Background: an optimization exercise with open tools, aiming at small area. Do not read the settings as production practice. The RTL was checked by simulation tests, not by an equivalence proof against the original design. Not every run is shown, and edits may drop behaviour that the tests do not exercise.

## design/flow/config.mk

```make
export PLATFORM = sky130hd
export DESIGN_NAME = rtc_mmio
export DESIGN_NICKNAME = rtc_mmio
export VERILOG_FILES = /design/flow/design.v
export SDC_FILE = /design/flow/constraint.sdc
export NUM_CORES = 4
export LEC_CHECK = 0
export CAP_MARGIN = 20
export CORE_MARGIN = 2
export CORE_UTILIZATION = 40
export SLEW_MARGIN = 20
```

## design/flow/constraint.sdc

```tcl
create_clock -name core_clock -period 12.0 [get_ports {clk}]
set_input_delay 2.4000 -clock core_clock [delete_from_list [all_inputs] [get_ports {clk}]]
set_output_delay 2.4000 -clock core_clock [all_outputs]
set_load 0.01 [all_outputs]
```

## design/flow/design.v

```verilog
`timescale 1ns/1ps
module rtc_mmio #(
    parameter [31:0] BASE_ADDR      = 32'h8100_9000,
    parameter [31:0] CLK_FREQ       = 32'd100_000_000,       
    parameter [31:0] DEFAULT_YEAR   = 32'h2026_01_01,
    parameter [31:0] DEFAULT_TIME   = 32'h00__00__00,
    parameter [31:0] EXT_CLK_FREQ   = 32'd32768              
)(
    input  wire        clk,
    input  wire        ext_clk,                              
    input  wire        use_ext_clk,                          
    input  wire        resetn,
    input  wire        mem_valid,
    input  wire        mem_instr,
    output reg         mem_ready,
    input  wire [31:0] mem_addr,
    /*verilator lint_off UNUSEDSIGNAL*/
    input  wire [31:0] mem_wdata,
    /*verilator lint_on UNUSEDSIGNAL*/
    input  wire [3:0]  mem_wstrb,
    output reg  [31:0] mem_rdata,
    output reg         irq,
    input  wire        eoi
);
    localparam [31:0] RW_REG_CTRL       = BASE_ADDR + 32'h00;
    localparam [31:0] RW_REG_DATE       = BASE_ADDR + 32'h04;   
    localparam [31:0] RW_REG_TIME       = BASE_ADDR + 32'h08;   
    localparam [31:0] RW_REG_ALARM_DATE = BASE_ADDR + 32'h0C;   
    localparam [31:0] RW_REG_ALARM_TIME = BASE_ADDR + 32'h10;   
    localparam [31:0] RO_REG_CUR_DATE   = BASE_ADDR + 32'h14;   
    localparam [31:0] RO_REG_CUR_TIME   = BASE_ADDR + 32'h18;   
    localparam [31:0] RW_REG_INT_MASK   = BASE_ADDR + 32'h1C;   
    localparam [31:0] RW_REG_EXT_FREQ   = BASE_ADDR + 32'h20;   
    localparam [31:0] RO_REG_IS_LEAPY   = BASE_ADDR + 32'h24;   
    localparam [31:0] RO_REG_MONTH_DAYS = BASE_ADDR + 32'h28;   
    reg [31:0] ctrl_reg;
    reg [31:0] date_reg;
    reg [31:0] time_reg;
    reg [31:0] alarm_date_reg;
    reg [31:0] alarm_time_reg;
    reg [31:0] int_mask_reg;
    reg [31:0] ext_freq_reg;
    reg [31:0] cur_date;
    reg [31:0] cur_time;
    reg [31:0] clk_divider;
    reg        tick_1hz;
    wire ctrl_enable     = ctrl_reg[0];
    wire ctrl_alarm_en   = ctrl_reg[1];
    wire ctrl_date_valid = ctrl_reg[3];
    wire int_mask_second = int_mask_reg[0];  
    wire int_mask_minute = int_mask_reg[1];  
    wire int_mask_hour   = int_mask_reg[2];  
    wire int_mask_alarm  = int_mask_reg[3];  
    reg second_irq, minute_irq, hour_irq, alarm_irq;
    reg second_tick, minute_tick, hour_tick, alarm_match;
    reg [2:0] ext_sync;
    wire ext_rise = ext_sync[1] & ~ext_sync[2];
    wire rtc_en = use_ext_clk ? ext_rise : 1'b1;
    wire [31:0] wmask = { {8{mem_wstrb[3]}}, {8{mem_wstrb[2]}}, {8{mem_wstrb[1]}}, {8{mem_wstrb[0]}} };
    wire [31:0] wdata = mem_wdata & wmask;
    wire [31:0] actual_ext_freq = (ext_freq_reg > 0) ? ext_freq_reg : EXT_CLK_FREQ;
    wire [31:0] target_freq = use_ext_clk ? actual_ext_freq : CLK_FREQ;
    wire [31:0] divider_value = (target_freq > 0) ? target_freq - 1 : 0;
    wire [15:0] year_bin = cur_date[31:28] * 16'd1000 + cur_date[27:24] * 16'd100 + cur_date[23:20] * 16'd10 + {12'b0, cur_date[19:16]};
    wire is_leap_year = ((year_bin % 4 == 0) && (year_bin % 100 != 0)) || (year_bin % 400 == 0);
    wire [7:0] current_month_days;                
    function [7:0] get_month_days;
        input [7:0] bcd_month;
        input is_leap;
        reg [7:0] decimal_month;
        reg [7:0] result;
        begin
            decimal_month = (bcd_month[7:4] * 8'd10) + {4'b0, bcd_month[3:0]};
            case (decimal_month)
                8'd1, 8'd3, 8'd5, 8'd7, 8'd8, 8'd10, 8'd12:
                    result = 8'h31;
                8'd4, 8'd6, 8'd9, 8'd11:
                    result = 8'h30;
                8'd2: begin
                    if (is_leap)
                        result = 8'h29;
                    else
                        result = 8'h28;
                end
                default: result = 8'h31;
            endcase
            get_month_days = result;
        end
    endfunction
    assign current_month_days = get_month_days(cur_date[15:8], is_leap_year);
    always @(posedge clk) begin: EXT_SYNC_FF
        if (!resetn) begin
            ext_sync <= 3'b0;
        end else begin
            ext_sync <= {ext_sync[1:0], ext_clk};
        end
    end
    always @(posedge clk) begin: GEN_1Hz_TICK
        if (!resetn) begin
            clk_divider <= 0;
            tick_1hz <= 0;
        end else begin
            if (ctrl_enable && target_freq > 0) begin
                if (!rtc_en) begin
                    tick_1hz <= 0;
                end else if (clk_divider >= divider_value) begin
                    clk_divider <= 0;
                    tick_1hz <= 1;
                end else begin
                    clk_divider <= clk_divider + 1;
                    tick_1hz <= 0;
                end
            end else begin
                clk_divider <= 0;
                tick_1hz <= 0;
            end
        end
    end
    wire load_time = mem_valid && (!mem_instr) && mem_wstrb != 0 && mem_addr == RW_REG_CTRL && wdata[3];
    always @(posedge clk) begin: RTC_TIMER
        reg [7:0] day_temp, month_temp;
        reg [15:0] year_temp;
        reg [7:0] month_days_temp;
        if (!resetn) begin
            cur_date <= DEFAULT_YEAR;
            cur_time <= DEFAULT_TIME;
            second_tick <= 0;
            minute_tick <= 0;
            hour_tick <= 0;
            alarm_match <= 0;
        end else begin
            second_tick <= 0;
            minute_tick <= 0;
            hour_tick <= 0;
            alarm_match <= 0;
            if (load_time) begin
                cur_date <= date_reg;
                cur_time <= time_reg;
            end else if (ctrl_enable && tick_1hz) begin
                second_tick <= 1;
                if (cur_time[7:0] < 8'h59) begin: SECOND
                    if (cur_time[3:0] < 4'h9) begin
                        cur_time[3:0] <= cur_time[3:0] + 1;
                    end else begin
                        cur_time[3:0] <= 0;
                        cur_time[7:4] <= cur_time[7:4] + 1;
                    end
                end else begin
                    cur_time[7:0] <= 0;
                    minute_tick <= 1;
                    if (cur_time[15:8] < 8'h59) begin: MINUTE
                        if (cur_time[11:8] < 4'h9) begin
                            cur_time[11:8] <= cur_time[11:8] + 1;
                        end else begin
                            cur_time[11:8] <= 0;
                            cur_time[15:12] <= cur_time[15:12] + 1;
                        end
                    end else begin
                        cur_time[15:8] <= 0;
                        hour_tick <= 1;
                        if (cur_time[23:16] < 8'h23) begin: HOUR
                            if (cur_time[19:16] < 4'h9) begin
                                cur_time[19:16] <= cur_time[19:16] + 1;
                            end else begin
                                cur_time[19:16] <= 0;
                                cur_time[23:20] <= cur_time[23:20] + 1;
                            end
                        end else begin: YYYYMMDD
                            cur_time[23:16] <= 0;
                            day_temp = cur_date[7:0];
                            month_temp = cur_date[15:8];
                            year_temp = cur_date[31:16];
                            month_days_temp = get_month_days(month_temp, is_leap_year);
                            if (day_temp < month_days_temp) begin: DD
                                if (day_temp[3:0] < 4'h9) begin
                                    day_temp[3:0] = day_temp[3:0] + 1;
                                end else begin
                                    day_temp[3:0] = 0;
                                    day_temp[7:4] = day_temp[7:4] + 1;
                                end
                            end else begin: MM
                                day_temp = 8'h01;
                                if (month_temp < 8'h12) begin
                                    if (month_temp[3:0] < 4'h9) begin
                                        month_temp[3:0] = month_temp[3:0] + 1;
                                    end else begin
                                        month_temp[3:0] = 0;
                                        month_temp[7:4] = month_temp[7:4] + 1;
                                    end
                                end else begin: YYYY
                                    month_temp = 8'h01;
                                    if (year_temp[3:0] < 4'h9) begin
                                        year_temp[3:0] = year_temp[3:0] + 1;
                                    end else begin
                                        year_temp[3:0] = 0;
                                        if (year_temp[7:4] < 4'h9) begin
                                            year_temp[7:4] = year_temp[7:4] + 1;
                                        end else begin
                                            year_temp[7:4] = 0;
                                            if (year_temp[11:8] < 4'h9) begin
                                                year_temp[11:8] = year_temp[11:8] + 1;
                                            end else begin
                                                year_temp[11:8] = 0;
                                                if (year_temp[15:12] < 4'h9) begin
                                                    year_temp[15:12] = year_temp[15:12] + 1;
                                                end else begin
                                                    year_temp[15:12] = 0;
                                                end
                                            end
                                        end
                                    end
                                end
                            end
                            cur_date <= {year_temp, month_temp, day_temp};
                        end
                    end
                end
                if (ctrl_alarm_en && (cur_date == alarm_date_reg) && (cur_time == alarm_time_reg)) begin
                    alarm_match <= 1;
                end
            end
        end
    end
    always @(posedge clk) begin
        if (!resetn || eoi) begin
            irq <= 0;
            second_irq <= 0;
            minute_irq <= 0;
            hour_irq <= 0;
            alarm_irq <= 0;
        end else begin
            if (second_tick && !int_mask_second) second_irq <= 1;
            if (minute_tick && !int_mask_minute) minute_irq <= 1;
            if (hour_tick && !int_mask_hour) hour_irq <= 1;
            if (alarm_match && !int_mask_alarm) alarm_irq <= 1;
            irq <= second_irq || minute_irq || hour_irq || alarm_irq;
        end
    end
    always @(posedge clk) begin
        if (!resetn) begin
            mem_ready <= 0;
        end else mem_ready <= mem_valid && !mem_instr;
    end
    always @(posedge clk) begin: MMIO_READ
        if (!resetn) begin
            mem_rdata <= 0;
        end else begin
            if (mem_valid && (!mem_instr) && mem_wstrb == 0) begin
                case (mem_addr)
                    RW_REG_CTRL:        mem_rdata <= ctrl_reg;
                    RW_REG_DATE:        mem_rdata <= date_reg;
                    RW_REG_TIME:        mem_rdata <= time_reg;
                    RW_REG_ALARM_DATE:  mem_rdata <= alarm_date_reg;
                    RW_REG_ALARM_TIME:  mem_rdata <= alarm_time_reg;
                    RO_REG_CUR_DATE:    mem_rdata <= cur_date;
                    RO_REG_CUR_TIME:    mem_rdata <= cur_time;
                    RW_REG_INT_MASK:    mem_rdata <= int_mask_reg;
                    RW_REG_EXT_FREQ:    mem_rdata <= ext_freq_reg;
                    RO_REG_IS_LEAPY:    mem_rdata <= {31'b0, is_leap_year};
                    RO_REG_MONTH_DAYS:  mem_rdata <= {24'b0, current_month_days};
                    default:            mem_rdata <= 32'h0;
                endcase
            end else begin
                mem_rdata <= 0;
            end
        end
    end
    integer j;
    always @(posedge clk) begin: MMIO_WRITE
        if (!resetn) begin
            ctrl_reg <= 0;
            date_reg <= DEFAULT_YEAR;
            time_reg <= DEFAULT_TIME;
            alarm_date_reg <= DEFAULT_YEAR;
            alarm_time_reg <= DEFAULT_TIME;
            int_mask_reg <= 32'hF;
            ext_freq_reg <= EXT_CLK_FREQ;
        end else begin
            if (mem_valid && (!mem_instr) && mem_wstrb != 0) begin
                case(mem_addr)
                    RW_REG_CTRL:        ctrl_reg <= wdata;
                    RW_REG_DATE:        date_reg <= wdata;
                    RW_REG_TIME:        time_reg <= wdata;
                    RW_REG_ALARM_DATE:  alarm_date_reg <= wdata;
                    RW_REG_ALARM_TIME:  alarm_time_reg <= wdata;
                    RW_REG_INT_MASK:    int_mask_reg <= wdata;
                    RW_REG_EXT_FREQ:    ext_freq_reg <= (wdata > 0) ? wdata : EXT_CLK_FREQ;
                endcase
            end
        end
    end
endmodule
```

## design/flow/run.sh

```bash
#!/bin/bash
# synth_recipe.tcl (not shown) runs the flow's synth.tcl, then flattens the netlist and writes it again
# the make line also repeats each setting of config.mk as NAME=value (left out here)
make -C /OpenROAD-flow-scripts/flow DESIGN_CONFIG=/design/flow/config.mk WORK_HOME=/design/flow/orfs CLKGATE_MAP_FILE= SYNTH_SCRIPT=/design/flow/synth_recipe.tcl finish
```

==> flow_summary.toml, run 1 <==
[job]
maxCapViolations = 0

[final_layout]
drive_gt1_share_pct = 5.350
multi_input_area_share_pct = 54.40
final_cell_mix = "565 x nor2_1, 365 x dfxtp_1, 290 x a21oi_1"
area.growth.synth_to_final_pct = 13.69
nNonClkInverters = 100
clock_cell_area_share_pct = 5.590
fillCellCount = 5233
final_common_cell = "nor2_1"
final-nonclk-buf-share_pct = 5.189
seq_area_um2 = 7328
nMultiInputCombCells = 2132
seq_cells = 366
largest_class = "multi-input combinational cells"
diodes = 0
clkbuf_count = 58
fin_nets = 2992
signal_buffers = 135

[cts]
cts.sinks = 366
clk_latency_ns = 0.56
htreeDepth = 2
clk_pin_slew_ns = 0.06

[logic_synthesis]
synth_area_leaders = "dfxtp_1 34%, nor2_1 9.9%, ha_1 7.2%"
synth_top_cell_by_area = "dfxtp_1"
ys_seq_area_share_pct = 33.80
syn_area_per_cell_um2 = 7.845
syn_nets = 2981
synthSimpleGateAreaFrac_pct = 21.65
synth_cells = 2763
yosys_warnings = 1
synth_compound_area_share_pct = 24.02
yosys-top-cells-count = "569 x nor2_1, 366 x dfxtp_1, 290 x a21oi_1"
synth_cell_types = 98
synth_top_area_share_pct = 33.80
synth_top_family_by_area = "compound AO/OA/AOI/OAI gates"
synthMuxAreaShare_pct = 0.9639
ys_ff_latch = 366
yosysMostFrequentCell = "nor2_1"
ys_async_sr_fraction_pct = 0
synth_adder_area_share_pct = 8.912

[routing]
drtIter0Drc = 2309
firstDrtPassIters = 7
wl_met2_mm = 34.30
wl_per_cell_um = 22.29
top_layer_used = "met4"
via_count = 21160
ant_nets = 0
post-route-drc-count = 0
wl_met3_mm = 7.403

[run_status]
outcome = "timing/DRC/antenna clean"

[timing]
fin_crit_sh_pct = 93.04
setup_viol = 0
fin_ws_ns = 0.8347
slew_violations = 0
skew_ns = 0.02060
rsz0062_at_grt = "no"
worst_pin_slew_ns = 1.150

[setup_path]
cpPeakStageDelay_ns = 0.56
crit_type = "reg -> reg"
cp.required_ns = 12.40
cp_max_fo = 21
ff2ff_path_depth = 39
r2r-start = "cur_date[31]"
critPathBufInv = 2
critical-path-top-delay-family = "compound AO/OA/AOI/OAI gates"
cpMostUsedCell = "ha_1"
cp.depth = 39
crit_path_top_delay_cell = "fa_1"
cp-start-kind = "flip-flop"

[hold_path]
hold_depth = 2
min_from = "ext_sync[1]"
hold_path_end = "ext_sync[2]"

[global_routing]
antenna_found_initial = 0
grt_start_max_net_pins = 158
met1_usage_pct = 36.93
busiest_layer = "met2"
grt-ovfl-total = 0
grt_pass1_vias = 19780
grt_pass1_wl_mm = 118.8
use_met2_pct = 42.17
grtUsageMet3_pct = 5.456

[placed_design]
dp_hpwl_mm = 54.12
routabilityCongestion = 0.9164
dp_slack_ns = 0.6213

[die]
fp.dieArea_um2 = 56070
start_util_pct = 40.36
run 1: stage by stage:
stage	utilization, %	instances	cell area [µm²]
final	45.89	3500	24640
after global routing	45.89	3500	24640
after CTS	45.85	3500	24620
after detailed placement	43.28	3429	23240
after global placement	43.28	3429	23240
after floorplan	-	2763	21680
run 1: repair_timing:
item                       in CTS  in global routing
setup endpoints to repair       0                 30
gates resized for setup         0                  4
setup buffers                   0                  0
hold buffers                    0                  0
hold endpoints to repair        0                  0
run 1: worst max-delay path by stage:
stage,startpoint,endpoint
3_5_place_dp,cur_date[30],cur_date[18]
3_3_place_gp,cur_date[30],cur_date[18]
4_1_cts,cur_date[30],cur_date[18]
2_1_floorplan,cur_date[30],cur_date[29]
6_report,cur_date[31],cur_date[18]
5_1_grt,cur_date[31],cur_date[16]
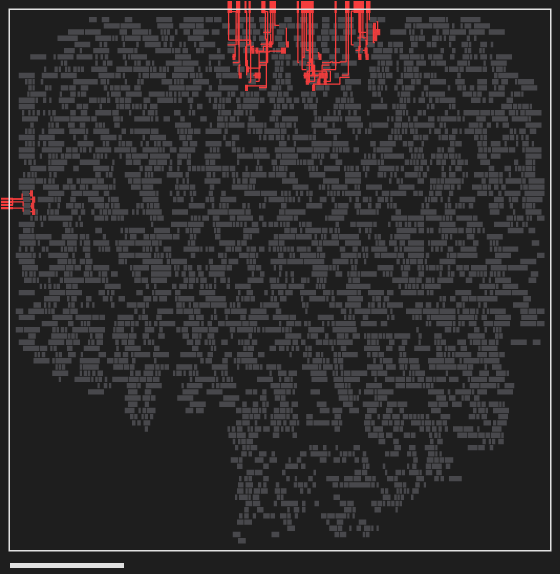
Fig. 1. I/O nets highlighted (run 1).
The bar under the picture is 50 µm long.
legend:
  red:
    port: `mem_wdata`
    direction: input
    edge: 28 top, 4 left
    end_cells: 33
    buffers: 32
    wire: 860 µm
Ports: 109
Port Buffers: 108

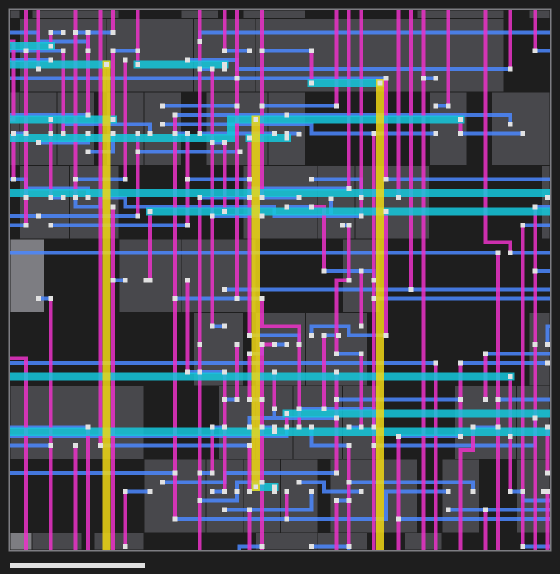
Fig. 2. Zoomed window (run 1).
The bar under the picture is 5 µm long. Window x 168 to 188, y 168 to 188 µm. Cells in gray, sequential cells in the stronger gray; small squares are vias.
legend:
  cyan:
    layer: metal 3
  magenta:
    layer: metal 2
  blue:
    layer: metal 1
  yellow:
    layer: metal 4
cells with their middle in the window: 36
sequential cells in the window: 0
most frequent: nor2_1 (7), nand2_1 (7), nor3_1 (3)

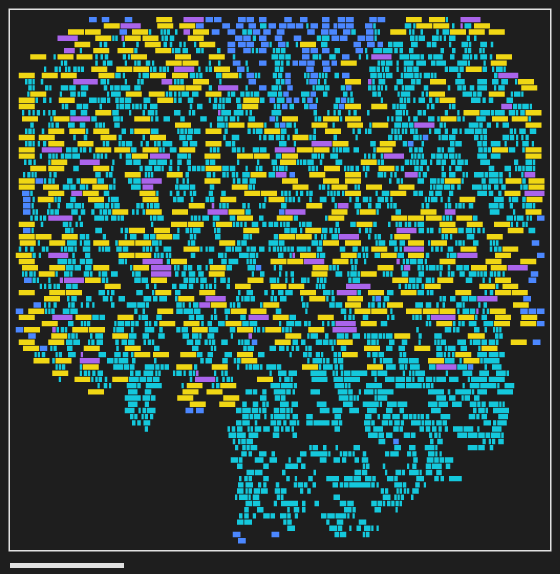
Fig. 3. Cells colored by class (run 1).
The bar under the picture is 50 µm long.
legend:
  cyan:
    class: combinational and other logic
    cells: 2,232
    share_of_their_area: 58%
  purple:
    class: clock drivers and dummy loads
    cells: 71
    share_of_their_area: 5.8%
  yellow:
    class: sequential cells
    cells: 366
    share_of_their_area: 31%
  blue:
    class: remaining buffers and delay cells
    cells: 135
    share_of_their_area: 5.4%
Layout Utilization: 45.89%
Seq area share: 29.74%
Layout Cell Area excl Fill: 24,640 µm²
row count: 85
Core ar.: 53,710 µm²

--- run 2 (changed files replaced; the others as in run 1) ---
==> design/flow/design.v <==
`timescale 1ns/1ps
module rtc_mmio #(
    parameter [31:0] BASE_ADDR      = 32'h8100_9000,
    parameter [31:0] CLK_FREQ       = 32'd100_000_000,       
    parameter [31:0] DEFAULT_YEAR   = 32'h2026_01_01,
    parameter [31:0] DEFAULT_TIME   = 32'h00__00__00,
    parameter [31:0] EXT_CLK_FREQ   = 32'd32768              
)(
    input  wire        clk,
    input  wire        ext_clk,                              
    input  wire        use_ext_clk,                          
    input  wire        resetn,
    input  wire        mem_valid,
    input  wire        mem_instr,
    output reg         mem_ready,
    input  wire [31:0] mem_addr,
    /*verilator lint_off UNUSEDSIGNAL*/
    input  wire [31:0] mem_wdata,
    /*verilator lint_on UNUSEDSIGNAL*/
    input  wire [3:0]  mem_wstrb,
    output reg  [31:0] mem_rdata,
    output reg         irq,
    input  wire        eoi
);
    localparam [3:0] I_CTRL       = 4'd0;
    localparam [3:0] I_DATE       = 4'd1;
    localparam [3:0] I_TIME       = 4'd2;
    localparam [3:0] I_ALARM_DATE = 4'd3;
    localparam [3:0] I_ALARM_TIME = 4'd4;
    localparam [3:0] I_CUR_DATE   = 4'd5;
    localparam [3:0] I_CUR_TIME   = 4'd6;
    localparam [3:0] I_INT_MASK   = 4'd7;
    localparam [3:0] I_EXT_FREQ   = 4'd8;
    localparam [3:0] I_IS_LEAPY   = 4'd9;
    localparam [3:0] I_MONTH_DAYS = 4'd10;
    reg [31:0] ctrl_reg;
    reg [31:0] date_reg;
    reg [31:0] time_reg;
    reg [31:0] alarm_date_reg;
    reg [31:0] alarm_time_reg;
    reg [31:0] int_mask_reg;
    reg [31:0] ext_freq_reg;
    reg [31:0] cur_date;         
    reg [31:0] cur_time;         
    reg [31:0] clk_divider;
    reg        tick_1hz;
    reg        ld;               
    reg        adv;              
    reg        alarm_match;
    reg        irq_flag;
    reg [3:0]  rd_sel;
    reg [2:0]  ext_sync;
    wire ctrl_enable   = ctrl_reg[0];
    wire ctrl_alarm_en = ctrl_reg[1];
    wire       req     = mem_valid & ~mem_instr;
    wire       wr      = req & (|mem_wstrb);
    wire       hit     = (mem_addr[31:6] == BASE_ADDR[31:6]) & (mem_addr[1:0] == 2'b00);
    wire [3:0] idx     = mem_addr[5:2];
    wire       wr_hit  = wr & hit;
    wire [31:0] wmask = { {8{mem_wstrb[3]}}, {8{mem_wstrb[2]}}, {8{mem_wstrb[1]}}, {8{mem_wstrb[0]}} };
    wire [31:0] wdata = mem_wdata & wmask;
    wire load_time = wr_hit & (idx == I_CTRL) & wdata[3];
    always @(posedge clk) begin
        mem_ready <= resetn & req;
        rd_sel    <= idx | {4{~hit}};
    end
    always @(posedge clk) if (!resetn || (wr_hit && idx == I_CTRL))       ctrl_reg       <= resetn ? wdata : 32'h0;
    always @(posedge clk) if (!resetn || (wr_hit && idx == I_DATE))       date_reg       <= resetn ? wdata : DEFAULT_YEAR;
    always @(posedge clk) if (!resetn || (wr_hit && idx == I_TIME))       time_reg       <= resetn ? wdata : DEFAULT_TIME;
    always @(posedge clk) if (!resetn || (wr_hit && idx == I_ALARM_DATE)) alarm_date_reg <= resetn ? wdata : DEFAULT_YEAR;
    always @(posedge clk) if (!resetn || (wr_hit && idx == I_ALARM_TIME)) alarm_time_reg <= resetn ? wdata : DEFAULT_TIME;
    always @(posedge clk) if (!resetn || (wr_hit && idx == I_INT_MASK))   int_mask_reg   <= resetn ? wdata : 32'hF;
    always @(posedge clk) if (!resetn || (wr_hit && idx == I_EXT_FREQ))
        ext_freq_reg <= (resetn && wdata != 0) ? wdata : EXT_CLK_FREQ;
    always @(posedge clk) begin
        if (!resetn) ext_sync <= 3'b0;
        else         ext_sync <= {ext_sync[1:0], ext_clk};
    end
    wire ext_rise = ext_sync[1] & ~ext_sync[2];
    wire rtc_en   = use_ext_clk ? ext_rise : 1'b1;
    wire [31:0] target  = use_ext_clk ? ext_freq_reg : CLK_FREQ;
    wire [32:0] div_inc = {1'b0, clk_divider} + 33'd1;
    wire        reach   = div_inc >= {1'b0, target};
    always @(posedge clk) begin
        if (!resetn || !ctrl_enable) begin
            clk_divider <= 0;
            tick_1hz <= 0;
        end else if (!rtc_en) begin
            tick_1hz <= 0;
        end else if (reach) begin
            clk_divider <= 0;
            tick_1hz <= 1;
        end else begin
            clk_divider <= div_inc[31:0];
            tick_1hz <= 0;
        end
    end
    function [3:0] dinc;
        input [3:0] u;
        begin
            dinc[0] = ~u[0];
            dinc[1] = ~u[3] & (u[1] ^ u[0]);
            dinc[2] = u[2] ^ (u[1] & u[0]);
            dinc[3] = u[3] ? ~u[0] : (u[2] & u[1] & u[0]);
        end
    endfunction
    function [2:0] tinc6;
        input [2:0] t;
        begin
            tinc6[0] = ~t[0];
            tinc6[1] = ~t[2] & (t[1] ^ t[0]);
            tinc6[2] = (t[1] & t[0]) | (t[2] & ~t[0]);
        end
    endfunction
    wire [3:0] s_u = cur_time[3:0];
    wire [2:0] s_t = cur_time[6:4];
    wire [3:0] m_u = cur_time[11:8];
    wire [2:0] m_t = cur_time[14:12];
    wire [3:0] h_u = cur_time[19:16];
    wire [1:0] h_t = cur_time[21:20];
    wire s_u9  = s_u[3] & s_u[0];
    wire sec59 = s_u9 & s_t[2] & s_t[0];
    wire m_u9  = m_u[3] & m_u[0];
    wire min59 = m_u9 & m_t[2] & m_t[0];
    wire h_u9  = h_u[3] & h_u[0];
    wire hr23  = h_t[1] & h_u[1] & h_u[0];
    wire c_s   = sec59;                  
    wire c_m   = sec59 & min59;          
    wire c_h   = c_m & hr23;             
    wire [23:0] time_nx;
    assign time_nx[3:0]   = dinc(s_u);
    assign time_nx[6:4]   = sec59 ? 3'd0 : s_u9 ? tinc6(s_t) : s_t;
    assign time_nx[7]     = cur_time[7];
    assign time_nx[11:8]  = ~c_s ? m_u : dinc(m_u);
    assign time_nx[14:12] = ~c_s ? m_t : c_m ? 3'd0 : m_u9 ? tinc6(m_t) : m_t;
    assign time_nx[15]    = cur_time[15];
    assign time_nx[19:16] = ~c_m ? h_u : hr23 ? 4'd0 : dinc(h_u);
    assign time_nx[21:20] = ~c_m ? h_t : hr23 ? 2'd0 : h_u9 ? {h_t[0], ~h_t[0]} : h_t;
    assign time_nx[23:22] = cur_time[23:22];
    wire [3:0] d_u = cur_date[3:0];
    wire [1:0] d_t = cur_date[5:4];
    wire [3:0] mo_u = cur_date[11:8];
    wire       mo_t = cur_date[12];
    wire [7:0] y_lo = cur_date[23:16];
    wire [7:0] y_hi = cur_date[31:24];
    wire lo_div4 = ~y_lo[0] & (y_lo[4] == y_lo[1]);
    wire hi_div4 = ~y_hi[0] & (y_hi[4] == y_hi[1]);
    wire is_leap_year = (|y_lo) ? lo_div4 : hi_div4;
    wire feb      = ~mo_t & mo_u[1] & ~mo_u[2] & ~mo_u[0];
    wire long_mo  = mo_u[0] ^ mo_u[3] ^ mo_t;
    wire [7:0] current_month_days = {2'b00, 1'b1, ~feb, feb, 2'b00, feb ? is_leap_year : long_mo};
    wire last_day = feb ? (d_t[1] & d_u[3] & (d_u[0] | ~is_leap_year))
                        : (d_t[1] & d_t[0] & (d_u[0] | ~long_mo));
    wire dec_mo   = mo_t & mo_u[1];
    wire d_u9     = d_u[3] & d_u[0];
    wire mo_u9    = mo_u[3] & mo_u[0];
    wire [31:0] date_nx;
    assign date_nx[3:0]   = last_day ? 4'd1 : dinc(d_u);
    assign date_nx[5:4]   = last_day ? 2'd0 : d_u9 ? d_t + 2'd1 : d_t;
    assign date_nx[7:6]   = cur_date[7:6];
    assign date_nx[11:8]  = ~last_day ? mo_u : dec_mo ? 4'd1 : dinc(mo_u);
    assign date_nx[12]    = ~last_day ? mo_t : dec_mo ? 1'b0 : (mo_t | mo_u9);
    assign date_nx[15:13] = cur_date[15:13];
    wire c_y  = last_day & dec_mo;
    wire c_y0 = c_y  & (y_lo[3:0]   == 4'h9);
    wire c_y1 = c_y0 & (y_lo[7:4]   == 4'h9);
    wire c_y2 = c_y1 & (y_hi[3:0]   == 4'h9);
    assign date_nx[19:16] = c_y  ? dinc(y_lo[3:0]) : y_lo[3:0];
    assign date_nx[23:20] = c_y0 ? dinc(y_lo[7:4]) : y_lo[7:4];
    assign date_nx[27:24] = c_y1 ? dinc(y_hi[3:0]) : y_hi[3:0];
    assign date_nx[31:28] = c_y2 ? dinc(y_hi[7:4]) : y_hi[7:4];
    wire [31:0] cur_time_d = ld ? time_reg : adv ? {cur_time[31:24], time_nx} : cur_time;
    wire [31:0] cur_date_d = ld ? date_reg : (adv & c_h) ? date_nx : cur_date;
    always @(posedge clk) begin
        if (!resetn) begin
            cur_date <= DEFAULT_YEAR;
            cur_time <= DEFAULT_TIME;
        end else begin
            cur_date <= cur_date_d;
            cur_time <= cur_time_d;
        end
    end
    wire tick_now = ctrl_enable & tick_1hz & ~load_time;
    always @(posedge clk) begin
        if (!resetn) begin
            ld <= 0;
            adv <= 0;
            alarm_match <= 0;
        end else begin
            ld <= load_time;
            adv <= tick_now;
            alarm_match <= tick_now & ctrl_alarm_en &
                           (cur_date_d == alarm_date_reg) & (cur_time_d == alarm_time_reg);
        end
    end
    wire irq_set = (adv & ~int_mask_reg[0]) |
                   (adv & c_s & ~int_mask_reg[1]) |
                   (adv & c_m & ~int_mask_reg[2]) |
                   (alarm_match & ~int_mask_reg[3]);
    always @(posedge clk) begin
        if (!resetn || eoi) begin
            irq <= 0;
            irq_flag <= 0;
        end else begin
            irq_flag <= irq_flag | irq_set;
            irq <= irq_flag;
        end
    end
    always @(*) begin
        case (rd_sel)
            I_CTRL:       mem_rdata = ctrl_reg;
            I_DATE:       mem_rdata = date_reg;
            I_TIME:       mem_rdata = time_reg;
            I_ALARM_DATE: mem_rdata = alarm_date_reg;
            I_ALARM_TIME: mem_rdata = alarm_time_reg;
            I_CUR_DATE:   mem_rdata = cur_date;
            I_CUR_TIME:   mem_rdata = cur_time;
            I_INT_MASK:   mem_rdata = int_mask_reg;
            I_EXT_FREQ:   mem_rdata = ext_freq_reg;
            I_IS_LEAPY:   mem_rdata = {31'b0, is_leap_year};
            I_MONTH_DAYS: mem_rdata = {24'b0, current_month_days};
            default:      mem_rdata = 32'h0;
        endcase
    end
endmodule
==> run 2 against run 1 <==
Flip-flop and latch count shrank 32. Largest cell class is now flip-flops and latches. Critical endpoint is now mem_rdata[9]. Still clean on timing, DRC and antenna. Critical path depth fell by 32. Cell area is 17% lower.
==> flow_summary.toml, run 2 <==
[setup_path]
cp-start-kind = "flip-flop"
worstSetupEndpoint = "mem_rdata[9]"
cp.required_ns = 9.60
cp.depth = 7
r2r-start = "clk_divider[0]"
crit_path_top_delay_cell = "dfxtp_1"
ff2ff_path_depth = 20

[routing]
post-route-drc-count = 0
via_count = 14710
top_layer_used = "met4"
drtIter0Drc = 1765
wl_met2_mm = 28.81

[die]
start_util_pct = 40.67
fp.dieArea_um2 = 45680

[logic_synthesis]
synthMuxAreaShare_pct = 1.671
synth_cell_types = 82
synth_cells = 1703
synth_adder_area_share_pct = 3.484
ys_ff_latch = 334
syn_nets = 1827
synth_top_cell_by_area = "edfxtp_1"
syn_area_per_cell_um2 = 10.33

[cts]
ctsResizeCount = 0
cts_hold_buffers = 0

[timing]
worst_pin_slew_ns = 0.8860
fin_ws_ns = 6.125
rsz0062_at_grt = "no"
slew_violations = 0

[hold_path]
min_from = "ext_sync[0]"
hold_path_end = "ext_sync[1]"

[run_status]
outcome = "timing/DRC/antenna clean"

[global_routing]
met1_usage_pct = 37.58
grtUsageMet3_pct = 4.994

[final_layout]
fin_area_um2 = 20530
drive_gt1_share_pct = 7.290
utilization_pct = 47.46
diodes = 0
final_cell_mix = "224 x edfxtp_1, 151 x nand2_1, 120 x nor2_1"
run 2: cell count changes in the layout (fill, tap and decap cells not counted), moves of 27 or more:
| cell | previous run | this run |
|---|---|---|
| a21oi_1 | 290 | 79 |
| a22oi_1 | 114 | 44 |
| a41oi_1 | 29 | 2 |
| and3_1 | 12 | 100 |
| dfxtp_1 | 365 | 109 |
| edfxtp_1 | 0 | 224 |
| ha_1 | 124 | 49 |
| inv_1 | 99 | 24 |
| nand2_1 | 183 | 151 |
| nand3_1 | 53 | 86 |
| nor2_1 | 565 | 120 |
run 2: cell families (layout without fill, tap and decap cells):
| group | after synthesis | count (layout) |
|---|---|---|
| AND/OR/NAND/NOR | 669 | 669 |
| AO/OA/AOI/OAI | 373 | 373 |
| flip-flops | 334 | 334 |
| buffers and inverters | 137 | 231 |
| XOR/XNOR | 112 | 112 |
| adder cells (fa/ha/maj) | 49 | 49 |
| multiplexers | 29 | 29 |
run 2: layout make-up:
cell class              count  area, µm²
fillers                  3986      22730
flip-flops and latches    334       8932
multi-input cells        1232       8249
repair buffers            136       1289
clock buffers              56       1132
well taps                 585      732.0
clock inverters            14      106.4
inverters                  25      93.84
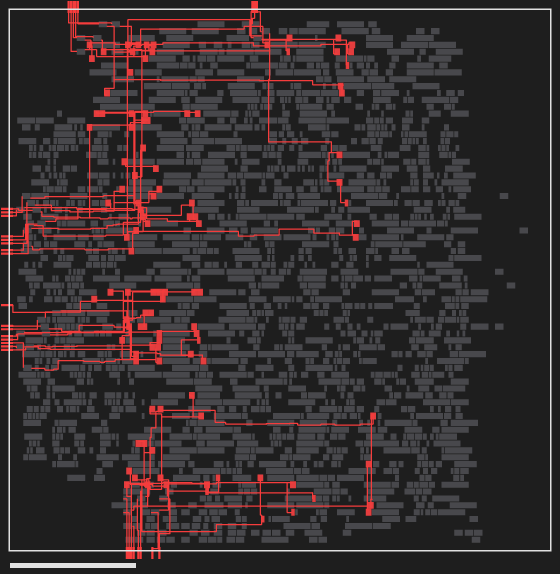
Fig. 4. I/O nets highlighted (run 2).
The bar under the picture is 50 µm long.
legend:
  red:
    port: `mem_wdata`
    direction: input
    edge: 16 left, 8 bottom, 8 top
    end_cells: 108
    buffers: 32
    wire: 3,450 µm

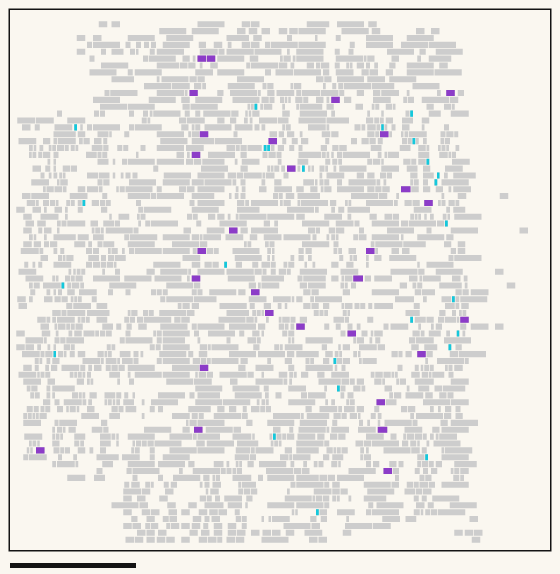
Fig. 5. Gate families picked out (run 2).
The bar under the picture is 50 µm long.
legend:
  cyan:
    family: inv cells
    cells: 25
    most_used: inv_1
  purple:
    family: mux cells
    cells: 29
    most_used: mux2i_1
most common cell after layout, fill and taps aside: edfxtp_1
multi-input combinational area share: 40.17%
Finished Layout Cells: 2,382

## Run 3: files that changed since run 2, shown whole
==> design/flow/design.v <==
`timescale 1ns/1ps
module rtc_mmio #(
    parameter [31:0] BASE_ADDR      = 32'h8100_9000,
    parameter [31:0] CLK_FREQ       = 32'd100_000_000,       
    parameter [31:0] DEFAULT_YEAR   = 32'h2026_01_01,
    parameter [31:0] DEFAULT_TIME   = 32'h00__00__00,
    parameter [31:0] EXT_CLK_FREQ   = 32'd32768              
)(
    input  wire        clk,
    input  wire        ext_clk,                              
    input  wire        use_ext_clk,                          
    input  wire        resetn,
    input  wire        mem_valid,
    input  wire        mem_instr,
    output reg         mem_ready,
    input  wire [31:0] mem_addr,
    /*verilator lint_off UNUSEDSIGNAL*/
    input  wire [31:0] mem_wdata,
    /*verilator lint_on UNUSEDSIGNAL*/
    input  wire [3:0]  mem_wstrb,
    output reg  [31:0] mem_rdata,
    output reg         irq,
    input  wire        eoi
);
    localparam [3:0] I_CTRL       = 4'd0;
    localparam [3:0] I_DATE       = 4'd1;
    localparam [3:0] I_TIME       = 4'd2;
    localparam [3:0] I_ALARM_DATE = 4'd3;
    localparam [3:0] I_ALARM_TIME = 4'd4;
    localparam [3:0] I_CUR_DATE   = 4'd5;
    localparam [3:0] I_CUR_TIME   = 4'd6;
    localparam [3:0] I_INT_MASK   = 4'd7;
    localparam [3:0] I_EXT_FREQ   = 4'd8;
    localparam [3:0] I_IS_LEAPY   = 4'd9;
    localparam [3:0] I_MONTH_DAYS = 4'd10;
    reg [31:0] ctrl_reg;
    reg [31:0] date_reg;
    reg [31:0] time_reg;
    reg [31:0] alarm_date_reg;
    reg [31:0] alarm_time_reg;
    reg [31:0] int_mask_reg;
    reg [31:0] ext_freq_reg;
    reg [31:0] cur_date;         
    reg [31:0] cur_time;         
    reg [31:0] clk_divider;
    reg        tick_1hz;
    reg        ld;               
    reg        adv;              
    reg        alarm_match;
    reg        irq_flag;
    reg [3:0]  rd_sel;
    reg [2:0]  ext_sync;
    wire ctrl_enable   = ctrl_reg[0];
    wire ctrl_alarm_en = ctrl_reg[1];
    wire       req     = mem_valid & ~mem_instr;
    wire       wr      = req & (|mem_wstrb);
    wire       hit     = (mem_addr[31:6] == BASE_ADDR[31:6]) & (mem_addr[1:0] == 2'b00);
    wire [3:0] idx     = mem_addr[5:2];
    wire       wr_hit  = wr & hit;
    wire [31:0] wmask = { {8{mem_wstrb[3]}}, {8{mem_wstrb[2]}}, {8{mem_wstrb[1]}}, {8{mem_wstrb[0]}} };
    wire [31:0] wdata = mem_wdata & wmask;
    wire load_time = wr_hit & (idx == I_CTRL) & wdata[3];
    always @(posedge clk) begin
        mem_ready <= resetn & req;
        rd_sel    <= idx | {4{~hit}};
    end
    wire [31:0] wd_r0 = wdata & {32{resetn}};       
    wire [31:0] wd_r1 = wdata | {32{~resetn}};      
    function [31:0] wsel;
        input [31:0] rv;
        wsel = (wd_r0 & ~rv) | (wd_r1 & rv);
    endfunction
    wire        ef_dflt = ~resetn | ~|wdata;
    wire [31:0] wd_ef   = wd_r0 | ({32{ef_dflt}} & EXT_CLK_FREQ);
    always @(posedge clk) if (!resetn || (wr_hit && idx == I_CTRL))       ctrl_reg       <= wsel(32'h0);
    always @(posedge clk) if (!resetn || (wr_hit && idx == I_DATE))       date_reg       <= wsel(DEFAULT_YEAR);
    always @(posedge clk) if (!resetn || (wr_hit && idx == I_TIME))       time_reg       <= wsel(DEFAULT_TIME);
    always @(posedge clk) if (!resetn || (wr_hit && idx == I_ALARM_DATE)) alarm_date_reg <= wsel(DEFAULT_YEAR);
    always @(posedge clk) if (!resetn || (wr_hit && idx == I_ALARM_TIME)) alarm_time_reg <= wsel(DEFAULT_TIME);
    always @(posedge clk) if (!resetn || (wr_hit && idx == I_INT_MASK))   int_mask_reg   <= wsel(32'hF);
    always @(posedge clk) if (!resetn || (wr_hit && idx == I_EXT_FREQ))   ext_freq_reg   <= wd_ef;
    always @(posedge clk) begin
        if (!resetn) ext_sync <= 3'b0;
        else         ext_sync <= {ext_sync[1:0], ext_clk};
    end
    wire ext_rise = ext_sync[1] & ~ext_sync[2];
    wire rtc_en   = use_ext_clk ? ext_rise : 1'b1;
    wire [31:0] ntarget = ~(use_ext_clk ? ext_freq_reg : CLK_FREQ);
    reg  [31:0] div_sum;
    reg         reach;
    reg         cy;
    integer     k;
    always @(*) begin
        cy = rtc_en;
        for (k = 0; k < 32; k = k + 1) begin
            div_sum[k] = clk_divider[k] ^ cy;
            cy = cy & clk_divider[k];
        end
        reach = 1'b1;
        for (k = 0; k < 32; k = k + 1)
            reach = (div_sum[k] & ntarget[k]) | (div_sum[k] & reach) | (ntarget[k] & reach);
    end
    wire div_clr = ~ctrl_enable | (rtc_en & reach);
    always @(posedge clk) begin
        clk_divider <= div_clr ? 32'd0 : div_sum;
        tick_1hz    <= ctrl_enable & rtc_en & reach;
    end
    function [3:0] dinc;
        input [3:0] u;
        begin
            dinc[0] = ~u[0];
            dinc[1] = ~u[3] & (u[1] ^ u[0]);
            dinc[2] = u[2] ^ (u[1] & u[0]);
            dinc[3] = u[3] ? ~u[0] : (u[2] & u[1] & u[0]);
        end
    endfunction
    function [2:0] tinc6;
        input [2:0] t;
        begin
            tinc6[0] = ~t[0];
            tinc6[1] = ~t[2] & (t[1] ^ t[0]);
            tinc6[2] = (t[1] & t[0]) | (t[2] & ~t[0]);
        end
    endfunction
    wire [3:0] s_u = cur_time[3:0];
    wire [2:0] s_t = cur_time[6:4];
    wire [3:0] m_u = cur_time[11:8];
    wire [2:0] m_t = cur_time[14:12];
    wire [3:0] h_u = cur_time[19:16];
    wire [1:0] h_t = cur_time[21:20];
    wire s_u9  = s_u[3] & s_u[0];
    wire sec59 = s_u9 & s_t[2] & s_t[0];
    wire m_u9  = m_u[3] & m_u[0];
    wire min59 = m_u9 & m_t[2] & m_t[0];
    wire h_u9  = h_u[3] & h_u[0];
    wire hr23  = h_t[1] & h_u[1] & h_u[0];
    wire c_s   = sec59;                  
    wire c_m   = sec59 & min59;          
    wire c_h   = c_m & hr23;             
    wire [23:0] time_nx;
    assign time_nx[3:0]   = dinc(s_u);
    assign time_nx[6:4]   = sec59 ? 3'd0 : s_u9 ? tinc6(s_t) : s_t;
    assign time_nx[7]     = cur_time[7];
    assign time_nx[11:8]  = ~c_s ? m_u : dinc(m_u);
    assign time_nx[14:12] = ~c_s ? m_t : c_m ? 3'd0 : m_u9 ? tinc6(m_t) : m_t;
    assign time_nx[15]    = cur_time[15];
    assign time_nx[19:16] = ~c_m ? h_u : hr23 ? 4'd0 : dinc(h_u);
    assign time_nx[21:20] = ~c_m ? h_t : hr23 ? 2'd0 : h_u9 ? {h_t[0], ~h_t[0]} : h_t;
    assign time_nx[23:22] = cur_time[23:22];
    wire [3:0] d_u = cur_date[3:0];
    wire [1:0] d_t = cur_date[5:4];
    wire [3:0] mo_u = cur_date[11:8];
    wire       mo_t = cur_date[12];
    wire [7:0] y_lo = cur_date[23:16];
    wire [7:0] y_hi = cur_date[31:24];
    wire lo_div4 = ~y_lo[0] & (y_lo[4] == y_lo[1]);
    wire hi_div4 = ~y_hi[0] & (y_hi[4] == y_hi[1]);
    wire is_leap_year = (|y_lo) ? lo_div4 : hi_div4;
    wire feb      = ~mo_t & mo_u[1] & ~mo_u[2] & ~mo_u[0];
    wire long_mo  = mo_u[0] ^ mo_u[3] ^ mo_t;
    wire [7:0] current_month_days = {2'b00, 1'b1, ~feb, feb, 2'b00, feb ? is_leap_year : long_mo};
    wire last_day = feb ? (d_t[1] & d_u[3] & (d_u[0] | ~is_leap_year))
                        : (d_t[1] & d_t[0] & (d_u[0] | ~long_mo));
    wire dec_mo   = mo_t & mo_u[1];
    wire d_u9     = d_u[3] & d_u[0];
    wire mo_u9    = mo_u[3] & mo_u[0];
    wire [31:0] date_nx;
    assign date_nx[3:0]   = last_day ? 4'd1 : dinc(d_u);
    assign date_nx[5:4]   = last_day ? 2'd0 : d_u9 ? d_t + 2'd1 : d_t;
    assign date_nx[7:6]   = cur_date[7:6];
    assign date_nx[11:8]  = ~last_day ? mo_u : dec_mo ? 4'd1 : dinc(mo_u);
    assign date_nx[12]    = ~last_day ? mo_t : dec_mo ? 1'b0 : (mo_t | mo_u9);
    assign date_nx[15:13] = cur_date[15:13];
    wire c_y  = last_day & dec_mo;
    wire c_y0 = c_y  & (y_lo[3:0]   == 4'h9);
    wire c_y1 = c_y0 & (y_lo[7:4]   == 4'h9);
    wire c_y2 = c_y1 & (y_hi[3:0]   == 4'h9);
    assign date_nx[19:16] = c_y  ? dinc(y_lo[3:0]) : y_lo[3:0];
    assign date_nx[23:20] = c_y0 ? dinc(y_lo[7:4]) : y_lo[7:4];
    assign date_nx[27:24] = c_y1 ? dinc(y_hi[3:0]) : y_hi[3:0];
    assign date_nx[31:28] = c_y2 ? dinc(y_hi[7:4]) : y_hi[7:4];
    wire        adv_d = adv & c_h;
    wire [31:0] cur_time_d = ({32{ld}} & time_reg) | ({32{adv}} & {cur_time[31:24], time_nx}) |
                             ({32{~ld & ~adv}} & cur_time);
    wire [31:0] cur_date_d = ({32{ld}} & date_reg) | ({32{adv_d}} & date_nx) |
                             ({32{~ld & ~adv_d}} & cur_date);
    always @(posedge clk) begin
        cur_date <= cur_date_d;
        cur_time <= cur_time_d;
    end
    wire tick_now = ctrl_enable & tick_1hz & ~load_time;
    always @(posedge clk) begin
        ld  <= ~resetn | load_time;
        adv <= resetn & tick_now;
        alarm_match <= tick_now & ctrl_alarm_en &
                       (cur_date_d == alarm_date_reg) & (cur_time_d == alarm_time_reg);
    end
    wire irq_set = (adv & ~int_mask_reg[0]) |
                   (adv & c_s & ~int_mask_reg[1]) |
                   (adv & c_m & ~int_mask_reg[2]) |
                   (alarm_match & ~int_mask_reg[3]);
    always @(posedge clk) begin
        if (!resetn || eoi) begin
            irq <= 0;
            irq_flag <= 0;
        end else begin
            irq_flag <= irq_flag | irq_set;
            irq <= irq_flag;
        end
    end
    wire [10:0] rs;
    genvar gi;
    generate
        for (gi = 0; gi < 11; gi = gi + 1) begin: RS
            assign rs[gi] = (rd_sel == gi);
        end
    endgenerate
    always @(*) begin
        mem_rdata = ({32{rs[I_CTRL]}}       & ctrl_reg)       |
                    ({32{rs[I_DATE]}}       & date_reg)       |
                    ({32{rs[I_TIME]}}       & time_reg)       |
                    ({32{rs[I_ALARM_DATE]}} & alarm_date_reg) |
                    ({32{rs[I_ALARM_TIME]}} & alarm_time_reg) |
                    ({32{rs[I_CUR_DATE]}}   & cur_date)       |
                    ({32{rs[I_CUR_TIME]}}   & cur_time)       |
                    ({32{rs[I_INT_MASK]}}   & int_mask_reg)   |
                    ({32{rs[I_EXT_FREQ]}}   & ext_freq_reg)   |
                    ({32{rs[I_IS_LEAPY]}}   & {31'b0, is_leap_year}) |
                    ({32{rs[I_MONTH_DAYS]}} & {24'b0, current_month_days});
    end
endmodule
==> design/flow/config.mk <==
export PLATFORM = sky130hd
export DESIGN_NAME = rtc_mmio
export DESIGN_NICKNAME = rtc_mmio
export VERILOG_FILES = /design/flow/design.v
export SDC_FILE = /design/flow/constraint.sdc
export NUM_CORES = 4
export LEC_CHECK = 0
export ABC_AREA = 1
export CAP_MARGIN = 20
export CORE_MARGIN = 2
export CORE_UTILIZATION = 40
export CTS_BUF_LIST = sky130_fd_sc_hd__clkbuf_4 sky130_fd_sc_hd__clkbuf_8
export SLEW_MARGIN = 20
==> run 3 against run 2 <==
Still clean. Critical path depth is 39 higher. Die area is 9.9% lower. Sequential share of layout area is 4.1 points higher. Non-clock buffer count is 1 higher. Largest cell class unchanged. Highest routed layer unchanged.
==> flow_summary.toml, run 3 <==
[die]
die_h_um = 202.8
n_tap_cell = 518
fp.dieArea_um2 = 41140
start_util_pct = 40.73
die_x_um = 202.8

[setup_path]
critPathCaptureType = "flip-flop"
cp-start-kind = "primary input"
crit_path_top_delay_cell = "clkdlybuf4s50_1"
critPathBufInv = 6
critical-path-top-delay-family = "adder cells"
cp_data_arrival_time_ns = 10.48
cp.required_ns = 12.48
cpMostUsedCell = "ha_1"
cp_max_fo = 17

[logic_synthesis]
synth_area_leaders = "edfxtp_1 43%, dfxtp_1 14%, inv_1 5.9%"
syn_nets = 1700
synthMuxAreaShare_pct = 0.07121
synth_top_cell_by_area = "edfxtp_1"
yosys-top-cells-count = "247 x inv_1, 233 x nand2_1, 224 x edfxtp_1"
synth_top_family_by_area = "compound AO/OA/AOI/OAI gates"
yosysMostFrequentCell = "inv_1"
ys_ff_latch = 334
synth_cell_types = 66
yosys_warnings = 1
ys_seq_area_share_pct = 56.46
ys_async_sr_fraction_pct = 0
syn_area_per_cell_um2 = 10.02
syn_area_um2 = 15810
synth_adder_area_share_pct = 3.719
synth_cells = 1578
synth_ff_type = "edfxtp_1"

[final_layout]
seq_area_um2 = 8929
largest_class = "flip-flops and latches"
nMultiInputCombCells = 933
clkbuf_count = 76
utilization_pct = 48.27
multi_input_area_um2 = 5729
multi_input_area_share_pct = 30.57
fin_nets = 1845
final-nonclk-buf-share_pct = 6.929
area.growth.synth_to_final_pct = 18.52
signal_buffers = 137
final_common_cell = "inv_1"
seq_cells = 334
nNonClkInverters = 261
clock_cell_area_share_pct = 6.088
final_cell_mix = "247 x inv_1, 232 x nand2_1, 224 x edfxtp_1"
fillCellCount = 3629
drive_gt1_share_pct = 10.69
diodes = 1

[cts]
ctsResizeCount = 0
cts_buffer_depth = 3
cts_hold_buffers = 0
clk_pin_slew_ns = 0.06
cts-buffers-inserted = 56
cts_tree = "yes"
cts_setup_buffers = 0
cts.sinks = 334

[timing]
slew_violations = 0
rsz0062_at_grt = "no"
setup_viol = 0
worst_pin_slew_ns = 1.116
skew_ns = 0.03069
clock.fmax_mhz = 100.0
fin_crit_ns = 9.996
fin_crit_sh_pct = 83.30
tns_ns = 0
hold_violations = 0

[run_status]
outcome = "timing/DRC/antenna clean"

[hold_path]
hp-class = "reg -> reg"

[placed_design]
io_buffers = 108
placed_area_um2 = 17600

[routing]
vias_per_cell = 5.737
firstDrtPassIters = 6
post-route-drc-count = 0
wl_per_cell_um = 24.68
wirelength_mm = 56.45
via_count = 13120
drtIter0Drc = 1490

[global_routing]
grt_usage_pct = 27.36
grt_pass1_vias = 12850
grt_pass1_wl_mm = 82.43

[job]
maxCapViolations = 0
[run 3: routing by layer]
metal  track usage (%)  wire length (µm)  up-vias
met5                 0                 0        -
met4             13.71              2867        0
met3             5.072              5537      123
met2             42.32             24940      720
met1             36.91             23100     6396
li1                  -                 -     5882
[run 3: path summary, 6_finish.rpt]
check	startpoint	endpoint	slack (ns)	depth (start not counted)
setup / recovery	use_ext_clk	clk_divider[31]	2.00	46
hold / removal	irq_flag	irq	0.44	2
setup reg to reg	ext_sync[2]	clk_divider[31]	4.17	45
hold reg to reg	irq_flag	irq	0.44	2
[run 3: stage by stage]
stage | worst slack [ns] | hold WS (ns) | cells
after floorplan | 2.694 | 0.3905 | 1578
after global placement | 1.413 | 0.4238 | 2183
after detailed placement | 1.357 | 0.4265 | 2183
after CTS | 1.984 | 0.4380 | 2286
after global routing | 1.462 | 0.4711 | 2286
final | 2.004 | 0.4376 | 2287
[run 3: worst reg2reg max path, delay by kind of cell (launching register included)]
family | cells | cell delay [ns]
AND/OR/NAND/NOR | 6 | 0.66
buffers and inverters | 5 | 0.53
flip-flops | 1 | 0.31
adder cells (fa/ha/maj) | 31 | 5.68
AO/OA/AOI/OAI | 3 | 0.51
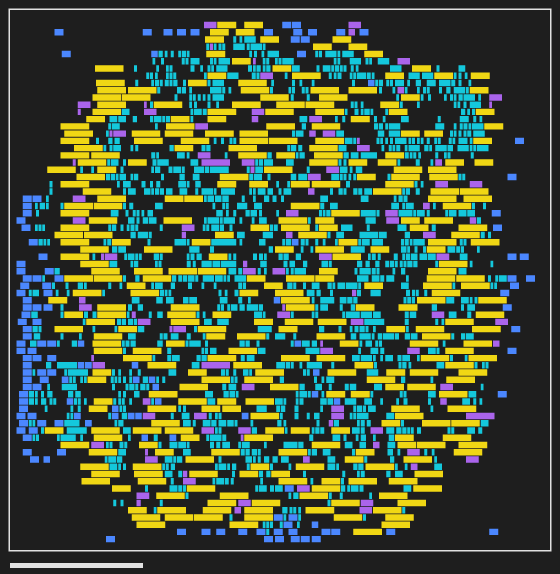
Fig. 6. Cells colored by class (run 3).
The bar under the picture is 50 µm long.
legend:
  blue:
    class: remaining buffers and delay cells
    cells: 137
    share_of_their_area: 7.2%
  yellow:
    class: sequential cells
    cells: 334
    share_of_their_area: 49%
  cyan:
    class: combinational and other logic
    cells: 1,194
    share_of_their_area: 37%
  purple:
    class: clock drivers and dummy loads
    cells: 103
    share_of_their_area: 6.3%
Core ar.: 38,830 µm²
row count: 72
Layout Cell Area excl Fill: 18,740 µm²
Seq area share: 47.64%

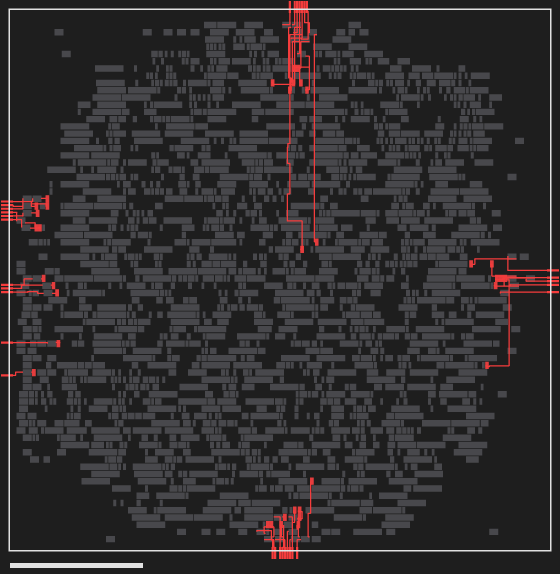
Fig. 7. I/O nets highlighted (run 3).
The bar under the picture is 50 µm long.
legend:
  red:
    port: `mem_wdata`
    direction: input
    edge: 11 left, 9 bottom, 7 top, 5 right
    end_cells: 34
    buffers: 32
    wire: 822 µm

--- run 4 (diff from run 3) ---
==> design/flow/flow/run.sh (new file) <==
#!/bin/bash
# Own layout flow: the standard ORFS flow (standard.sh, unchanged synthesis
# script synth_recipe.tcl) with three differences:
#  - ABC maps the combinational logic with an area-oriented script
#    (flow/abc_area.script) instead of ORFS's speed script;
#  - port buffers use sky130_fd_sc_hd__buf_1;
#  - CTS uses small clock buffers and inserts no dummy loads.
# Each tool's full output stays in orfs/logs/ (ORFS) and flow_make.log here.
set -euo pipefail
HERE=$(pwd)
rm -rf "$HERE/scripts_mod"
cp -r "$FLOW_HOME/scripts" "$HERE/scripts_mod"
cp "$HERE/flow/abc_area.script" "$HERE/scripts_mod/abc_speed.script"
cp "$HERE/flow/abc_area.script" "$HERE/scripts_mod/abc_area.script"
export BUFFER_PORTS_ARGS="-buffer_cell sky130_fd_sc_hd__buf_1"
export CTS_ARGS="-sink_clustering_enable -repair_clock_nets -dont_use_dummy_load -sink_clustering_size 15 -sink_clustering_max_diameter 60 -buf_list {sky130_fd_sc_hd__clkbuf_4 sky130_fd_sc_hd__clkbuf_8}"
bash standard.sh SCRIPTS_DIR="$HERE/scripts_mod" finish > "$HERE/flow_make.log" 2>&1
==> design/flow/flow/abc_area.script (new file) <==
strash
dc2
&get -n
&st
&syn2
&dch -f
&nf -R 1000
&st
&dch -f
&nf -R 1000
&put
topo
stime -c
==> design/flow/standard.sh (new file) <==
#!/bin/bash
# synth_recipe.tcl (not shown) runs the flow's synth.tcl, then flattens the netlist and writes it again
# the make line also repeats each setting of config.mk as NAME=value (left out here)
make -C /OpenROAD-flow-scripts/flow DESIGN_CONFIG=/design/flow/config.mk WORK_HOME=/design/flow/orfs CLKGATE_MAP_FILE= SYNTH_SCRIPT=/design/flow/synth_recipe.tcl "${@:-finish}"
==> design/flow/config.mk (replaced) <==
export PLATFORM = sky130hd
export DESIGN_NAME = rtc_mmio
export DESIGN_NICKNAME = rtc_mmio
export VERILOG_FILES = /design/flow/design.v
export SDC_FILE = /design/flow/constraint.sdc
export NUM_CORES = 4
export LEC_CHECK = 0
export CAP_MARGIN = 20
export CORE_MARGIN = 2
export CORE_UTILIZATION = 60
export SLEW_MARGIN = 20
removed: design/flow/run.sh
==> run 4 against run 3 <==
Still clean on timing, DRC and antenna. Global-route usage is 8.7 points higher. Synthesized cell count is 30% lower. Clock-buffer cell count is 46 lower. Via count is 13% lower. Register-to-register slack better by 0.25 ns. Cell count is 30% lower. Utilization is 19 points higher.
==> flow_summary.toml, run 4 <==
[run_status]
outcome = "timing/DRC/antenna clean"

[routing]
vias_per_cell = 7.122
wirelength_mm = 45.25
via_count = 11350
top_layer_used = "met4"
wl_met3_mm = 6.567
drtIter0Drc = 1898
post-route-drc-count = 0
wl_per_cell_um = 28.39
wl_met2_mm = 19.70

[logic_synthesis]
synth_ff_type = "edfxtp_1"
syn_area_per_cell_um2 = 12.82
yosys_warnings = 1
synth_cells = 1111
ys_async_sr_fraction_pct = 0
yosysMostFrequentCell = "edfxtp_1"
ys_seq_area_share_pct = 62.68
synth_area_leaders = "edfxtp_1 47%, dfxtp_1 15%, a222oi_1 6.4%"
yosys-top-cells-count = "224 x edfxtp_1, 110 x dfxtp_1, 99 x nand2_1"
ys_ff_latch = 334
synth_top_cell_by_area = "edfxtp_1"

[setup_path]
worstSetupEndpoint = "clk_divider[5]"
r2r-start = "ext_sync[1]"
cp.depth = 39
crit_path_top_delay_cell = "o21ai_2"
cpMostUsedCell = "ha_1"
crit_start = "use_ext_clk"
cp_max_fo = 27
reg2reg_slack_ns = 4.42
r2r_end = "clk_divider[5]"
critPathCaptureType = "flip-flop"
cp-start-kind = "primary input"
critPathBufInv = 3
ff2ff_path_depth = 38
critical-path-top-delay-family = "adder cells"
cp.required_ns = 12.52

[cts]
cts_tree = "yes"
ctsResizeCount = 0
cts_buffer_depth = 3
cts_hold_buffers = 0
cts_setup_buffers = 0

[final_layout]
seq_share_pct = 56.58
diodes = 0
area.growth.synth_to_final_pct = 10.81
fin_nets = 1399
largest_class = "flip-flops and latches"
nMultiInputCombCells = 729
nNonClkInverters = 48
clkbuf_count = 30
final-nonclk-buf-share_pct = 3.860
final_cell_mix = "224 x edfxtp_1, 109 x dfxtp_1, 107 x buf_1"
signal_buffers = 134
fillCellCount = 1833

[global_routing]
grt_pass1_wl_mm = 65.36
met1_usage_pct = 51.63
grt_pass1_vias = 10610
busiest_layer = "met2"
grt_usage_pct = 36.08

[timing]
setup_viol = 0
clock.fmax_mhz = 106.6
skew_ns = 0.05612
slew_violations = 0
rsz0062_at_grt = "no"
fin_crit_ns = 9.378

[die]
die_x_um = 158.1
fp.dieArea_um2 = 24990
row_count = 56
core_area_um2 = 23400
-- run 4: how the worst min path moves through the flow --
stage	startpoint	to	slack, ns
final	ext_sync[0]	ext_sync[1]	0.47
after global routing	ext_sync[0]	ext_sync[1]	0.50
after CTS	ext_sync[0]	ext_sync[1]	0.48
after detailed placement	ext_sync[0]	ext_sync[1]	0.44
after global placement	ext_sync[0]	ext_sync[1]	0.44
after floorplan	ext_sync[0]	ext_sync[1]	0.41
-- run 4: per-stage QoR --
stage                     util (%)  setup WS, ns  area, µm²  cells
final                        67.45         2.622      15780   1594
after CTS                    67.38         2.297      15770   1593
after detailed placement     65.62         1.690      15360   1563
after global routing         67.45         2.192      15780   1594
after floorplan                  -         2.209      14240   1111
after global placement       65.62         1.740      15360   1563
-- run 4: logic make-up after synthesis --
family / share of synthesized area, %
and+or+nand+nor: 12.39
DFF: 62.68
AOI/OAI and AO/OA: 17.02
buffers and inverters: 1.265
adders and majority gates: 4.129
xor gates and xnor gates: 2.521
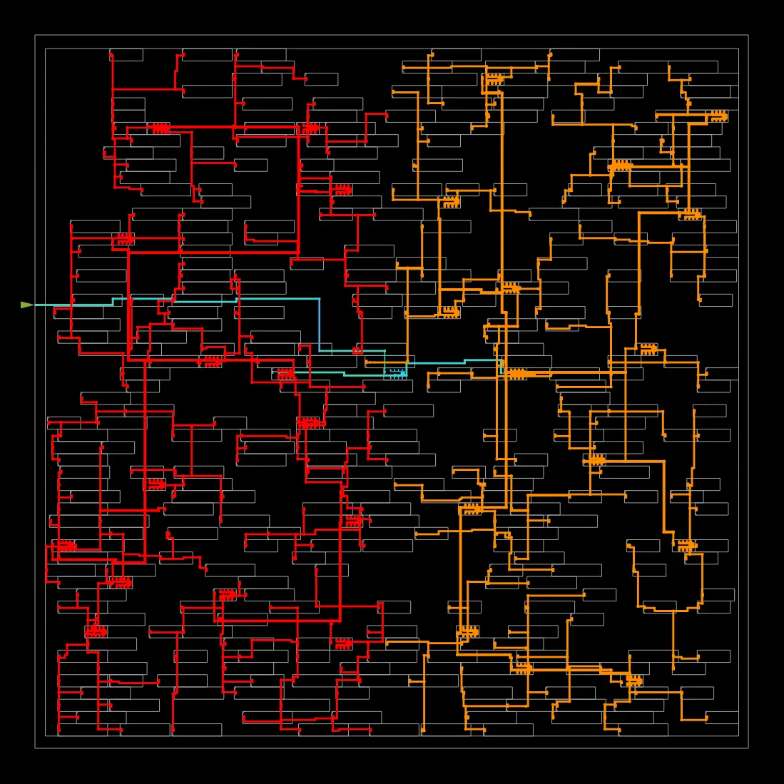
Fig. 8. CTS result over the die (run 4).
FFs & Latches: 334
H-tree levels: 1
Root Driver: clkbuf_8
TritonCTS Buffers: 30
clock sink count: 334

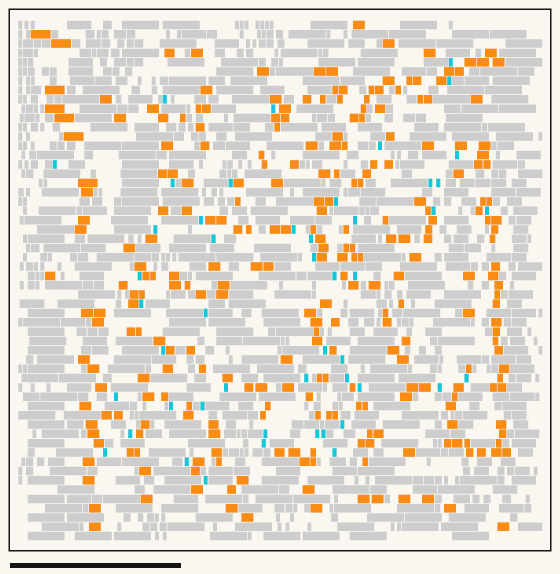
Fig. 9. Gate families picked out (run 4).
The bar under the picture is 50 µm long.
legend:
  cyan:
    family: inv cells
    cells: 48
    most_used: clkinv_1
  orange:
    family: aoi and oai cells
    cells: 274
    most_used: a222oi_1
    where: all over the die
multi-input combinational area share: 33.28%
Finished Layout Cells: 1,594

--- run 5 (diff from run 4) ---
--- a/design/flow/flow/run.sh
+++ b/design/flow/flow/run.sh
@@ -13,5 +13,5 @@
 cp "$HERE/flow/abc_area.script" "$HERE/scripts_mod/abc_speed.script"
 cp "$HERE/flow/abc_area.script" "$HERE/scripts_mod/abc_area.script"
 export BUFFER_PORTS_ARGS="-buffer_cell sky130_fd_sc_hd__buf_1"
-export CTS_ARGS="-sink_clustering_enable -repair_clock_nets -dont_use_dummy_load -sink_clustering_size 15 -sink_clustering_max_diameter 60 -buf_list {sky130_fd_sc_hd__clkbuf_4 sky130_fd_sc_hd__clkbuf_8}"
+export CTS_ARGS="-sink_clustering_enable -repair_clock_nets -dont_use_dummy_load -buf_list {sky130_fd_sc_hd__clkbuf_4 sky130_fd_sc_hd__clkbuf_8}"
 bash standard.sh SCRIPTS_DIR="$HERE/scripts_mod" finish > "$HERE/flow_make.log" 2>&1
--- a/design/flow/config.mk
+++ b/design/flow/config.mk
@@ -7,5 +7,5 @@
 export LEC_CHECK = 0
 export CAP_MARGIN = 20
 export CORE_MARGIN = 2
-export CORE_UTILIZATION = 60
+export CORE_UTILIZATION = 40
 export SLEW_MARGIN = 20
==> run 5 against run 4 <==
Synthesized area unchanged. Maximum frequency fell by 2.4%. Wire length rose by 6.2%. Cell area grew 3.3%. Flip-flop and latch count unchanged. Worst hold slack barely moved. Non-clock buffer count grew 1. Critical path depth is 1 lower. First-iteration DRC count fell by 14%. Critical endpoint is now clk_divider[20]. Highest routed layer unchanged.
==> flow_summary.toml, run 5 <==
[run_status]
outcome = "timing/DRC/antenna clean"

[routing]
wl_met3_mm = 5.055
wl_met2_mm = 22.02
firstDrtPassIters = 9
via_count = 11330
wirelength_mm = 48.03
vias_per_cell = 6.428
top_layer_used = "met4"
wl_per_cell_um = 27.26
post-route-drc-count = 0
drtIter0Drc = 1637

[hold_path]
min_from = "ext_sync[0]"
hp-class = "reg -> reg"
hold_depth = 1
hold_path_end = "ext_sync[1]"

[logic_synthesis]
syn_area_per_cell_um2 = 12.82
synth_top_cell_by_area = "edfxtp_1"
ys_ff_latch = 334
yosys-top-cells-count = "224 x edfxtp_1, 110 x dfxtp_1, 99 x nand2_1"
synth_cell_types = 49
syn_nets = 1233
synth_top_area_share_pct = 47.22
syn_area_um2 = 14240
ys_seq_area_share_pct = 62.68
synth_area_leaders = "edfxtp_1 47%, dfxtp_1 15%, a222oi_1 6.4%"
yosysMostFrequentCell = "edfxtp_1"
yosys_warnings = 1
synth_ff_type = "edfxtp_1"
synth_cells = 1111
ys_async_sr_fraction_pct = 0
synth_edf_count = 224

[global_routing]
grt-ovfl-total = 0
grt_usage_pct = 25.90
grt_pass1_vias = 11080
grt_pass1_wl_mm = 69.54
grt_start_max_net_pins = 57
use_met2_pct = 41.11
busiest_layer = "met2"
met1_usage_pct = 34.70
antenna_found_initial = 0
grtUsageMet3_pct = 5.383

[timing]
worst_pin_slew_ns = 1.087
setup_viol = 0
fin_ws_ns = 2.391
fin_crit_sh_pct = 80.07
tns_ns = 0
slew_violations = 0
fin_crit_ns = 9.609
rsz0062_at_grt = "no"
skew_ns = 0.04928
clock.fmax_mhz = 104.1

[job]
maxCapViolations = 0

[placed_design]
io_buffers = 108
dp_slack_ns = 1.814
placed_area_um2 = 15550
dpl.cell_count = 1707
dp_hpwl_mm = 31.99
routabilityCongestion = 0.9072

[final_layout]
final_cell_mix = "224 x edfxtp_1, 109 x dfxtp_1, 107 x buf_1"
drive_gt1_share_pct = 7.763
area.growth.synth_to_final_pct = 14.48
utilization_pct = 46.18
final_common_cell = "edfxtp_1"
fin_area_um2 = 16310
fin_nets = 1425
fillCellCount = 3174
diodes = 0

[setup_path]
critical-path-top-delay-family = "adder cells"
cpMostUsedCell = "ha_1"
r2r_end = "clk_divider[20]"
r2r-start = "ext_sync[1]"
cp.required_ns = 12.51
cp-start-kind = "primary input"
critPathBufInv = 2
reg2reg_slack_ns = 4.23
ff2ff_path_depth = 37
cp_max_fo = 33
critPathCaptureType = "flip-flop"
crit_path_top_delay_cell = "o21ai_2"

[die]
die_h_um = 192.7
die_x_um = 192.7
fp.dieArea_um2 = 37140
row_count = 69
io_pins = 109
core_area_um2 = 35310

[cts]
ctsResizeCount = 0
cts.sinks = 334
cts_buffer_depth = 3
cts_hold_buffers = 0
cts_tree = "yes"
cts_setup_buffers = 0
cts_root_buffer = "clkbuf_8"
-- run 5: cell count changes in the layout (fill, tap and decap cells not counted), sizes merged --
cell and change:
clkbuf +25, buf +1
-- run 5: cell families (layout without fill, tap and decap cells) --
family,Yosys count,in the layout,share of synthesized area (%)
buffers and inverters,48,238,1.265
xor gates and xnor gates,41,41,2.521
adders and majority gates,47,47,4.129
DFF,334,334,62.68
and+or+nand+nor,336,336,12.39
AOI/OAI and AO/OA,305,305,17.02
-- run 5: worst max path at each step --
| stage | to | from | depth (start not counted) |
|---|---|---|---|
| floorplan | clk_divider[31] | use_ext_clk | 36 |
| CTS | clk_divider[31] | use_ext_clk | 38 |
| global placement | clk_divider[31] | use_ext_clk | 38 |
| finish | clk_divider[20] | use_ext_clk | 38 |
| global route | clk_divider[20] | use_ext_clk | 38 |
| detailed placement | clk_divider[31] | use_ext_clk | 38 |
-- run 5: final cells by class --
cell class / count / area [µm²] / area share (%)
Sequential cell: 334 / 8930 / 54.77
Clock buffer: 55 / 757.0 / 4.642
Multi-Input combinational cell: 729 / 5253 / 32.21
Tap cell: 461 / 576.8 / 3.537
Inverter: 48 / 180.2 / 1.105
Timing Repair Buffer: 135 / 609.3 / 3.737
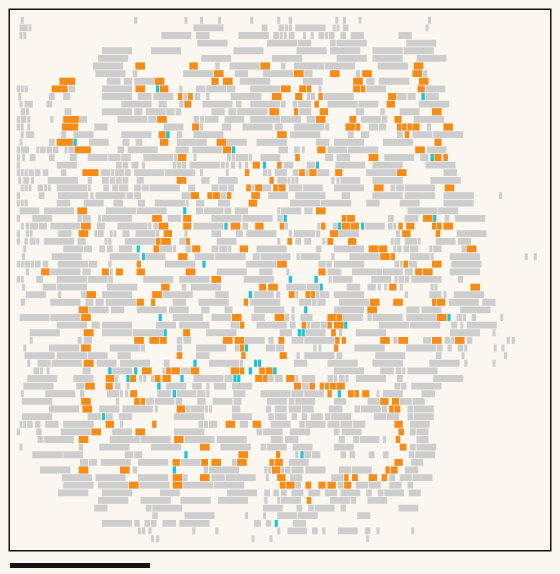
Fig. 10. Gate families picked out (run 5).
The bar under the picture is 50 µm long.
legend:
  orange:
    family: aoi and oai cells
    cells: 274
    most_used: a222oi_1
  cyan:
    family: inv cells
    cells: 48
    most_used: clkinv_1
multi-input combinational area share: 32.21%
Finished Layout Cells: 1,762

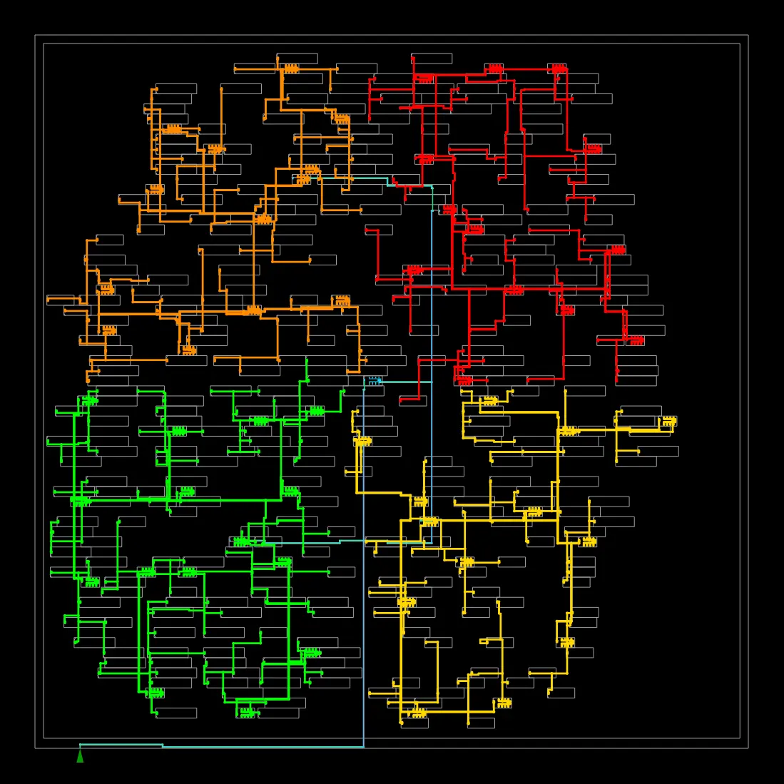
Fig. 11. CTS result over the die (run 5).
H-tree levels: 2
TritonCTS Buffers: 55

--- run 6 (diff from run 5) ---
--- a/design/flow/design.v
+++ b/design/flow/design.v
@@ -184,16 +184,18 @@
                              ({32{~ld & ~adv}} & cur_time);
     wire [31:0] cur_date_d = ({32{ld}} & date_reg) | ({32{adv_d}} & date_nx) |
                              ({32{~ld & ~adv_d}} & cur_date);
-    always @(posedge clk) begin
-        cur_date <= cur_date_d;
-        cur_time <= cur_time_d;
+    localparam [31:0] TIME_BITS = 32'hFF3F_7F7F;
+    localparam [31:0] DATE_BITS = 32'hFFFF_1F3F;
+    always @(posedge clk) begin
+        cur_date <= cur_date_d & DATE_BITS;
+        cur_time <= cur_time_d & TIME_BITS;
     end
     wire tick_now = ctrl_enable & tick_1hz & ~load_time;
     always @(posedge clk) begin
         ld  <= ~resetn | load_time;
         adv <= resetn & tick_now;
         alarm_match <= tick_now & ctrl_alarm_en &
-                       (cur_date_d == alarm_date_reg) & (cur_time_d == alarm_time_reg);
+                       ((cur_date_d & DATE_BITS) == alarm_date_reg) & ((cur_time_d & TIME_BITS) == alarm_time_reg);
     end
     wire irq_set = (adv & ~int_mask_reg[0]) |
                    (adv & c_s & ~int_mask_reg[1]) |
--- a/design/flow/flow/run.sh
+++ b/design/flow/flow/run.sh
@@ -13,5 +13,5 @@
 cp "$HERE/flow/abc_area.script" "$HERE/scripts_mod/abc_speed.script"
 cp "$HERE/flow/abc_area.script" "$HERE/scripts_mod/abc_area.script"
 export BUFFER_PORTS_ARGS="-buffer_cell sky130_fd_sc_hd__buf_1"
-export CTS_ARGS="-sink_clustering_enable -repair_clock_nets -dont_use_dummy_load -buf_list {sky130_fd_sc_hd__clkbuf_4 sky130_fd_sc_hd__clkbuf_8}"
+export CTS_ARGS="-sink_clustering_enable -repair_clock_nets -dont_use_dummy_load -sink_clustering_size 10 -sink_clustering_max_diameter 40 -buf_list {sky130_fd_sc_hd__clkbuf_4}"
 bash standard.sh SCRIPTS_DIR="$HERE/scripts_mod" finish > "$HERE/flow_make.log" 2>&1
==> design/flow/config.mk (replaced) <==
export PLATFORM = sky130hd
export DESIGN_NAME = rtc_mmio
export DESIGN_NICKNAME = rtc_mmio
export VERILOG_FILES = /design/flow/design.v
export SDC_FILE = /design/flow/constraint.sdc
export NUM_CORES = 4
export LEC_CHECK = 0
export CAP_MARGIN = 0
export CORE_MARGIN = 2
export CORE_UTILIZATION = 60
export SLEW_MARGIN = 0
==> run 6 against run 5 <==
Flip-flop and latch count is 9 lower. First-iteration DRC count rose by 13%. Worst hold slack gained 0.057 ns. Setup slack better by 0.35 ns. Utilization up 22 points. Critical path depth rose by 1. Non-clock buffer count is 4 lower. Global-route usage rose by 10 points. Register-to-register slack gained 0.29 ns. Synthesized area fell by 1.6%.
==> flow_summary.toml, run 6 <==
[run_status]
outcome = "timing/DRC/antenna clean"

[logic_synthesis]
synth_area_leaders = "edfxtp_1 48%, dfxtp_1 14%, a222oi_1 5.7%"
synthSimpleGateAreaFrac_pct = 13.99
synth_top_area_share_pct = 47.97
synth_cell_types = 50
ys_ff_latch = 325
synth_top_family_by_area = "compound AO/OA/AOI/OAI gates"
yosysMostFrequentCell = "edfxtp_1"
synthMuxAreaShare_pct = 0.2231
synth_cells = 1126
synth_edf_count = 224
syn_nets = 1248

[die]
row_count = 55
die_h_um = 156.9
core_area_um2 = 22780
die_x_um = 156.9
fp.dieArea_um2 = 24610

[setup_path]
cpMostUsedCell = "ha_1"
ff2ff_path_depth = 38
r2r_end = "clk_divider[31]"
reg2reg_slack_ns = 4.52
crit_path_top_delay_cell = "ha_1"
crit_start = "use_ext_clk"
cp_max_fo = 33
critPathCaptureType = "flip-flop"
worstSetupEndpoint = "clk_divider[31]"
cp-start-kind = "primary input"

[cts]
cts-buffers-inserted = 43
cts_setup_buffers = 0
htreeDepth = 2
cts_tree = "yes"
ctsResizeCount = 0
cts_root_buffer = "clkbuf_4"

[timing]
setup_viol = 0
rsz0062_at_grt = "no"
fin_ws_ns = 2.741
worst_pin_slew_ns = 1.113
fin_crit_sh_pct = 77.16
fin_crit_ns = 9.259
tns_ns = 0
skew_ns = 0.05291

[final_layout]
fin_area_um2 = 15440
drive_gt1_share_pct = 6.462

[global_routing]
antenna_found_initial = 1
grt_start_max_net_pins = 62
busiest_layer = "met2"
grtUsageMet3_pct = 8.751
grt_pass1_wl_mm = 65.18
grt_usage_pct = 36.30

[hold_path]
hold_depth = 2
hp-class = "reg -> reg"
min_from = "cur_time[31]"
hold_path_end = "cur_time[31]"

[routing]
drtIter0Drc = 1843
wl_met3_mm = 6.500
top_layer_used = "met4"
firstDrtPassIters = 9
wl_per_cell_um = 27.47
post-route-drc-count = 0
via_count = 11410

[placed_design]
routabilityCongestion = 0.9615
dp_hpwl_mm = 29.32
dpl.cell_count = 1570
io_buffers = 108
[run 6: cell count changes after synthesis, sizes merged, moves of 6 or more]
cell,change
clkinv,+8
nor2,+18
dfxtp,-9
o21ai,-6
nand3,+7
nand2,+10
a222oi,-11
xnor2,-11
[run 6: kinds of logic (layout without fill, tap and decap cells)]
kind of cell	count (synthesis)	count (layout)
simple gates	380	380
flops	325	325
compound gates	287	287
buf+inv	56	230
fa+ha+maj	47	47
xor+xnor	28	28
mux	3	3
other cells	0	3
[run 6: critical path: cells and delay by family]
kind,cells,cell delay [ns]
adders and majority gates,31,5.81
AOI/OAI and AO/OA,4,0.70
buffers and inverters,3,0.69
and+or+nand+nor,1,0.22
[run 6: final cells by class]
cell class                 instances  area, µm²
sequential                       325       8750
clock buffer                      43      322.8
timing repair buffer             131      579.3
multi-input combinational        745       5182
antenna                            3      7.507
tap                              313      391.6
fill                            1754       7335
inverter                          56      210.2
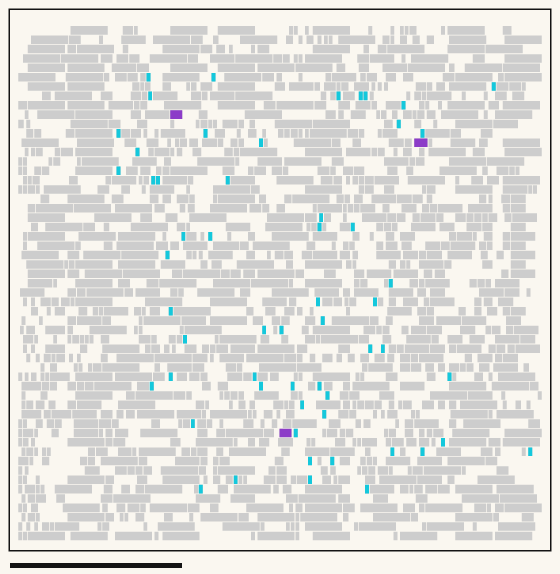
Fig. 12. Gate families picked out (run 6).
The bar under the picture is 50 µm long.
legend:
  cyan:
    family: inv cells
    cells: 56
    most_used: clkinv_1
  purple:
    family: mux cells
    cells: 3
    most_used: mux2i_1
Finished Layout Cells: 1,616
multi-input combinational area share: 33.56%

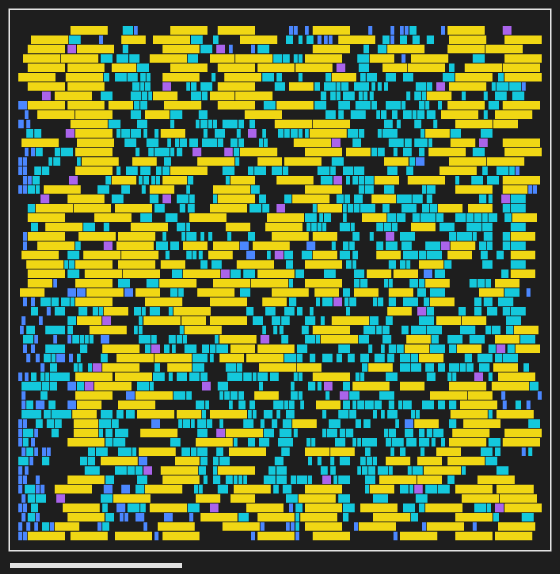
Fig. 13. Cells colored by class (run 6).
The bar under the picture is 50 µm long.
legend:
  cyan:
    class: combinational and other logic
    cells: 801
    share_of_their_area: 36%
  yellow:
    class: sequential cells
    cells: 325
    share_of_their_area: 58%
  purple:
    class: clock drivers
    cells: 43
    share_of_their_area: 2.1%
  blue:
    class: remaining buffers and delay cells
    cells: 131
    share_of_their_area: 3.9%
Seq area share: 56.66%
Layout Utilization: 67.80%

--- run 7 (diff from run 6) ---
--- a/design/flow/flow/run.sh
+++ b/design/flow/flow/run.sh
@@ -13,5 +13,5 @@
 cp "$HERE/flow/abc_area.script" "$HERE/scripts_mod/abc_speed.script"
 cp "$HERE/flow/abc_area.script" "$HERE/scripts_mod/abc_area.script"
 export BUFFER_PORTS_ARGS="-buffer_cell sky130_fd_sc_hd__buf_1"
-export CTS_ARGS="-sink_clustering_enable -repair_clock_nets -dont_use_dummy_load -sink_clustering_size 10 -sink_clustering_max_diameter 40 -buf_list {sky130_fd_sc_hd__clkbuf_4}"
+export CTS_ARGS="-sink_clustering_enable -repair_clock_nets -dont_use_dummy_load -sink_clustering_size 15 -sink_clustering_max_diameter 60 -buf_list {sky130_fd_sc_hd__clkbuf_4 sky130_fd_sc_hd__clkbuf_8}"
 bash standard.sh SCRIPTS_DIR="$HERE/scripts_mod" finish > "$HERE/flow_make.log" 2>&1
--- a/design/flow/config.mk
+++ b/design/flow/config.mk
@@ -5,7 +5,7 @@
 export SDC_FILE = /design/flow/constraint.sdc
 export NUM_CORES = 4
 export LEC_CHECK = 0
-export CAP_MARGIN = 0
+export CAP_MARGIN = 20
 export CORE_MARGIN = 2
 export CORE_UTILIZATION = 60
-export SLEW_MARGIN = 0
+export SLEW_MARGIN = 20
==> run 7 against run 6 <==
Critical path depth unchanged. Global-route usage decreased by 0.22 points. Setup slack worse by 0.041 ns. Register-to-register slack gained 0.04 ns. Synthesized cell count unchanged. Flip-flop and latch count stayed put. Cell area is 0.27% higher. Clock-buffer cell count fell by 16. Via count is 1.3% lower. Highest routed layer unchanged.
==> flow_summary.toml, run 7 <==
[logic_synthesis]
synth_cells = 1126
synth_top_family_by_area = "compound AO/OA/AOI/OAI gates"
synthMuxAreaShare_pct = 0.2231
yosys_warnings = 1
synth_area_leaders = "edfxtp_1 48%, dfxtp_1 14%, a222oi_1 5.7%"
synth_edf_count = 224
syn_nets = 1248
synth_cell_types = 50
yosysMostFrequentCell = "edfxtp_1"
synth_top_area_share_pct = 47.97
synthSimpleGateAreaFrac_pct = 13.99
ys_ff_latch = 325
syn_area_um2 = 14020

[timing]
fin_ws_ns = 2.700
slew_violations = 0
fin_crit_sh_pct = 77.50
fin_crit_ns = 9.300
tns_ns = 0
setup_viol = 0
skew_ns = 0.03797

[final_layout]
multi_input_area_um2 = 5182
utilization_pct = 67.98
fillCellCount = 1744
diodes = 0
finalNonFillerCells = 1597
fin_nets = 1408
seq_area_um2 = 8750
drive_gt1_share_pct = 5.296

[cts]
cts_tree = "yes"
ctsResizeCount = 0
cts_root_buffer = "clkbuf_8"
cts_setup_buffers = 0
cts_hold_buffers = 0

[hold_path]
hp-class = "reg -> reg"

[routing]
via_count = 11250
drtIter0Drc = 1769
wirelength_mm = 44.18
post-route-drc-count = 0
wl_per_cell_um = 27.66
firstDrtPassIters = 8

[die]
die_x_um = 156.9
fp.dieArea_um2 = 24610
die_h_um = 156.9

[setup_path]
critPathBufInv = 3
cp-start-kind = "primary input"
cp_max_fo = 33
critical-path-top-delay-family = "adder cells"
critPathCaptureType = "flip-flop"

[global_routing]
use_met2_pct = 54.43
grtUsageMet3_pct = 8.723
busiest_layer = "met2"
grt_pass1_wl_mm = 64.94
antenna_found_initial = 0
grt_start_max_net_pins = 62
grt_usage_pct = 36.08

[placed_design]
io_buffers = 108
dpl.cell_count = 1570
dp_hpwl_mm = 29.32

[run_status]
outcome = "timing/DRC/antenna clean"
==> run 7: cell counts after synthesis <==
No cell type changed its count.
==> run 7: final timing paths <==
path / from / slack, ns / to / cells after the start
worst max-delay path: use_ext_clk / 2.70 / clk_divider[31] / 39
worst min-delay path: cur_time[31] / 0.52 / cur_time[31] / 2
worst max register to register: ext_sync[1] / 4.56 / clk_divider[31] / 38
worst min register to register: cur_time[31] / 0.52 / cur_time[31] / 2
==> run 7: routing by layer <==
metal,vias to the layer above,part of all wire (%)
li1,4902,-
met1,5356,38
met2,884,44
met3,112,15
met4,0,3.5
met5,-,0
==> run 7: cell type report <==
type | instances | area share (%)
sequential | 325 | 56.50
multi-input combinational | 745 | 33.47
timing repair buffer | 131 | 3.741
tap | 313 | 2.529
clock buffer | 27 | 2.400
inverter | 56 | 1.357
==> run 7: worst register-to-register path, delay by kind of cell, from the launching register on <==
kind,cells,cell delay (ns)
simple gates,1,0.22
flops,1,0.38
buf+inv,2,0.37
compound gates,4,0.61
fa+ha+maj,31,5.84
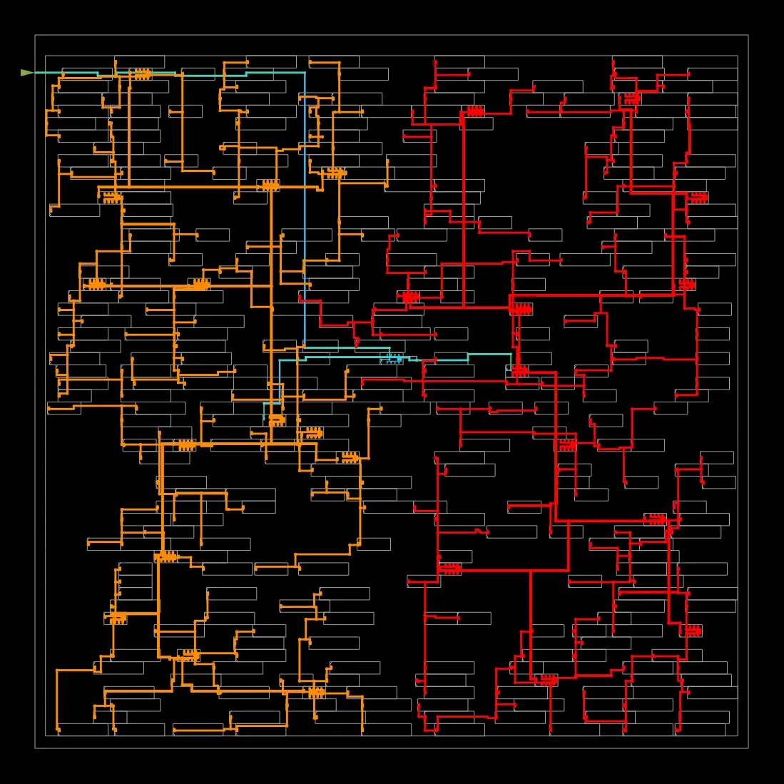
Fig. 14. CTS result over the die (run 7).
FFs & Latches: 325
clock sink count: 325
H-tree levels: 1
TritonCTS Buffers: 27

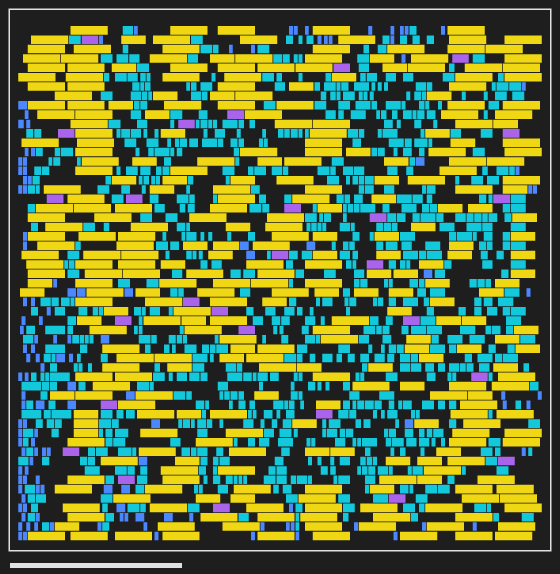
Fig. 15. Cells colored by class (run 7).
The bar under the picture is 50 µm long.
legend:
  blue:
    class: remaining buffers and delay cells
    cells: 131
    share_of_their_area: 3.8%
  cyan:
    class: combinational and other logic
    cells: 801
    share_of_their_area: 36%
  yellow:
    class: sequential cells
    cells: 325
    share_of_their_area: 58%
  purple:
    class: clock drivers
    cells: 27
    share_of_their_area: 2.5%
row count: 55
Layout Cell Area excl Fill: 15,480 µm²
Seq area share: 56.50%
Core ar.: 22,780 µm²

--- run 8 (diff from run 7) ---
--- a/design/flow/design.v
+++ b/design/flow/design.v
@@ -137,16 +137,6 @@
     wire c_s   = sec59;                  
     wire c_m   = sec59 & min59;          
     wire c_h   = c_m & hr23;             
-    wire [23:0] time_nx;
-    assign time_nx[3:0]   = dinc(s_u);
-    assign time_nx[6:4]   = sec59 ? 3'd0 : s_u9 ? tinc6(s_t) : s_t;
-    assign time_nx[7]     = cur_time[7];
-    assign time_nx[11:8]  = ~c_s ? m_u : dinc(m_u);
-    assign time_nx[14:12] = ~c_s ? m_t : c_m ? 3'd0 : m_u9 ? tinc6(m_t) : m_t;
-    assign time_nx[15]    = cur_time[15];
-    assign time_nx[19:16] = ~c_m ? h_u : hr23 ? 4'd0 : dinc(h_u);
-    assign time_nx[21:20] = ~c_m ? h_t : hr23 ? 2'd0 : h_u9 ? {h_t[0], ~h_t[0]} : h_t;
-    assign time_nx[23:22] = cur_time[23:22];
     wire [3:0] d_u = cur_date[3:0];
     wire [1:0] d_t = cur_date[5:4];
     wire [3:0] mo_u = cur_date[11:8];
@@ -164,26 +154,40 @@
     wire dec_mo   = mo_t & mo_u[1];
     wire d_u9     = d_u[3] & d_u[0];
     wire mo_u9    = mo_u[3] & mo_u[0];
-    wire [31:0] date_nx;
-    assign date_nx[3:0]   = last_day ? 4'd1 : dinc(d_u);
-    assign date_nx[5:4]   = last_day ? 2'd0 : d_u9 ? d_t + 2'd1 : d_t;
-    assign date_nx[7:6]   = cur_date[7:6];
-    assign date_nx[11:8]  = ~last_day ? mo_u : dec_mo ? 4'd1 : dinc(mo_u);
-    assign date_nx[12]    = ~last_day ? mo_t : dec_mo ? 1'b0 : (mo_t | mo_u9);
-    assign date_nx[15:13] = cur_date[15:13];
     wire c_y  = last_day & dec_mo;
-    wire c_y0 = c_y  & (y_lo[3:0]   == 4'h9);
-    wire c_y1 = c_y0 & (y_lo[7:4]   == 4'h9);
-    wire c_y2 = c_y1 & (y_hi[3:0]   == 4'h9);
-    assign date_nx[19:16] = c_y  ? dinc(y_lo[3:0]) : y_lo[3:0];
-    assign date_nx[23:20] = c_y0 ? dinc(y_lo[7:4]) : y_lo[7:4];
-    assign date_nx[27:24] = c_y1 ? dinc(y_hi[3:0]) : y_hi[3:0];
-    assign date_nx[31:28] = c_y2 ? dinc(y_hi[7:4]) : y_hi[7:4];
-    wire        adv_d = adv & c_h;
-    wire [31:0] cur_time_d = ({32{ld}} & time_reg) | ({32{adv}} & {cur_time[31:24], time_nx}) |
-                             ({32{~ld & ~adv}} & cur_time);
-    wire [31:0] cur_date_d = ({32{ld}} & date_reg) | ({32{adv_d}} & date_nx) |
-                             ({32{~ld & ~adv_d}} & cur_date);
+    wire c_y0 = c_y  & y_lo[3] & y_lo[0];
+    wire c_y1 = c_y0 & y_lo[7] & y_lo[4];
+    wire c_y2 = c_y1 & y_hi[3] & y_hi[0];
+    wire e_d = adv & c_h;
+    wire [31:0] t_en = {8'h00,
+                        2'b00, {2{adv & c_m & (h_u9 | hr23)}},
+                        {4{adv & c_m}},
+                        1'b0, {3{adv & c_s & m_u9}},
+                        {4{adv & c_s}},
+                        1'b0, {3{adv & s_u9}},
+                        {4{adv}}};
+    wire [31:0] t_iv = {8'h00,
+                        2'b00, hr23 ? 2'd0 : {h_t[0], ~h_t[0]},
+                        hr23 ? 4'd0 : dinc(h_u),
+                        1'b0, tinc6(m_t),
+                        dinc(m_u),
+                        1'b0, tinc6(s_t),
+                        dinc(s_u)};
+    wire [31:0] d_en = {{4{e_d & c_y2}},
+                        {4{e_d & c_y1}},
+                        {4{e_d & c_y0}},
+                        {4{e_d & c_y}},
+                        3'b000, e_d & last_day & (mo_u9 | dec_mo),
+                        {4{e_d & last_day}},
+                        2'b00, {2{e_d & (d_u9 | last_day)}},
+                        {4{e_d}}};
+    wire [31:0] d_iv = {dinc(y_hi[7:4]), dinc(y_hi[3:0]), dinc(y_lo[7:4]), dinc(y_lo[3:0]),
+                        3'b000, ~dec_mo,
+                        dec_mo ? 4'd1 : dinc(mo_u),
+                        2'b00, last_day ? 2'd0 : d_t + 2'd1,
+                        last_day ? 4'd1 : dinc(d_u)};
+    wire [31:0] cur_time_d = ({32{ld}} & time_reg) | (t_en & t_iv) | (~(t_en | {32{ld}}) & cur_time);
+    wire [31:0] cur_date_d = ({32{ld}} & date_reg) | (d_en & d_iv) | (~(d_en | {32{ld}}) & cur_date);
     localparam [31:0] TIME_BITS = 32'hFF3F_7F7F;
     localparam [31:0] DATE_BITS = 32'hFFFF_1F3F;
     always @(posedge clk) begin
--- a/design/flow/flow/run.sh
+++ b/design/flow/flow/run.sh
@@ -13,5 +13,5 @@
 cp "$HERE/flow/abc_area.script" "$HERE/scripts_mod/abc_speed.script"
 cp "$HERE/flow/abc_area.script" "$HERE/scripts_mod/abc_area.script"
 export BUFFER_PORTS_ARGS="-buffer_cell sky130_fd_sc_hd__buf_1"
-export CTS_ARGS="-sink_clustering_enable -repair_clock_nets -dont_use_dummy_load -sink_clustering_size 15 -sink_clustering_max_diameter 60 -buf_list {sky130_fd_sc_hd__clkbuf_4 sky130_fd_sc_hd__clkbuf_8}"
+export CTS_ARGS="-sink_clustering_enable -repair_clock_nets -dont_use_dummy_load -sink_clustering_size 10 -sink_clustering_max_diameter 40 -buf_list {sky130_fd_sc_hd__clkbuf_4}"
 bash standard.sh SCRIPTS_DIR="$HERE/scripts_mod" finish > "$HERE/flow_make.log" 2>&1
--- a/design/flow/config.mk
+++ b/design/flow/config.mk
@@ -5,7 +5,8 @@
 export SDC_FILE = /design/flow/constraint.sdc
 export NUM_CORES = 4
 export LEC_CHECK = 0
-export CAP_MARGIN = 20
+export CAP_MARGIN = 0
 export CORE_MARGIN = 2
 export CORE_UTILIZATION = 60
-export SLEW_MARGIN = 20
+export GPL_TIMING_DRIVEN = 0
+export SLEW_MARGIN = 0
==> run 8 against run 7 <==
Synthesized area decreased by 0.84%. Die area decreased by 0.82%. Global-route usage decreased by 1.5 points. Clock-buffer cell count increased by 15. Non-clock buffer count increased by 10. Maximum frequency decreased by 15%. Highest routed layer unchanged.
==> flow_summary.toml, run 8 <==
[timing]
setup_viol = 0
tns_ns = 0

[final_layout]
signal_buffers = 141
multi_input_area_um2 = 5042
seq_cells = 325
multi_input_area_share_pct = 32.37
final-nonclk-buf-share_pct = 5.639
diodes = 2
drive_gt1_share_pct = 7.243
nMultiInputCombCells = 716
finalNonFillerCells = 1571
nNonClkInverters = 60
fin_nets = 1405
largest_class = "flip-flops and latches"

[routing]
post-route-drc-count = 0
drt-met1-wl_mm = 16.08
firstDrtPassIters = 8
wl_met3_mm = 5.052
wl_per_cell_um = 26.55
via_count = 10930
drtIter0Drc = 1524

[logic_synthesis]
synth_top_area_share_pct = 48.38
synth_edf_count = 224
yosysMostFrequentCell = "edfxtp_1"
ys_ff_latch = 325
synthSimpleGateAreaFrac_pct = 13.17
synth_area_leaders = "edfxtp_1 48%, dfxtp_1 15%, a222oi_1 5.6%"

[global_routing]
grt_usage_pct = 34.61
antenna_found_initial = 3
grt_pass1_wl_mm = 62.18
use_met2_pct = 55.06

[placed_design]
dp_hpwl_mm = 29.53

[hold_path]
min_from = "time_reg[28]"
hp-class = "reg -> reg"
hold_path_end = "cur_time[28]"

[run_status]
outcome = "timing/DRC/antenna clean"

[die]
die_x_um = 156.2
die_h_um = 156.2
n_tap_cell = 285

[setup_path]
r2r-start = "ext_sync[1]"
cp_max_fo = 27

[cts]
htreeDepth = 2
cts_root_buffer = "clkbuf_4"
cts_setup_buffers = 0
-- run 8: cell count changes after synthesis, moves of 5 or more --
| cell | change |
|---|---|
| a221oi_1 | +8 |
| o21ai_0 | +7 |
| or2_0 | -5 |
| nand2_1 | -9 |
| a22oi_1 | -15 |
| nand2b_1 | -6 |
| a221o_1 | +7 |
| nand4_1 | -7 |
| nand3_1 | -7 |
-- run 8: how the worst max path moves through the flow --
| stage | start | end | slack [ns] | cells past startpoint |
|---|---|---|---|---|
| floorplan | use_ext_clk | clk_divider[31] | 2.54 | 36 |
| global placement | use_ext_clk | clk_divider[22] | -0.65 | 37 |
| detailed placement | use_ext_clk | clk_divider[7] | 0.34 | 38 |
| CTS | use_ext_clk | clk_divider[25] | 1.05 | 38 |
| global route | use_ext_clk | clk_divider[12] | 0.69 | 38 |
| finish | use_ext_clk | clk_divider[25] | 1.05 | 38 |
-- run 8: critical path, delay by kind of cell --
kind / cells / cell delay (ns)
adders and majority gates: 31 / 6.11
buffers and inverters: 2 / 1.33
AOI/OAI and AO/OA: 3 / 1.37
and+or+nand+nor: 2 / 0.27
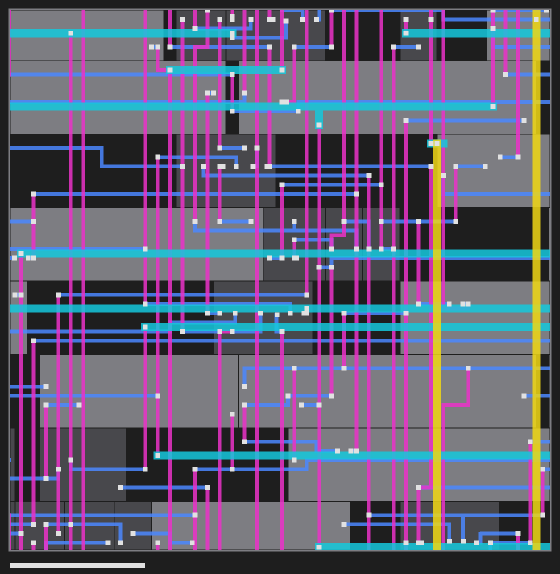
Fig. 16. Zoomed window (run 8).
The bar under the picture is 5 µm long. Window x 107 to 127, y 107 to 127 µm. Cells in gray, sequential cells in the stronger gray; small squares are vias.
legend:
  blue:
    layer: metal 1
  yellow:
    layer: metal 4
  magenta:
    layer: metal 2
  cyan:
    layer: metal 3
most frequent: edfxtp_1 (7), a222oi_1 (4), nand2_1 (3)
cells with their middle in the window: 22
netlist names of flops here include: `ctrl_reg` (2), `cur_date` (2), `time_reg` (2)
sequential cells in the window: 9

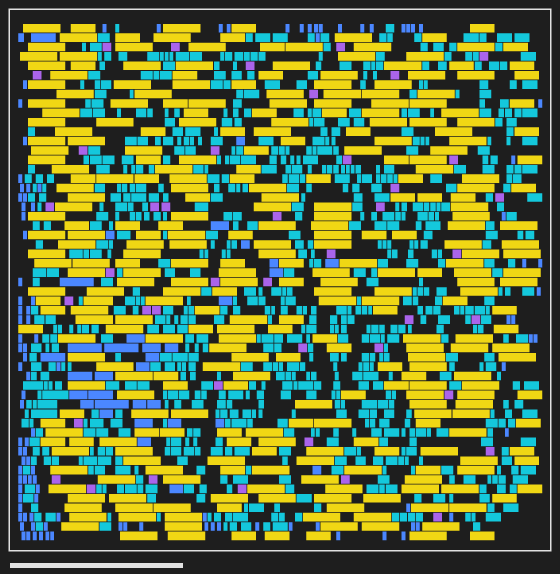
Fig. 17. Cells colored by class (run 8).
The bar under the picture is 50 µm long.
legend:
  yellow:
    class: sequential cells
    cells: 325
    share_of_their_area: 58%
  blue:
    class: remaining buffers and delay cells
    cells: 141
    share_of_their_area: 5.8%
  purple:
    class: clock drivers
    cells: 42
    share_of_their_area: 2.1%
  cyan:
    class: combinational and other logic
    cells: 776
    share_of_their_area: 35%
Layout Cell Area excl Fill: 15,570 µm²
Layout Utilization: 68.58%
Seq area share: 56.19%
Core ar.: 22,710 µm²

--- run 9 (diff from run 8) ---
--- a/design/flow/config.mk
+++ b/design/flow/config.mk
@@ -8,5 +8,5 @@
 export CAP_MARGIN = 0
 export CORE_MARGIN = 2
 export CORE_UTILIZATION = 60
-export GPL_TIMING_DRIVEN = 0
+export PLACE_DENSITY = 0.8
 export SLEW_MARGIN = 0
==> run 9 against run 8 <==
Synthesized cell count unchanged. Cell count down 0.76%. Flip-flop and latch count did not move. Highest routed layer unchanged. Global-route usage shrank 0.78 points. Utilization decreased by 1.4 points. Critical endpoint is now clk_divider[31]. Synthesized area unchanged. Wire length down 0.73%.
==> flow_summary.toml, run 9 <==
[logic_synthesis]
synth_top_area_share_pct = 48.38
synth_area_leaders = "edfxtp_1 48%, dfxtp_1 15%, a222oi_1 5.6%"
yosysMostFrequentCell = "edfxtp_1"
ys_ff_latch = 325

[routing]
drtIter0Drc = 2129
via_count = 11140
drt-met1-wl_mm = 14.99
wl_per_cell_um = 26.56
firstDrtPassIters = 9

[setup_path]
crit_start = "use_ext_clk"
cp-start-kind = "primary input"
critPathBufInv = 3
cp_max_fo = 27
critical-path-top-delay-family = "adder cells"

[hold_path]
hp-class = "reg -> reg"
min_from = "cur_time[26]"

[placed_design]
dp_hpwl_mm = 27.12

[global_routing]
use_met2_pct = 53.79
antenna_found_initial = 1
grt_usage_pct = 33.83

[cts]
cts_root_buffer = "clkbuf_4"
cts_setup_buffers = 0
htreeDepth = 2

[final_layout]
multi_input_area_um2 = 5025
final_cell_mix = "224 x edfxtp_1, 107 x buf_1, 100 x nand2_1, 100 x dfxtp_1, 78 x a222oi_1"
fin_nets = 1394
seq_area_um2 = 8750
fin_area_um2 = 15250
utilization_pct = 67.14

[die]
core_area_um2 = 22710
die_h_um = 156.2
die_x_um = 156.2

[timing]
setup_viol = 0
tns_ns = 0

[run_status]
outcome = "timing/DRC/antenna clean"
## run 9: cell counts after synthesis
Identical to the previous run, type by type.
## run 9: layout make-up
| type | instances | area share, % |
|---|---|---|
| sequential | 325 | 57.39 |
| multi-input combinational | 716 | 32.96 |
| timing repair buffer | 128 | 3.652 |
| tap | 285 | 2.339 |
| clock buffer | 44 | 2.167 |
| inverter | 60 | 1.477 |
| antenna | 1 | 0.01641 |
## run 9: final timing paths
check | endpoint | cells after the start
max reg2reg | clk_divider[31] | 38
max | clk_divider[31] | 39
min | cur_time[26] | 2
min reg2reg | cur_time[26] | 2
## run 9: logic make-up after synthesis
family,share of synthesized area [%]
AOI/OAI and AO/OA,15.69
adders and majority gates,3.959
muxes,0.6209
xor gates and xnor gates,2.016
and+or+nand+nor,13.17
DFF,62.92
buffers and inverters,1.620
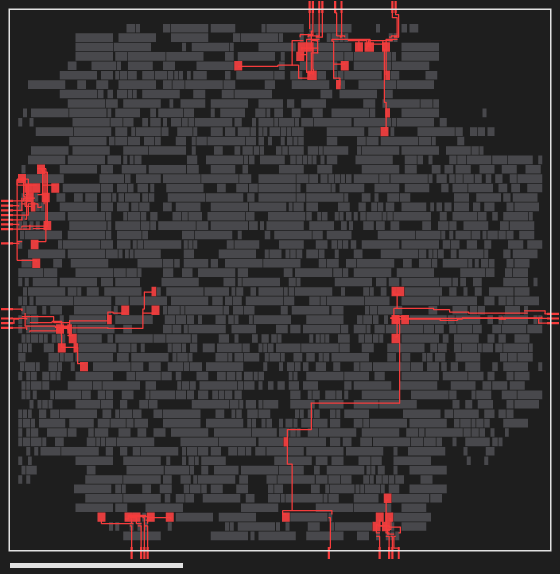
Fig. 18. I/O nets highlighted (run 9).
The bar under the picture is 50 µm long.
legend:
  red:
    port: `mem_wdata`
    direction: input
    edge: 12 left, 9 bottom, 8 top, 3 right
    end_cells: 51
    buffers: 32
    wire: 1,020 µm

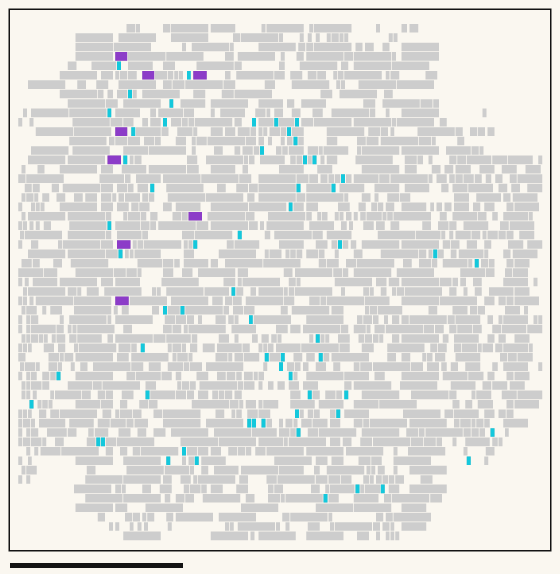
Fig. 19. Gate families picked out (run 9).
The bar under the picture is 50 µm long.
legend:
  cyan:
    family: inv cells
    cells: 60
    most_used: clkinv_1
  purple:
    family: mux cells
    cells: 8
    most_used: mux2_1
multi-input combinational area share: 32.96%
Finished Layout Cells: 1,559

--- run 10 (diff from run 9) ---
--- a/design/flow/config.mk
+++ b/design/flow/config.mk
@@ -8,5 +8,4 @@
 export CAP_MARGIN = 0
 export CORE_MARGIN = 2
 export CORE_UTILIZATION = 60
-export PLACE_DENSITY = 0.8
 export SLEW_MARGIN = 0
==> run 10 against run 9 <==
Register-to-register slack lost 0.53 ns. Synthesized cell count stayed put. Utilization is essentially flat. Critical endpoint is now clk_divider[16]. Sequential share of layout area about the same. Still clean. Global-route usage is 1.5 points higher. Wire length rose by 3.3%. Clock-buffer cell count shrank 3. Cell count is 0.13% lower. First-iteration DRC count shrank 19%.
==> flow_summary.toml, run 10 <==
[hold_path]
min_from = "time_reg[14]"
hold_depth = 2
hold_path_end = "cur_time[14]"
hp-class = "reg -> reg"

[final_layout]
drive_gt1_share_pct = 6.216
signal_buffers = 129
fin_nets = 1392
final_common_cell = "edfxtp_1"
seq_area_um2 = 8750
fillCellCount = 1770
largest_class = "flip-flops and latches"
seq_cells = 325
utilization_pct = 67.09
area.growth.synth_to_final_pct = 9.575
clock_cell_area_share_pct = 2.020
final_cell_mix = "224 x edfxtp_1, 107 x buf_1, 100 x dfxtp_1"
diodes = 1
clkbuf_count = 41
seq_share_pct = 57.43
nNonClkInverters = 60
fin_area_um2 = 15240
multi_input_area_um2 = 5030
nMultiInputCombCells = 716
final-nonclk-buf-share_pct = 3.704

[setup_path]
cp.required_ns = 12.56
ff2ff_path_depth = 38
r2r_end = "clk_divider[16]"
reg2reg_slack_ns = 3.78
cpPeakStageDelay_ns = 0.84
cp-start-kind = "primary input"
critPathCaptureType = "flip-flop"
cp_data_arrival_time_ns = 10.39
crit_type = "in -> reg"
cp_max_fo = 19
crit_start = "use_ext_clk"

[routing]
wl_per_cell_um = 27.46
drtIter0Drc = 1728
vias_per_cell = 7.022
drt-met1-wl_mm = 16.38
wirelength_mm = 42.76
firstDrtPassIters = 7
via_count = 10930

[timing]
relSlewSlack_pct = 23.98
tns_ns = 0
fin_crit_sh_pct = 81.89
hold_violations = 0
setup_viol = 0

[global_routing]
grt_start_max_net_pins = 59
grt-ovfl-total = 0
grtUsageMet3_pct = 8.086
grt_pass1_wl_mm = 63.19
antenna_found_initial = 3
grt_usage_pct = 35.33
grt_pass1_vias = 10560
use_met2_pct = 55.14

[logic_synthesis]
synthSimpleGateAreaFrac_pct = 13.17
ys_async_sr_fraction_pct = 0
synth_edf_count = 224
yosys-top-cells-count = "224 x edfxtp_1, 101 x dfxtp_1, 100 x nand2_1"
syn_area_um2 = 13900
synth_top_family_by_area = "compound AO/OA/AOI/OAI gates"
syn_area_per_cell_um2 = 12.63
yosys_warnings = 1
synth_compound_area_share_pct = 15.69
synth_top_area_share_pct = 48.38
synth_adder_area_share_pct = 3.959
synth-xor-area-share_pct = 2.016
yosysMostFrequentCell = "edfxtp_1"
syn_nets = 1220
synth_area_leaders = "edfxtp_1 48%, dfxtp_1 15%, a222oi_1 5.6%"
synthMuxAreaShare_pct = 0.6209
ys_ff_latch = 325

[die]
n_tap_cell = 285
core_area_um2 = 22710
fp.dieArea_um2 = 24410
die_x_um = 156.2
start_util_pct = 61.23
io_pins = 109
row_count = 55
die_h_um = 156.2

[cts]
cts_tree = "yes"
cts_buffer_depth = 3
ctsResizeCount = 0
clk_pin_slew_ns = 0.11
cts_setup_buffers = 0
cts_root_buffer = "clkbuf_4"
cts_hold_buffers = 0
htreeDepth = 2

[placed_design]
dp_hpwl_mm = 27.88
routabilityCongestion = 0.9136

[run_status]
outcome = "timing/DRC/antenna clean"

[job]
maxCapViolations = 0
run 10: changes by cell type in the layout (fill, tap and decap cells not counted):
| cell | delta |
|---|---|
| clkbuf_4 | -3 |
| nand2_1 | -2 |
| nand2_2 | +2 |
| buf_4 | +1 |
run 10: worst max-delay path, delay by kind of cell:
kind,cells,cell delay (ns)
AND/OR/NAND/NOR,2,0.26
buffers and inverters,2,0.54
adder cells (fa/ha/maj),31,5.85
AO/OA/AOI/OAI,3,1.32
run 10: how the worst max path moves through the flow:
stage / end / slack [ns] / cells after the start
floorplan: clk_divider[31] / 2.54 / 36
CTS: clk_divider[16] / 2.32 / 38
global placement: clk_divider[25] / 1.86 / 38
global route: clk_divider[16] / 1.84 / 38
detailed placement: clk_divider[29] / 1.69 / 38
finish: clk_divider[16] / 2.17 / 38
run 10: stage by stage:
stage | setup slack [ns] | cells
4_1_cts | 2.315 | 1556
3_3_place_gp | 1.858 | 1515
6_report | 2.173 | 1557
2_1_floorplan | 2.540 | 1101
5_1_grt | 1.844 | 1557
3_5_place_dp | 1.693 | 1515
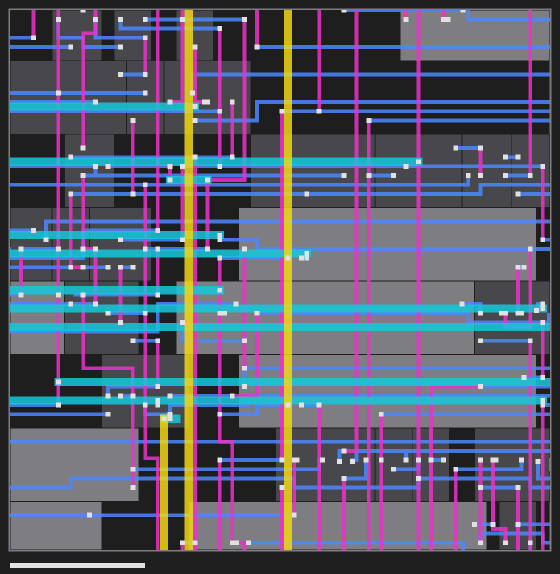
Fig. 20. Zoomed window (run 10).
The bar under the picture is 5 µm long. Window x 107 to 127, y 107 to 127 µm. Cells in gray, sequential cells in the stronger gray; small squares are vias.
legend:
  magenta:
    layer: metal 2
  blue:
    layer: metal 1
  yellow:
    layer: metal 4
  cyan:
    layer: metal 3
sequential cells in the window: 6
most frequent: edfxtp_1 (5), nand2_1 (3), a222oi_1 (3)
cells with their middle in the window: 28

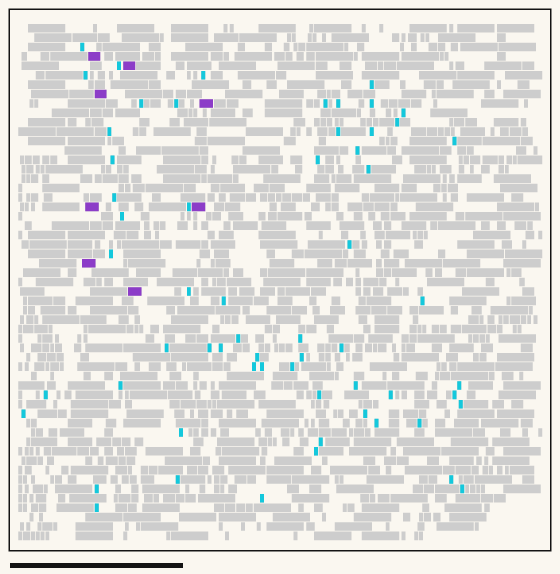
Fig. 21. Gate families picked out (run 10).
The bar under the picture is 50 µm long.
legend:
  cyan:
    family: inv cells
    cells: 60
    most_used: clkinv_1
  purple:
    family: mux cells
    cells: 8
    most_used: mux2_1
multi-input combinational area share: 33.01%
Finished Layout Cells: 1,557

--- run 11 (diff from run 10) ---
--- a/design/flow/flow/run.sh
+++ b/design/flow/flow/run.sh
@@ -1,6 +1,6 @@
 #!/bin/bash
 # Own layout flow: the standard ORFS flow (standard.sh, unchanged synthesis
-# script synth_recipe.tcl) with three differences:
+# script synth_recipe.tcl) with these differences:
 #  - ABC maps the combinational logic with an area-oriented script
 #    (flow/abc_area.script) instead of ORFS's speed script;
 #  - port buffers use sky130_fd_sc_hd__buf_1;
--- a/design/flow/config.mk
+++ b/design/flow/config.mk
@@ -5,7 +5,7 @@
 export SDC_FILE = /design/flow/constraint.sdc
 export NUM_CORES = 4
 export LEC_CHECK = 0
-export CAP_MARGIN = 0
+export CAP_MARGIN = 20
 export CORE_MARGIN = 2
 export CORE_UTILIZATION = 60
-export SLEW_MARGIN = 0
+export SLEW_MARGIN = 20
==> run 11 against run 10 <==
Largest cell class unchanged. Critical path type unchanged. Cell count unchanged. Setup slack is the same. Via count unchanged. Clock-buffer cell count did not move. Synthesized cell count unchanged. Still clean on timing, DRC and antenna. Synthesized area is the same. Utilization unchanged. Worst hold slack unchanged. Critical path depth unchanged.
==> flow_summary.toml, run 11 <==
[run_status]
outcome = "timing/DRC/antenna clean"

[setup_path]
crit_type = "in -> reg"
cp_max_fo = 19
cp-start-kind = "primary input"
cp.required_ns = 12.56
cpMostUsedCell = "ha_1"
critPathCaptureType = "flip-flop"
cp_data_arrival_time_ns = 10.39
cpPeakStageDelay_ns = 0.84

[cts]
ctsResizeCount = 0
cts_setup_buffers = 0
cts_tree = "yes"
cts_hold_buffers = 0
cts_buffer_depth = 3
clk_pin_slew_ns = 0.11

[final_layout]
fillCellCount = 1770
final_common_cell = "edfxtp_1"
fin_area_um2 = 15240
drive_gt1_share_pct = 6.216
final_cell_mix = "224 x edfxtp_1, 107 x buf_1, 100 x dfxtp_1"
finalNonFillerCells = 1557
utilization_pct = 67.09
area.growth.synth_to_final_pct = 9.575
fin_nets = 1392

[routing]
wl_per_cell_um = 27.46
wirelength_mm = 42.76
firstDrtPassIters = 7
vias_per_cell = 7.022
via_count = 10930
drt-met1-wl_mm = 16.38
drtIter0Drc = 1728
post-route-drc-count = 0

[timing]
tns_ns = 0
fin_crit_sh_pct = 81.89
fin_ws_ns = 2.173
hold_violations = 0
setup_viol = 0
relSlewSlack_pct = 23.98

[placed_design]
routabilityCongestion = 0.9136
dpl.cell_count = 1515
dp_slack_ns = 1.693
io_buffers = 108
dp_hpwl_mm = 27.88

[global_routing]
grt_start_max_net_pins = 59
use_met2_pct = 55.14
grt_pass1_wl_mm = 63.19
grt-ovfl-total = 0
grtUsageMet3_pct = 8.086
antenna_found_initial = 3
grt_usage_pct = 35.33
grt_pass1_vias = 10560

[logic_synthesis]
synthMuxAreaShare_pct = 0.6209
yosys-top-cells-count = "224 x edfxtp_1, 101 x dfxtp_1, 100 x nand2_1"
yosys_warnings = 1
synth_edf_count = 224
synth_cell_types = 51
synth_area_leaders = "edfxtp_1 48%, dfxtp_1 15%, a222oi_1 5.6%"
syn_nets = 1220
ys_async_sr_fraction_pct = 0
syn_area_um2 = 13900
synth-xor-area-share_pct = 2.016
ys_ff_latch = 325
synth_compound_area_share_pct = 15.69
synth_top_cell_by_area = "edfxtp_1"
synth_top_area_share_pct = 48.38
synth_top_family_by_area = "compound AO/OA/AOI/OAI gates"
synthSimpleGateAreaFrac_pct = 13.17
yosysMostFrequentCell = "edfxtp_1"
syn_area_per_cell_um2 = 12.63
synth_adder_area_share_pct = 3.959

[die]
row_count = 55
core_area_um2 = 22710
start_util_pct = 61.23
die_x_um = 156.2
io_pins = 109
fp.dieArea_um2 = 24410
die_h_um = 156.2

[job]
maxCapViolations = 0

[hold_path]
hp-class = "reg -> reg"
[run 11: layout make-up]
cell class                      instances  area [µm²]  share of cell area [%]
Sequential cell                       325        8750                   57.43
Clock buffer                           41       307.8                   2.020
Timing Repair Buffer                  129       564.3                   3.704
Multi-Input combinational cell        716        5030                   33.01
Inverter                               60       225.2                   1.478
Antenna cell                            1       2.502                 0.01642
Tap cell                              285       356.6                   2.340
[run 11: critical path, delay by kind of cell]
| family | cells | cell delay [ns] |
|---|---|---|
| AOI/OAI and AO/OA | 3 | 1.32 |
| and+or+nand+nor | 2 | 0.26 |
| adders and majority gates | 31 | 5.85 |
| buffers and inverters | 2 | 0.54 |
[run 11: final timing paths]
check | to | slack (ns) | cells past startpoint | startpoint
setup / recovery | clk_divider[16] | 2.17 | 38 | use_ext_clk
hold / removal | cur_time[14] | 0.50 | 2 | time_reg[14]
setup reg to reg | clk_divider[16] | 3.78 | 38 | ext_sync[1]
hold reg to reg | cur_time[14] | 0.50 | 2 | time_reg[14]
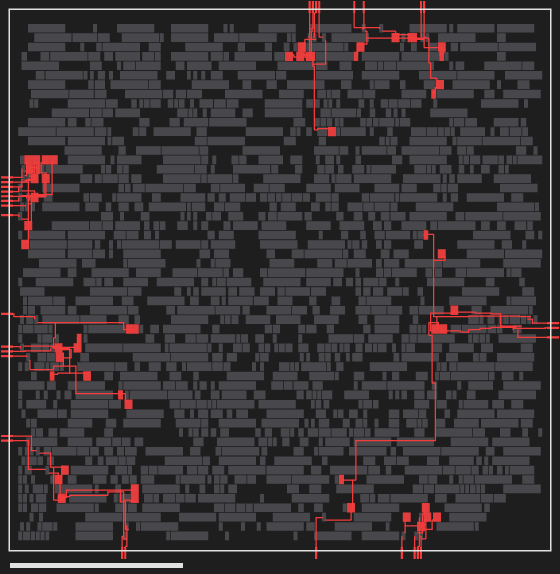
Fig. 22. I/O nets highlighted (run 11).
The bar under the picture is 50 µm long.
legend:
  red:
    port: `mem_wdata`
    direction: input
    edge: 14 left, 8 top, 7 bottom, 3 right
    end_cells: 51
    buffers: 32
    wire: 981 µm

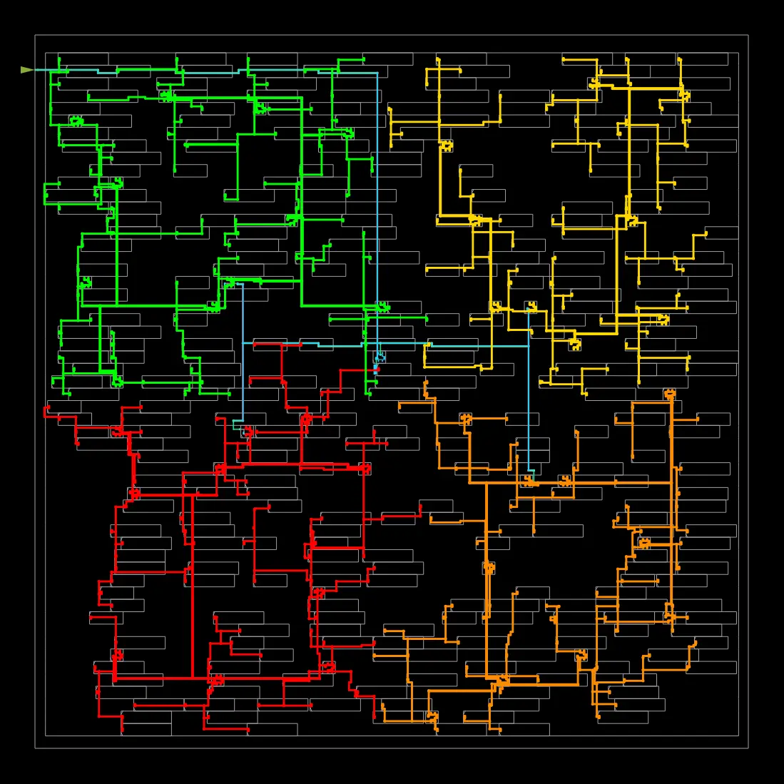
Fig. 23. CTS result over the die (run 11).
H-tree levels: 2
TritonCTS Buffers: 41
Root Driver: clkbuf_4


==> layout pictures side by side <==
CTS result over the die.
Plate I
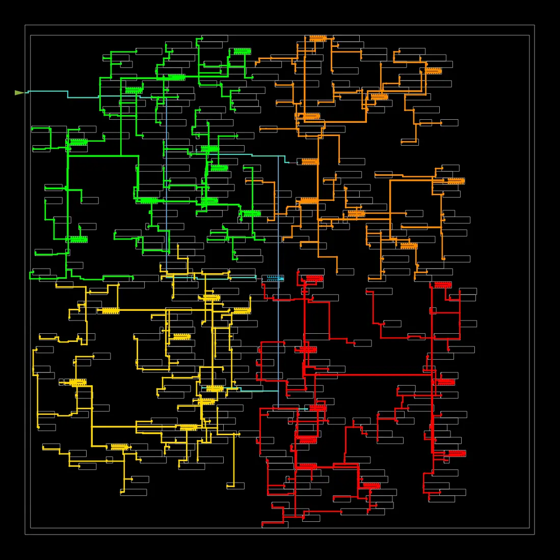
Plate II
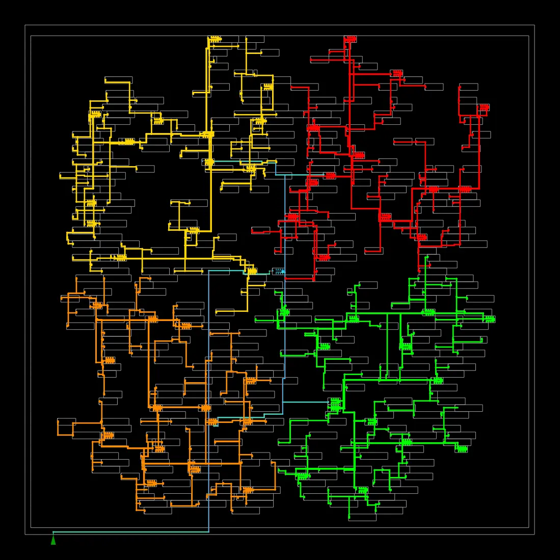
Plate III
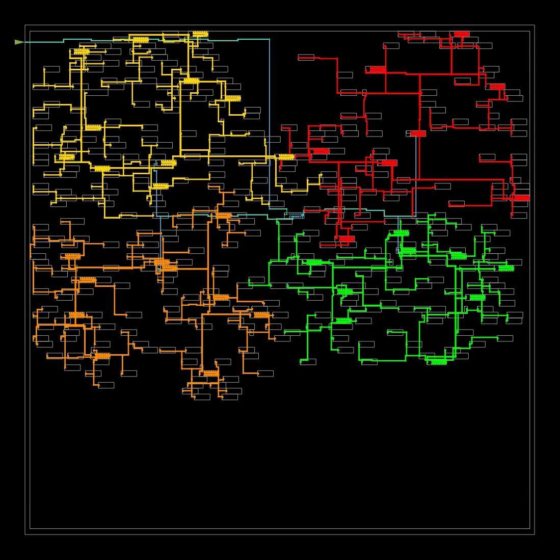
Plate IV
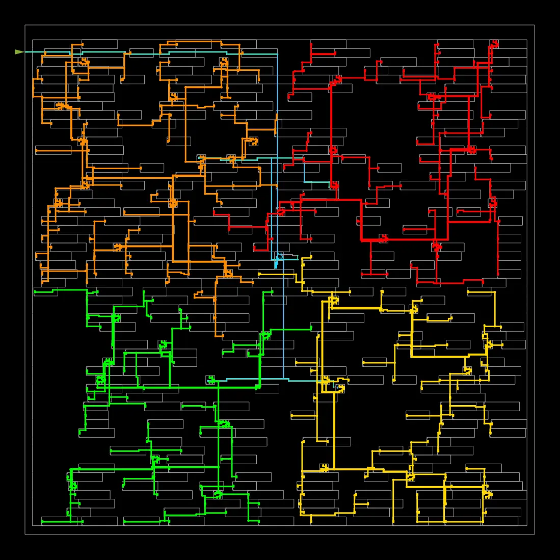
Plate V
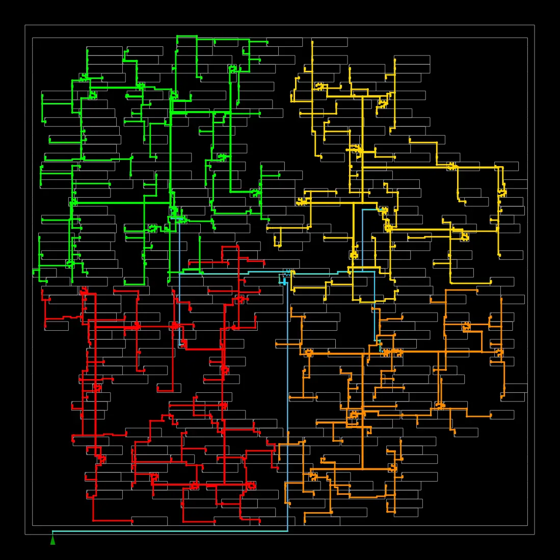
Plate VI
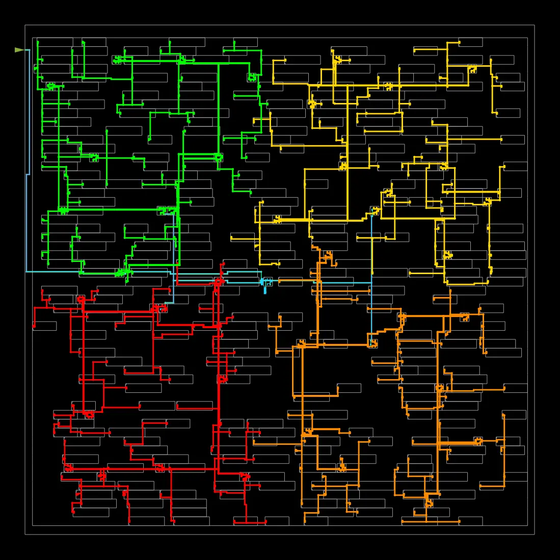
- Plate II = run 3
- Plate VI = run 8
- Plate V = run 9
- Plate III = run 1
- Plate I = run 2
- Plate IV = run 6


## Gallery

I/O nets highlighted.
The bar under the picture is 50 µm long.
panel A
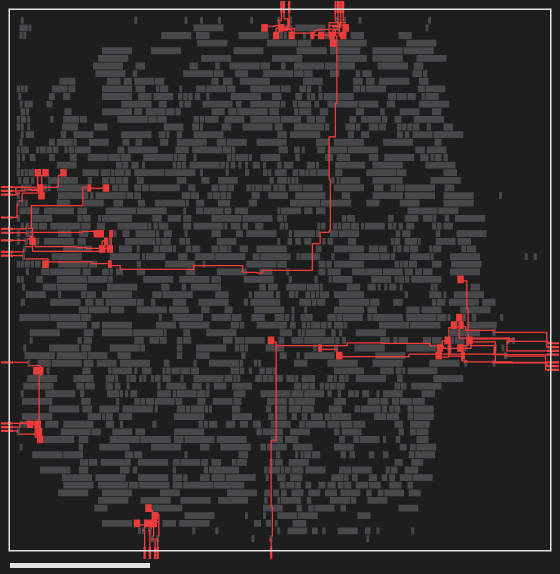
panel B
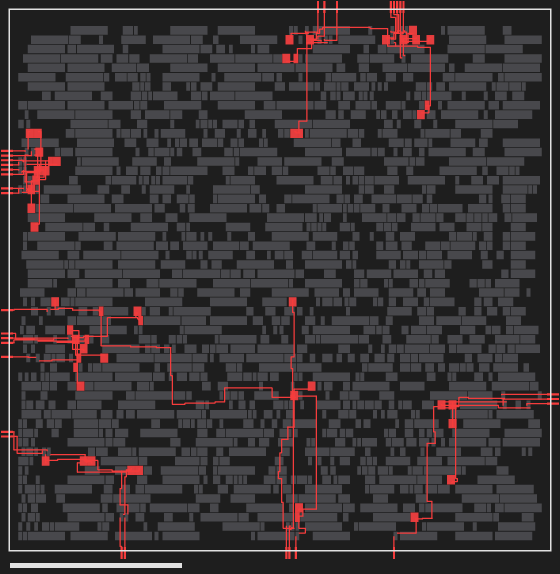
panel B -> run 6
panel A -> run 5
Of these, largest die: panel A

port drivers added, routing unchanged:
In the flow no input, the clock included, has a driving cell. The finished layouts below were timed again as built, in two steps.
Step 1 (the two cells are an assumption about what drives the block):
set clk [get_ports {clk}]
set_driving_cell -lib_cell sky130_fd_sc_hd__clkbuf_16 $clk
set_driving_cell -lib_cell sky130_fd_sc_hd__buf_2 [delete_from_list [all_inputs] $clk]
Step 2, shift: input delay + t, output delay - t, t = (earliest + latest rising clock arrival at the registers) / 2. This alone moves slack from input paths to output paths.
Slacks: no drivers / after step 1 / after step 2; pairs: no drivers / after step 1.
run	t (ns)	setup slack, ns	latest minus earliest clock arrival (ns)
run 1	0.610	0.835 / 0.835 / 0.835	0.022 / 0.022
run 2	0.591	6.125 / 6.071 / 5.930	0.020 / 0.020
run 3	0.651	2.004 / 2.022 / 1.371	0.035 / 0.036
run 4	0.619	2.622 / 2.633 / 2.014	0.065 / 0.065
run 5	0.637	2.391 / 2.415 / 1.778	0.049 / 0.050
run 6	0.715	2.741 / 2.762 / 2.048	0.063 / 0.063
run 7	0.621	2.700 / 2.722 / 2.101	0.039 / 0.039
run 8	0.684	1.053 / 1.046 / 0.362	0.073 / 0.073
run 9	0.689	2.563 / 2.570 / 1.881	0.073 / 0.072
run 10	0.689	2.173 / 2.196 / 1.508	0.060 / 0.061
run 11	0.689	2.173 / 2.196 / 1.508	0.060 / 0.061
After both steps every run listed still meets setup and hold. For run 6, which loses most, drivers alone change the setup slack by +0.021 ns; drivers and shift together by -0.693 ns.
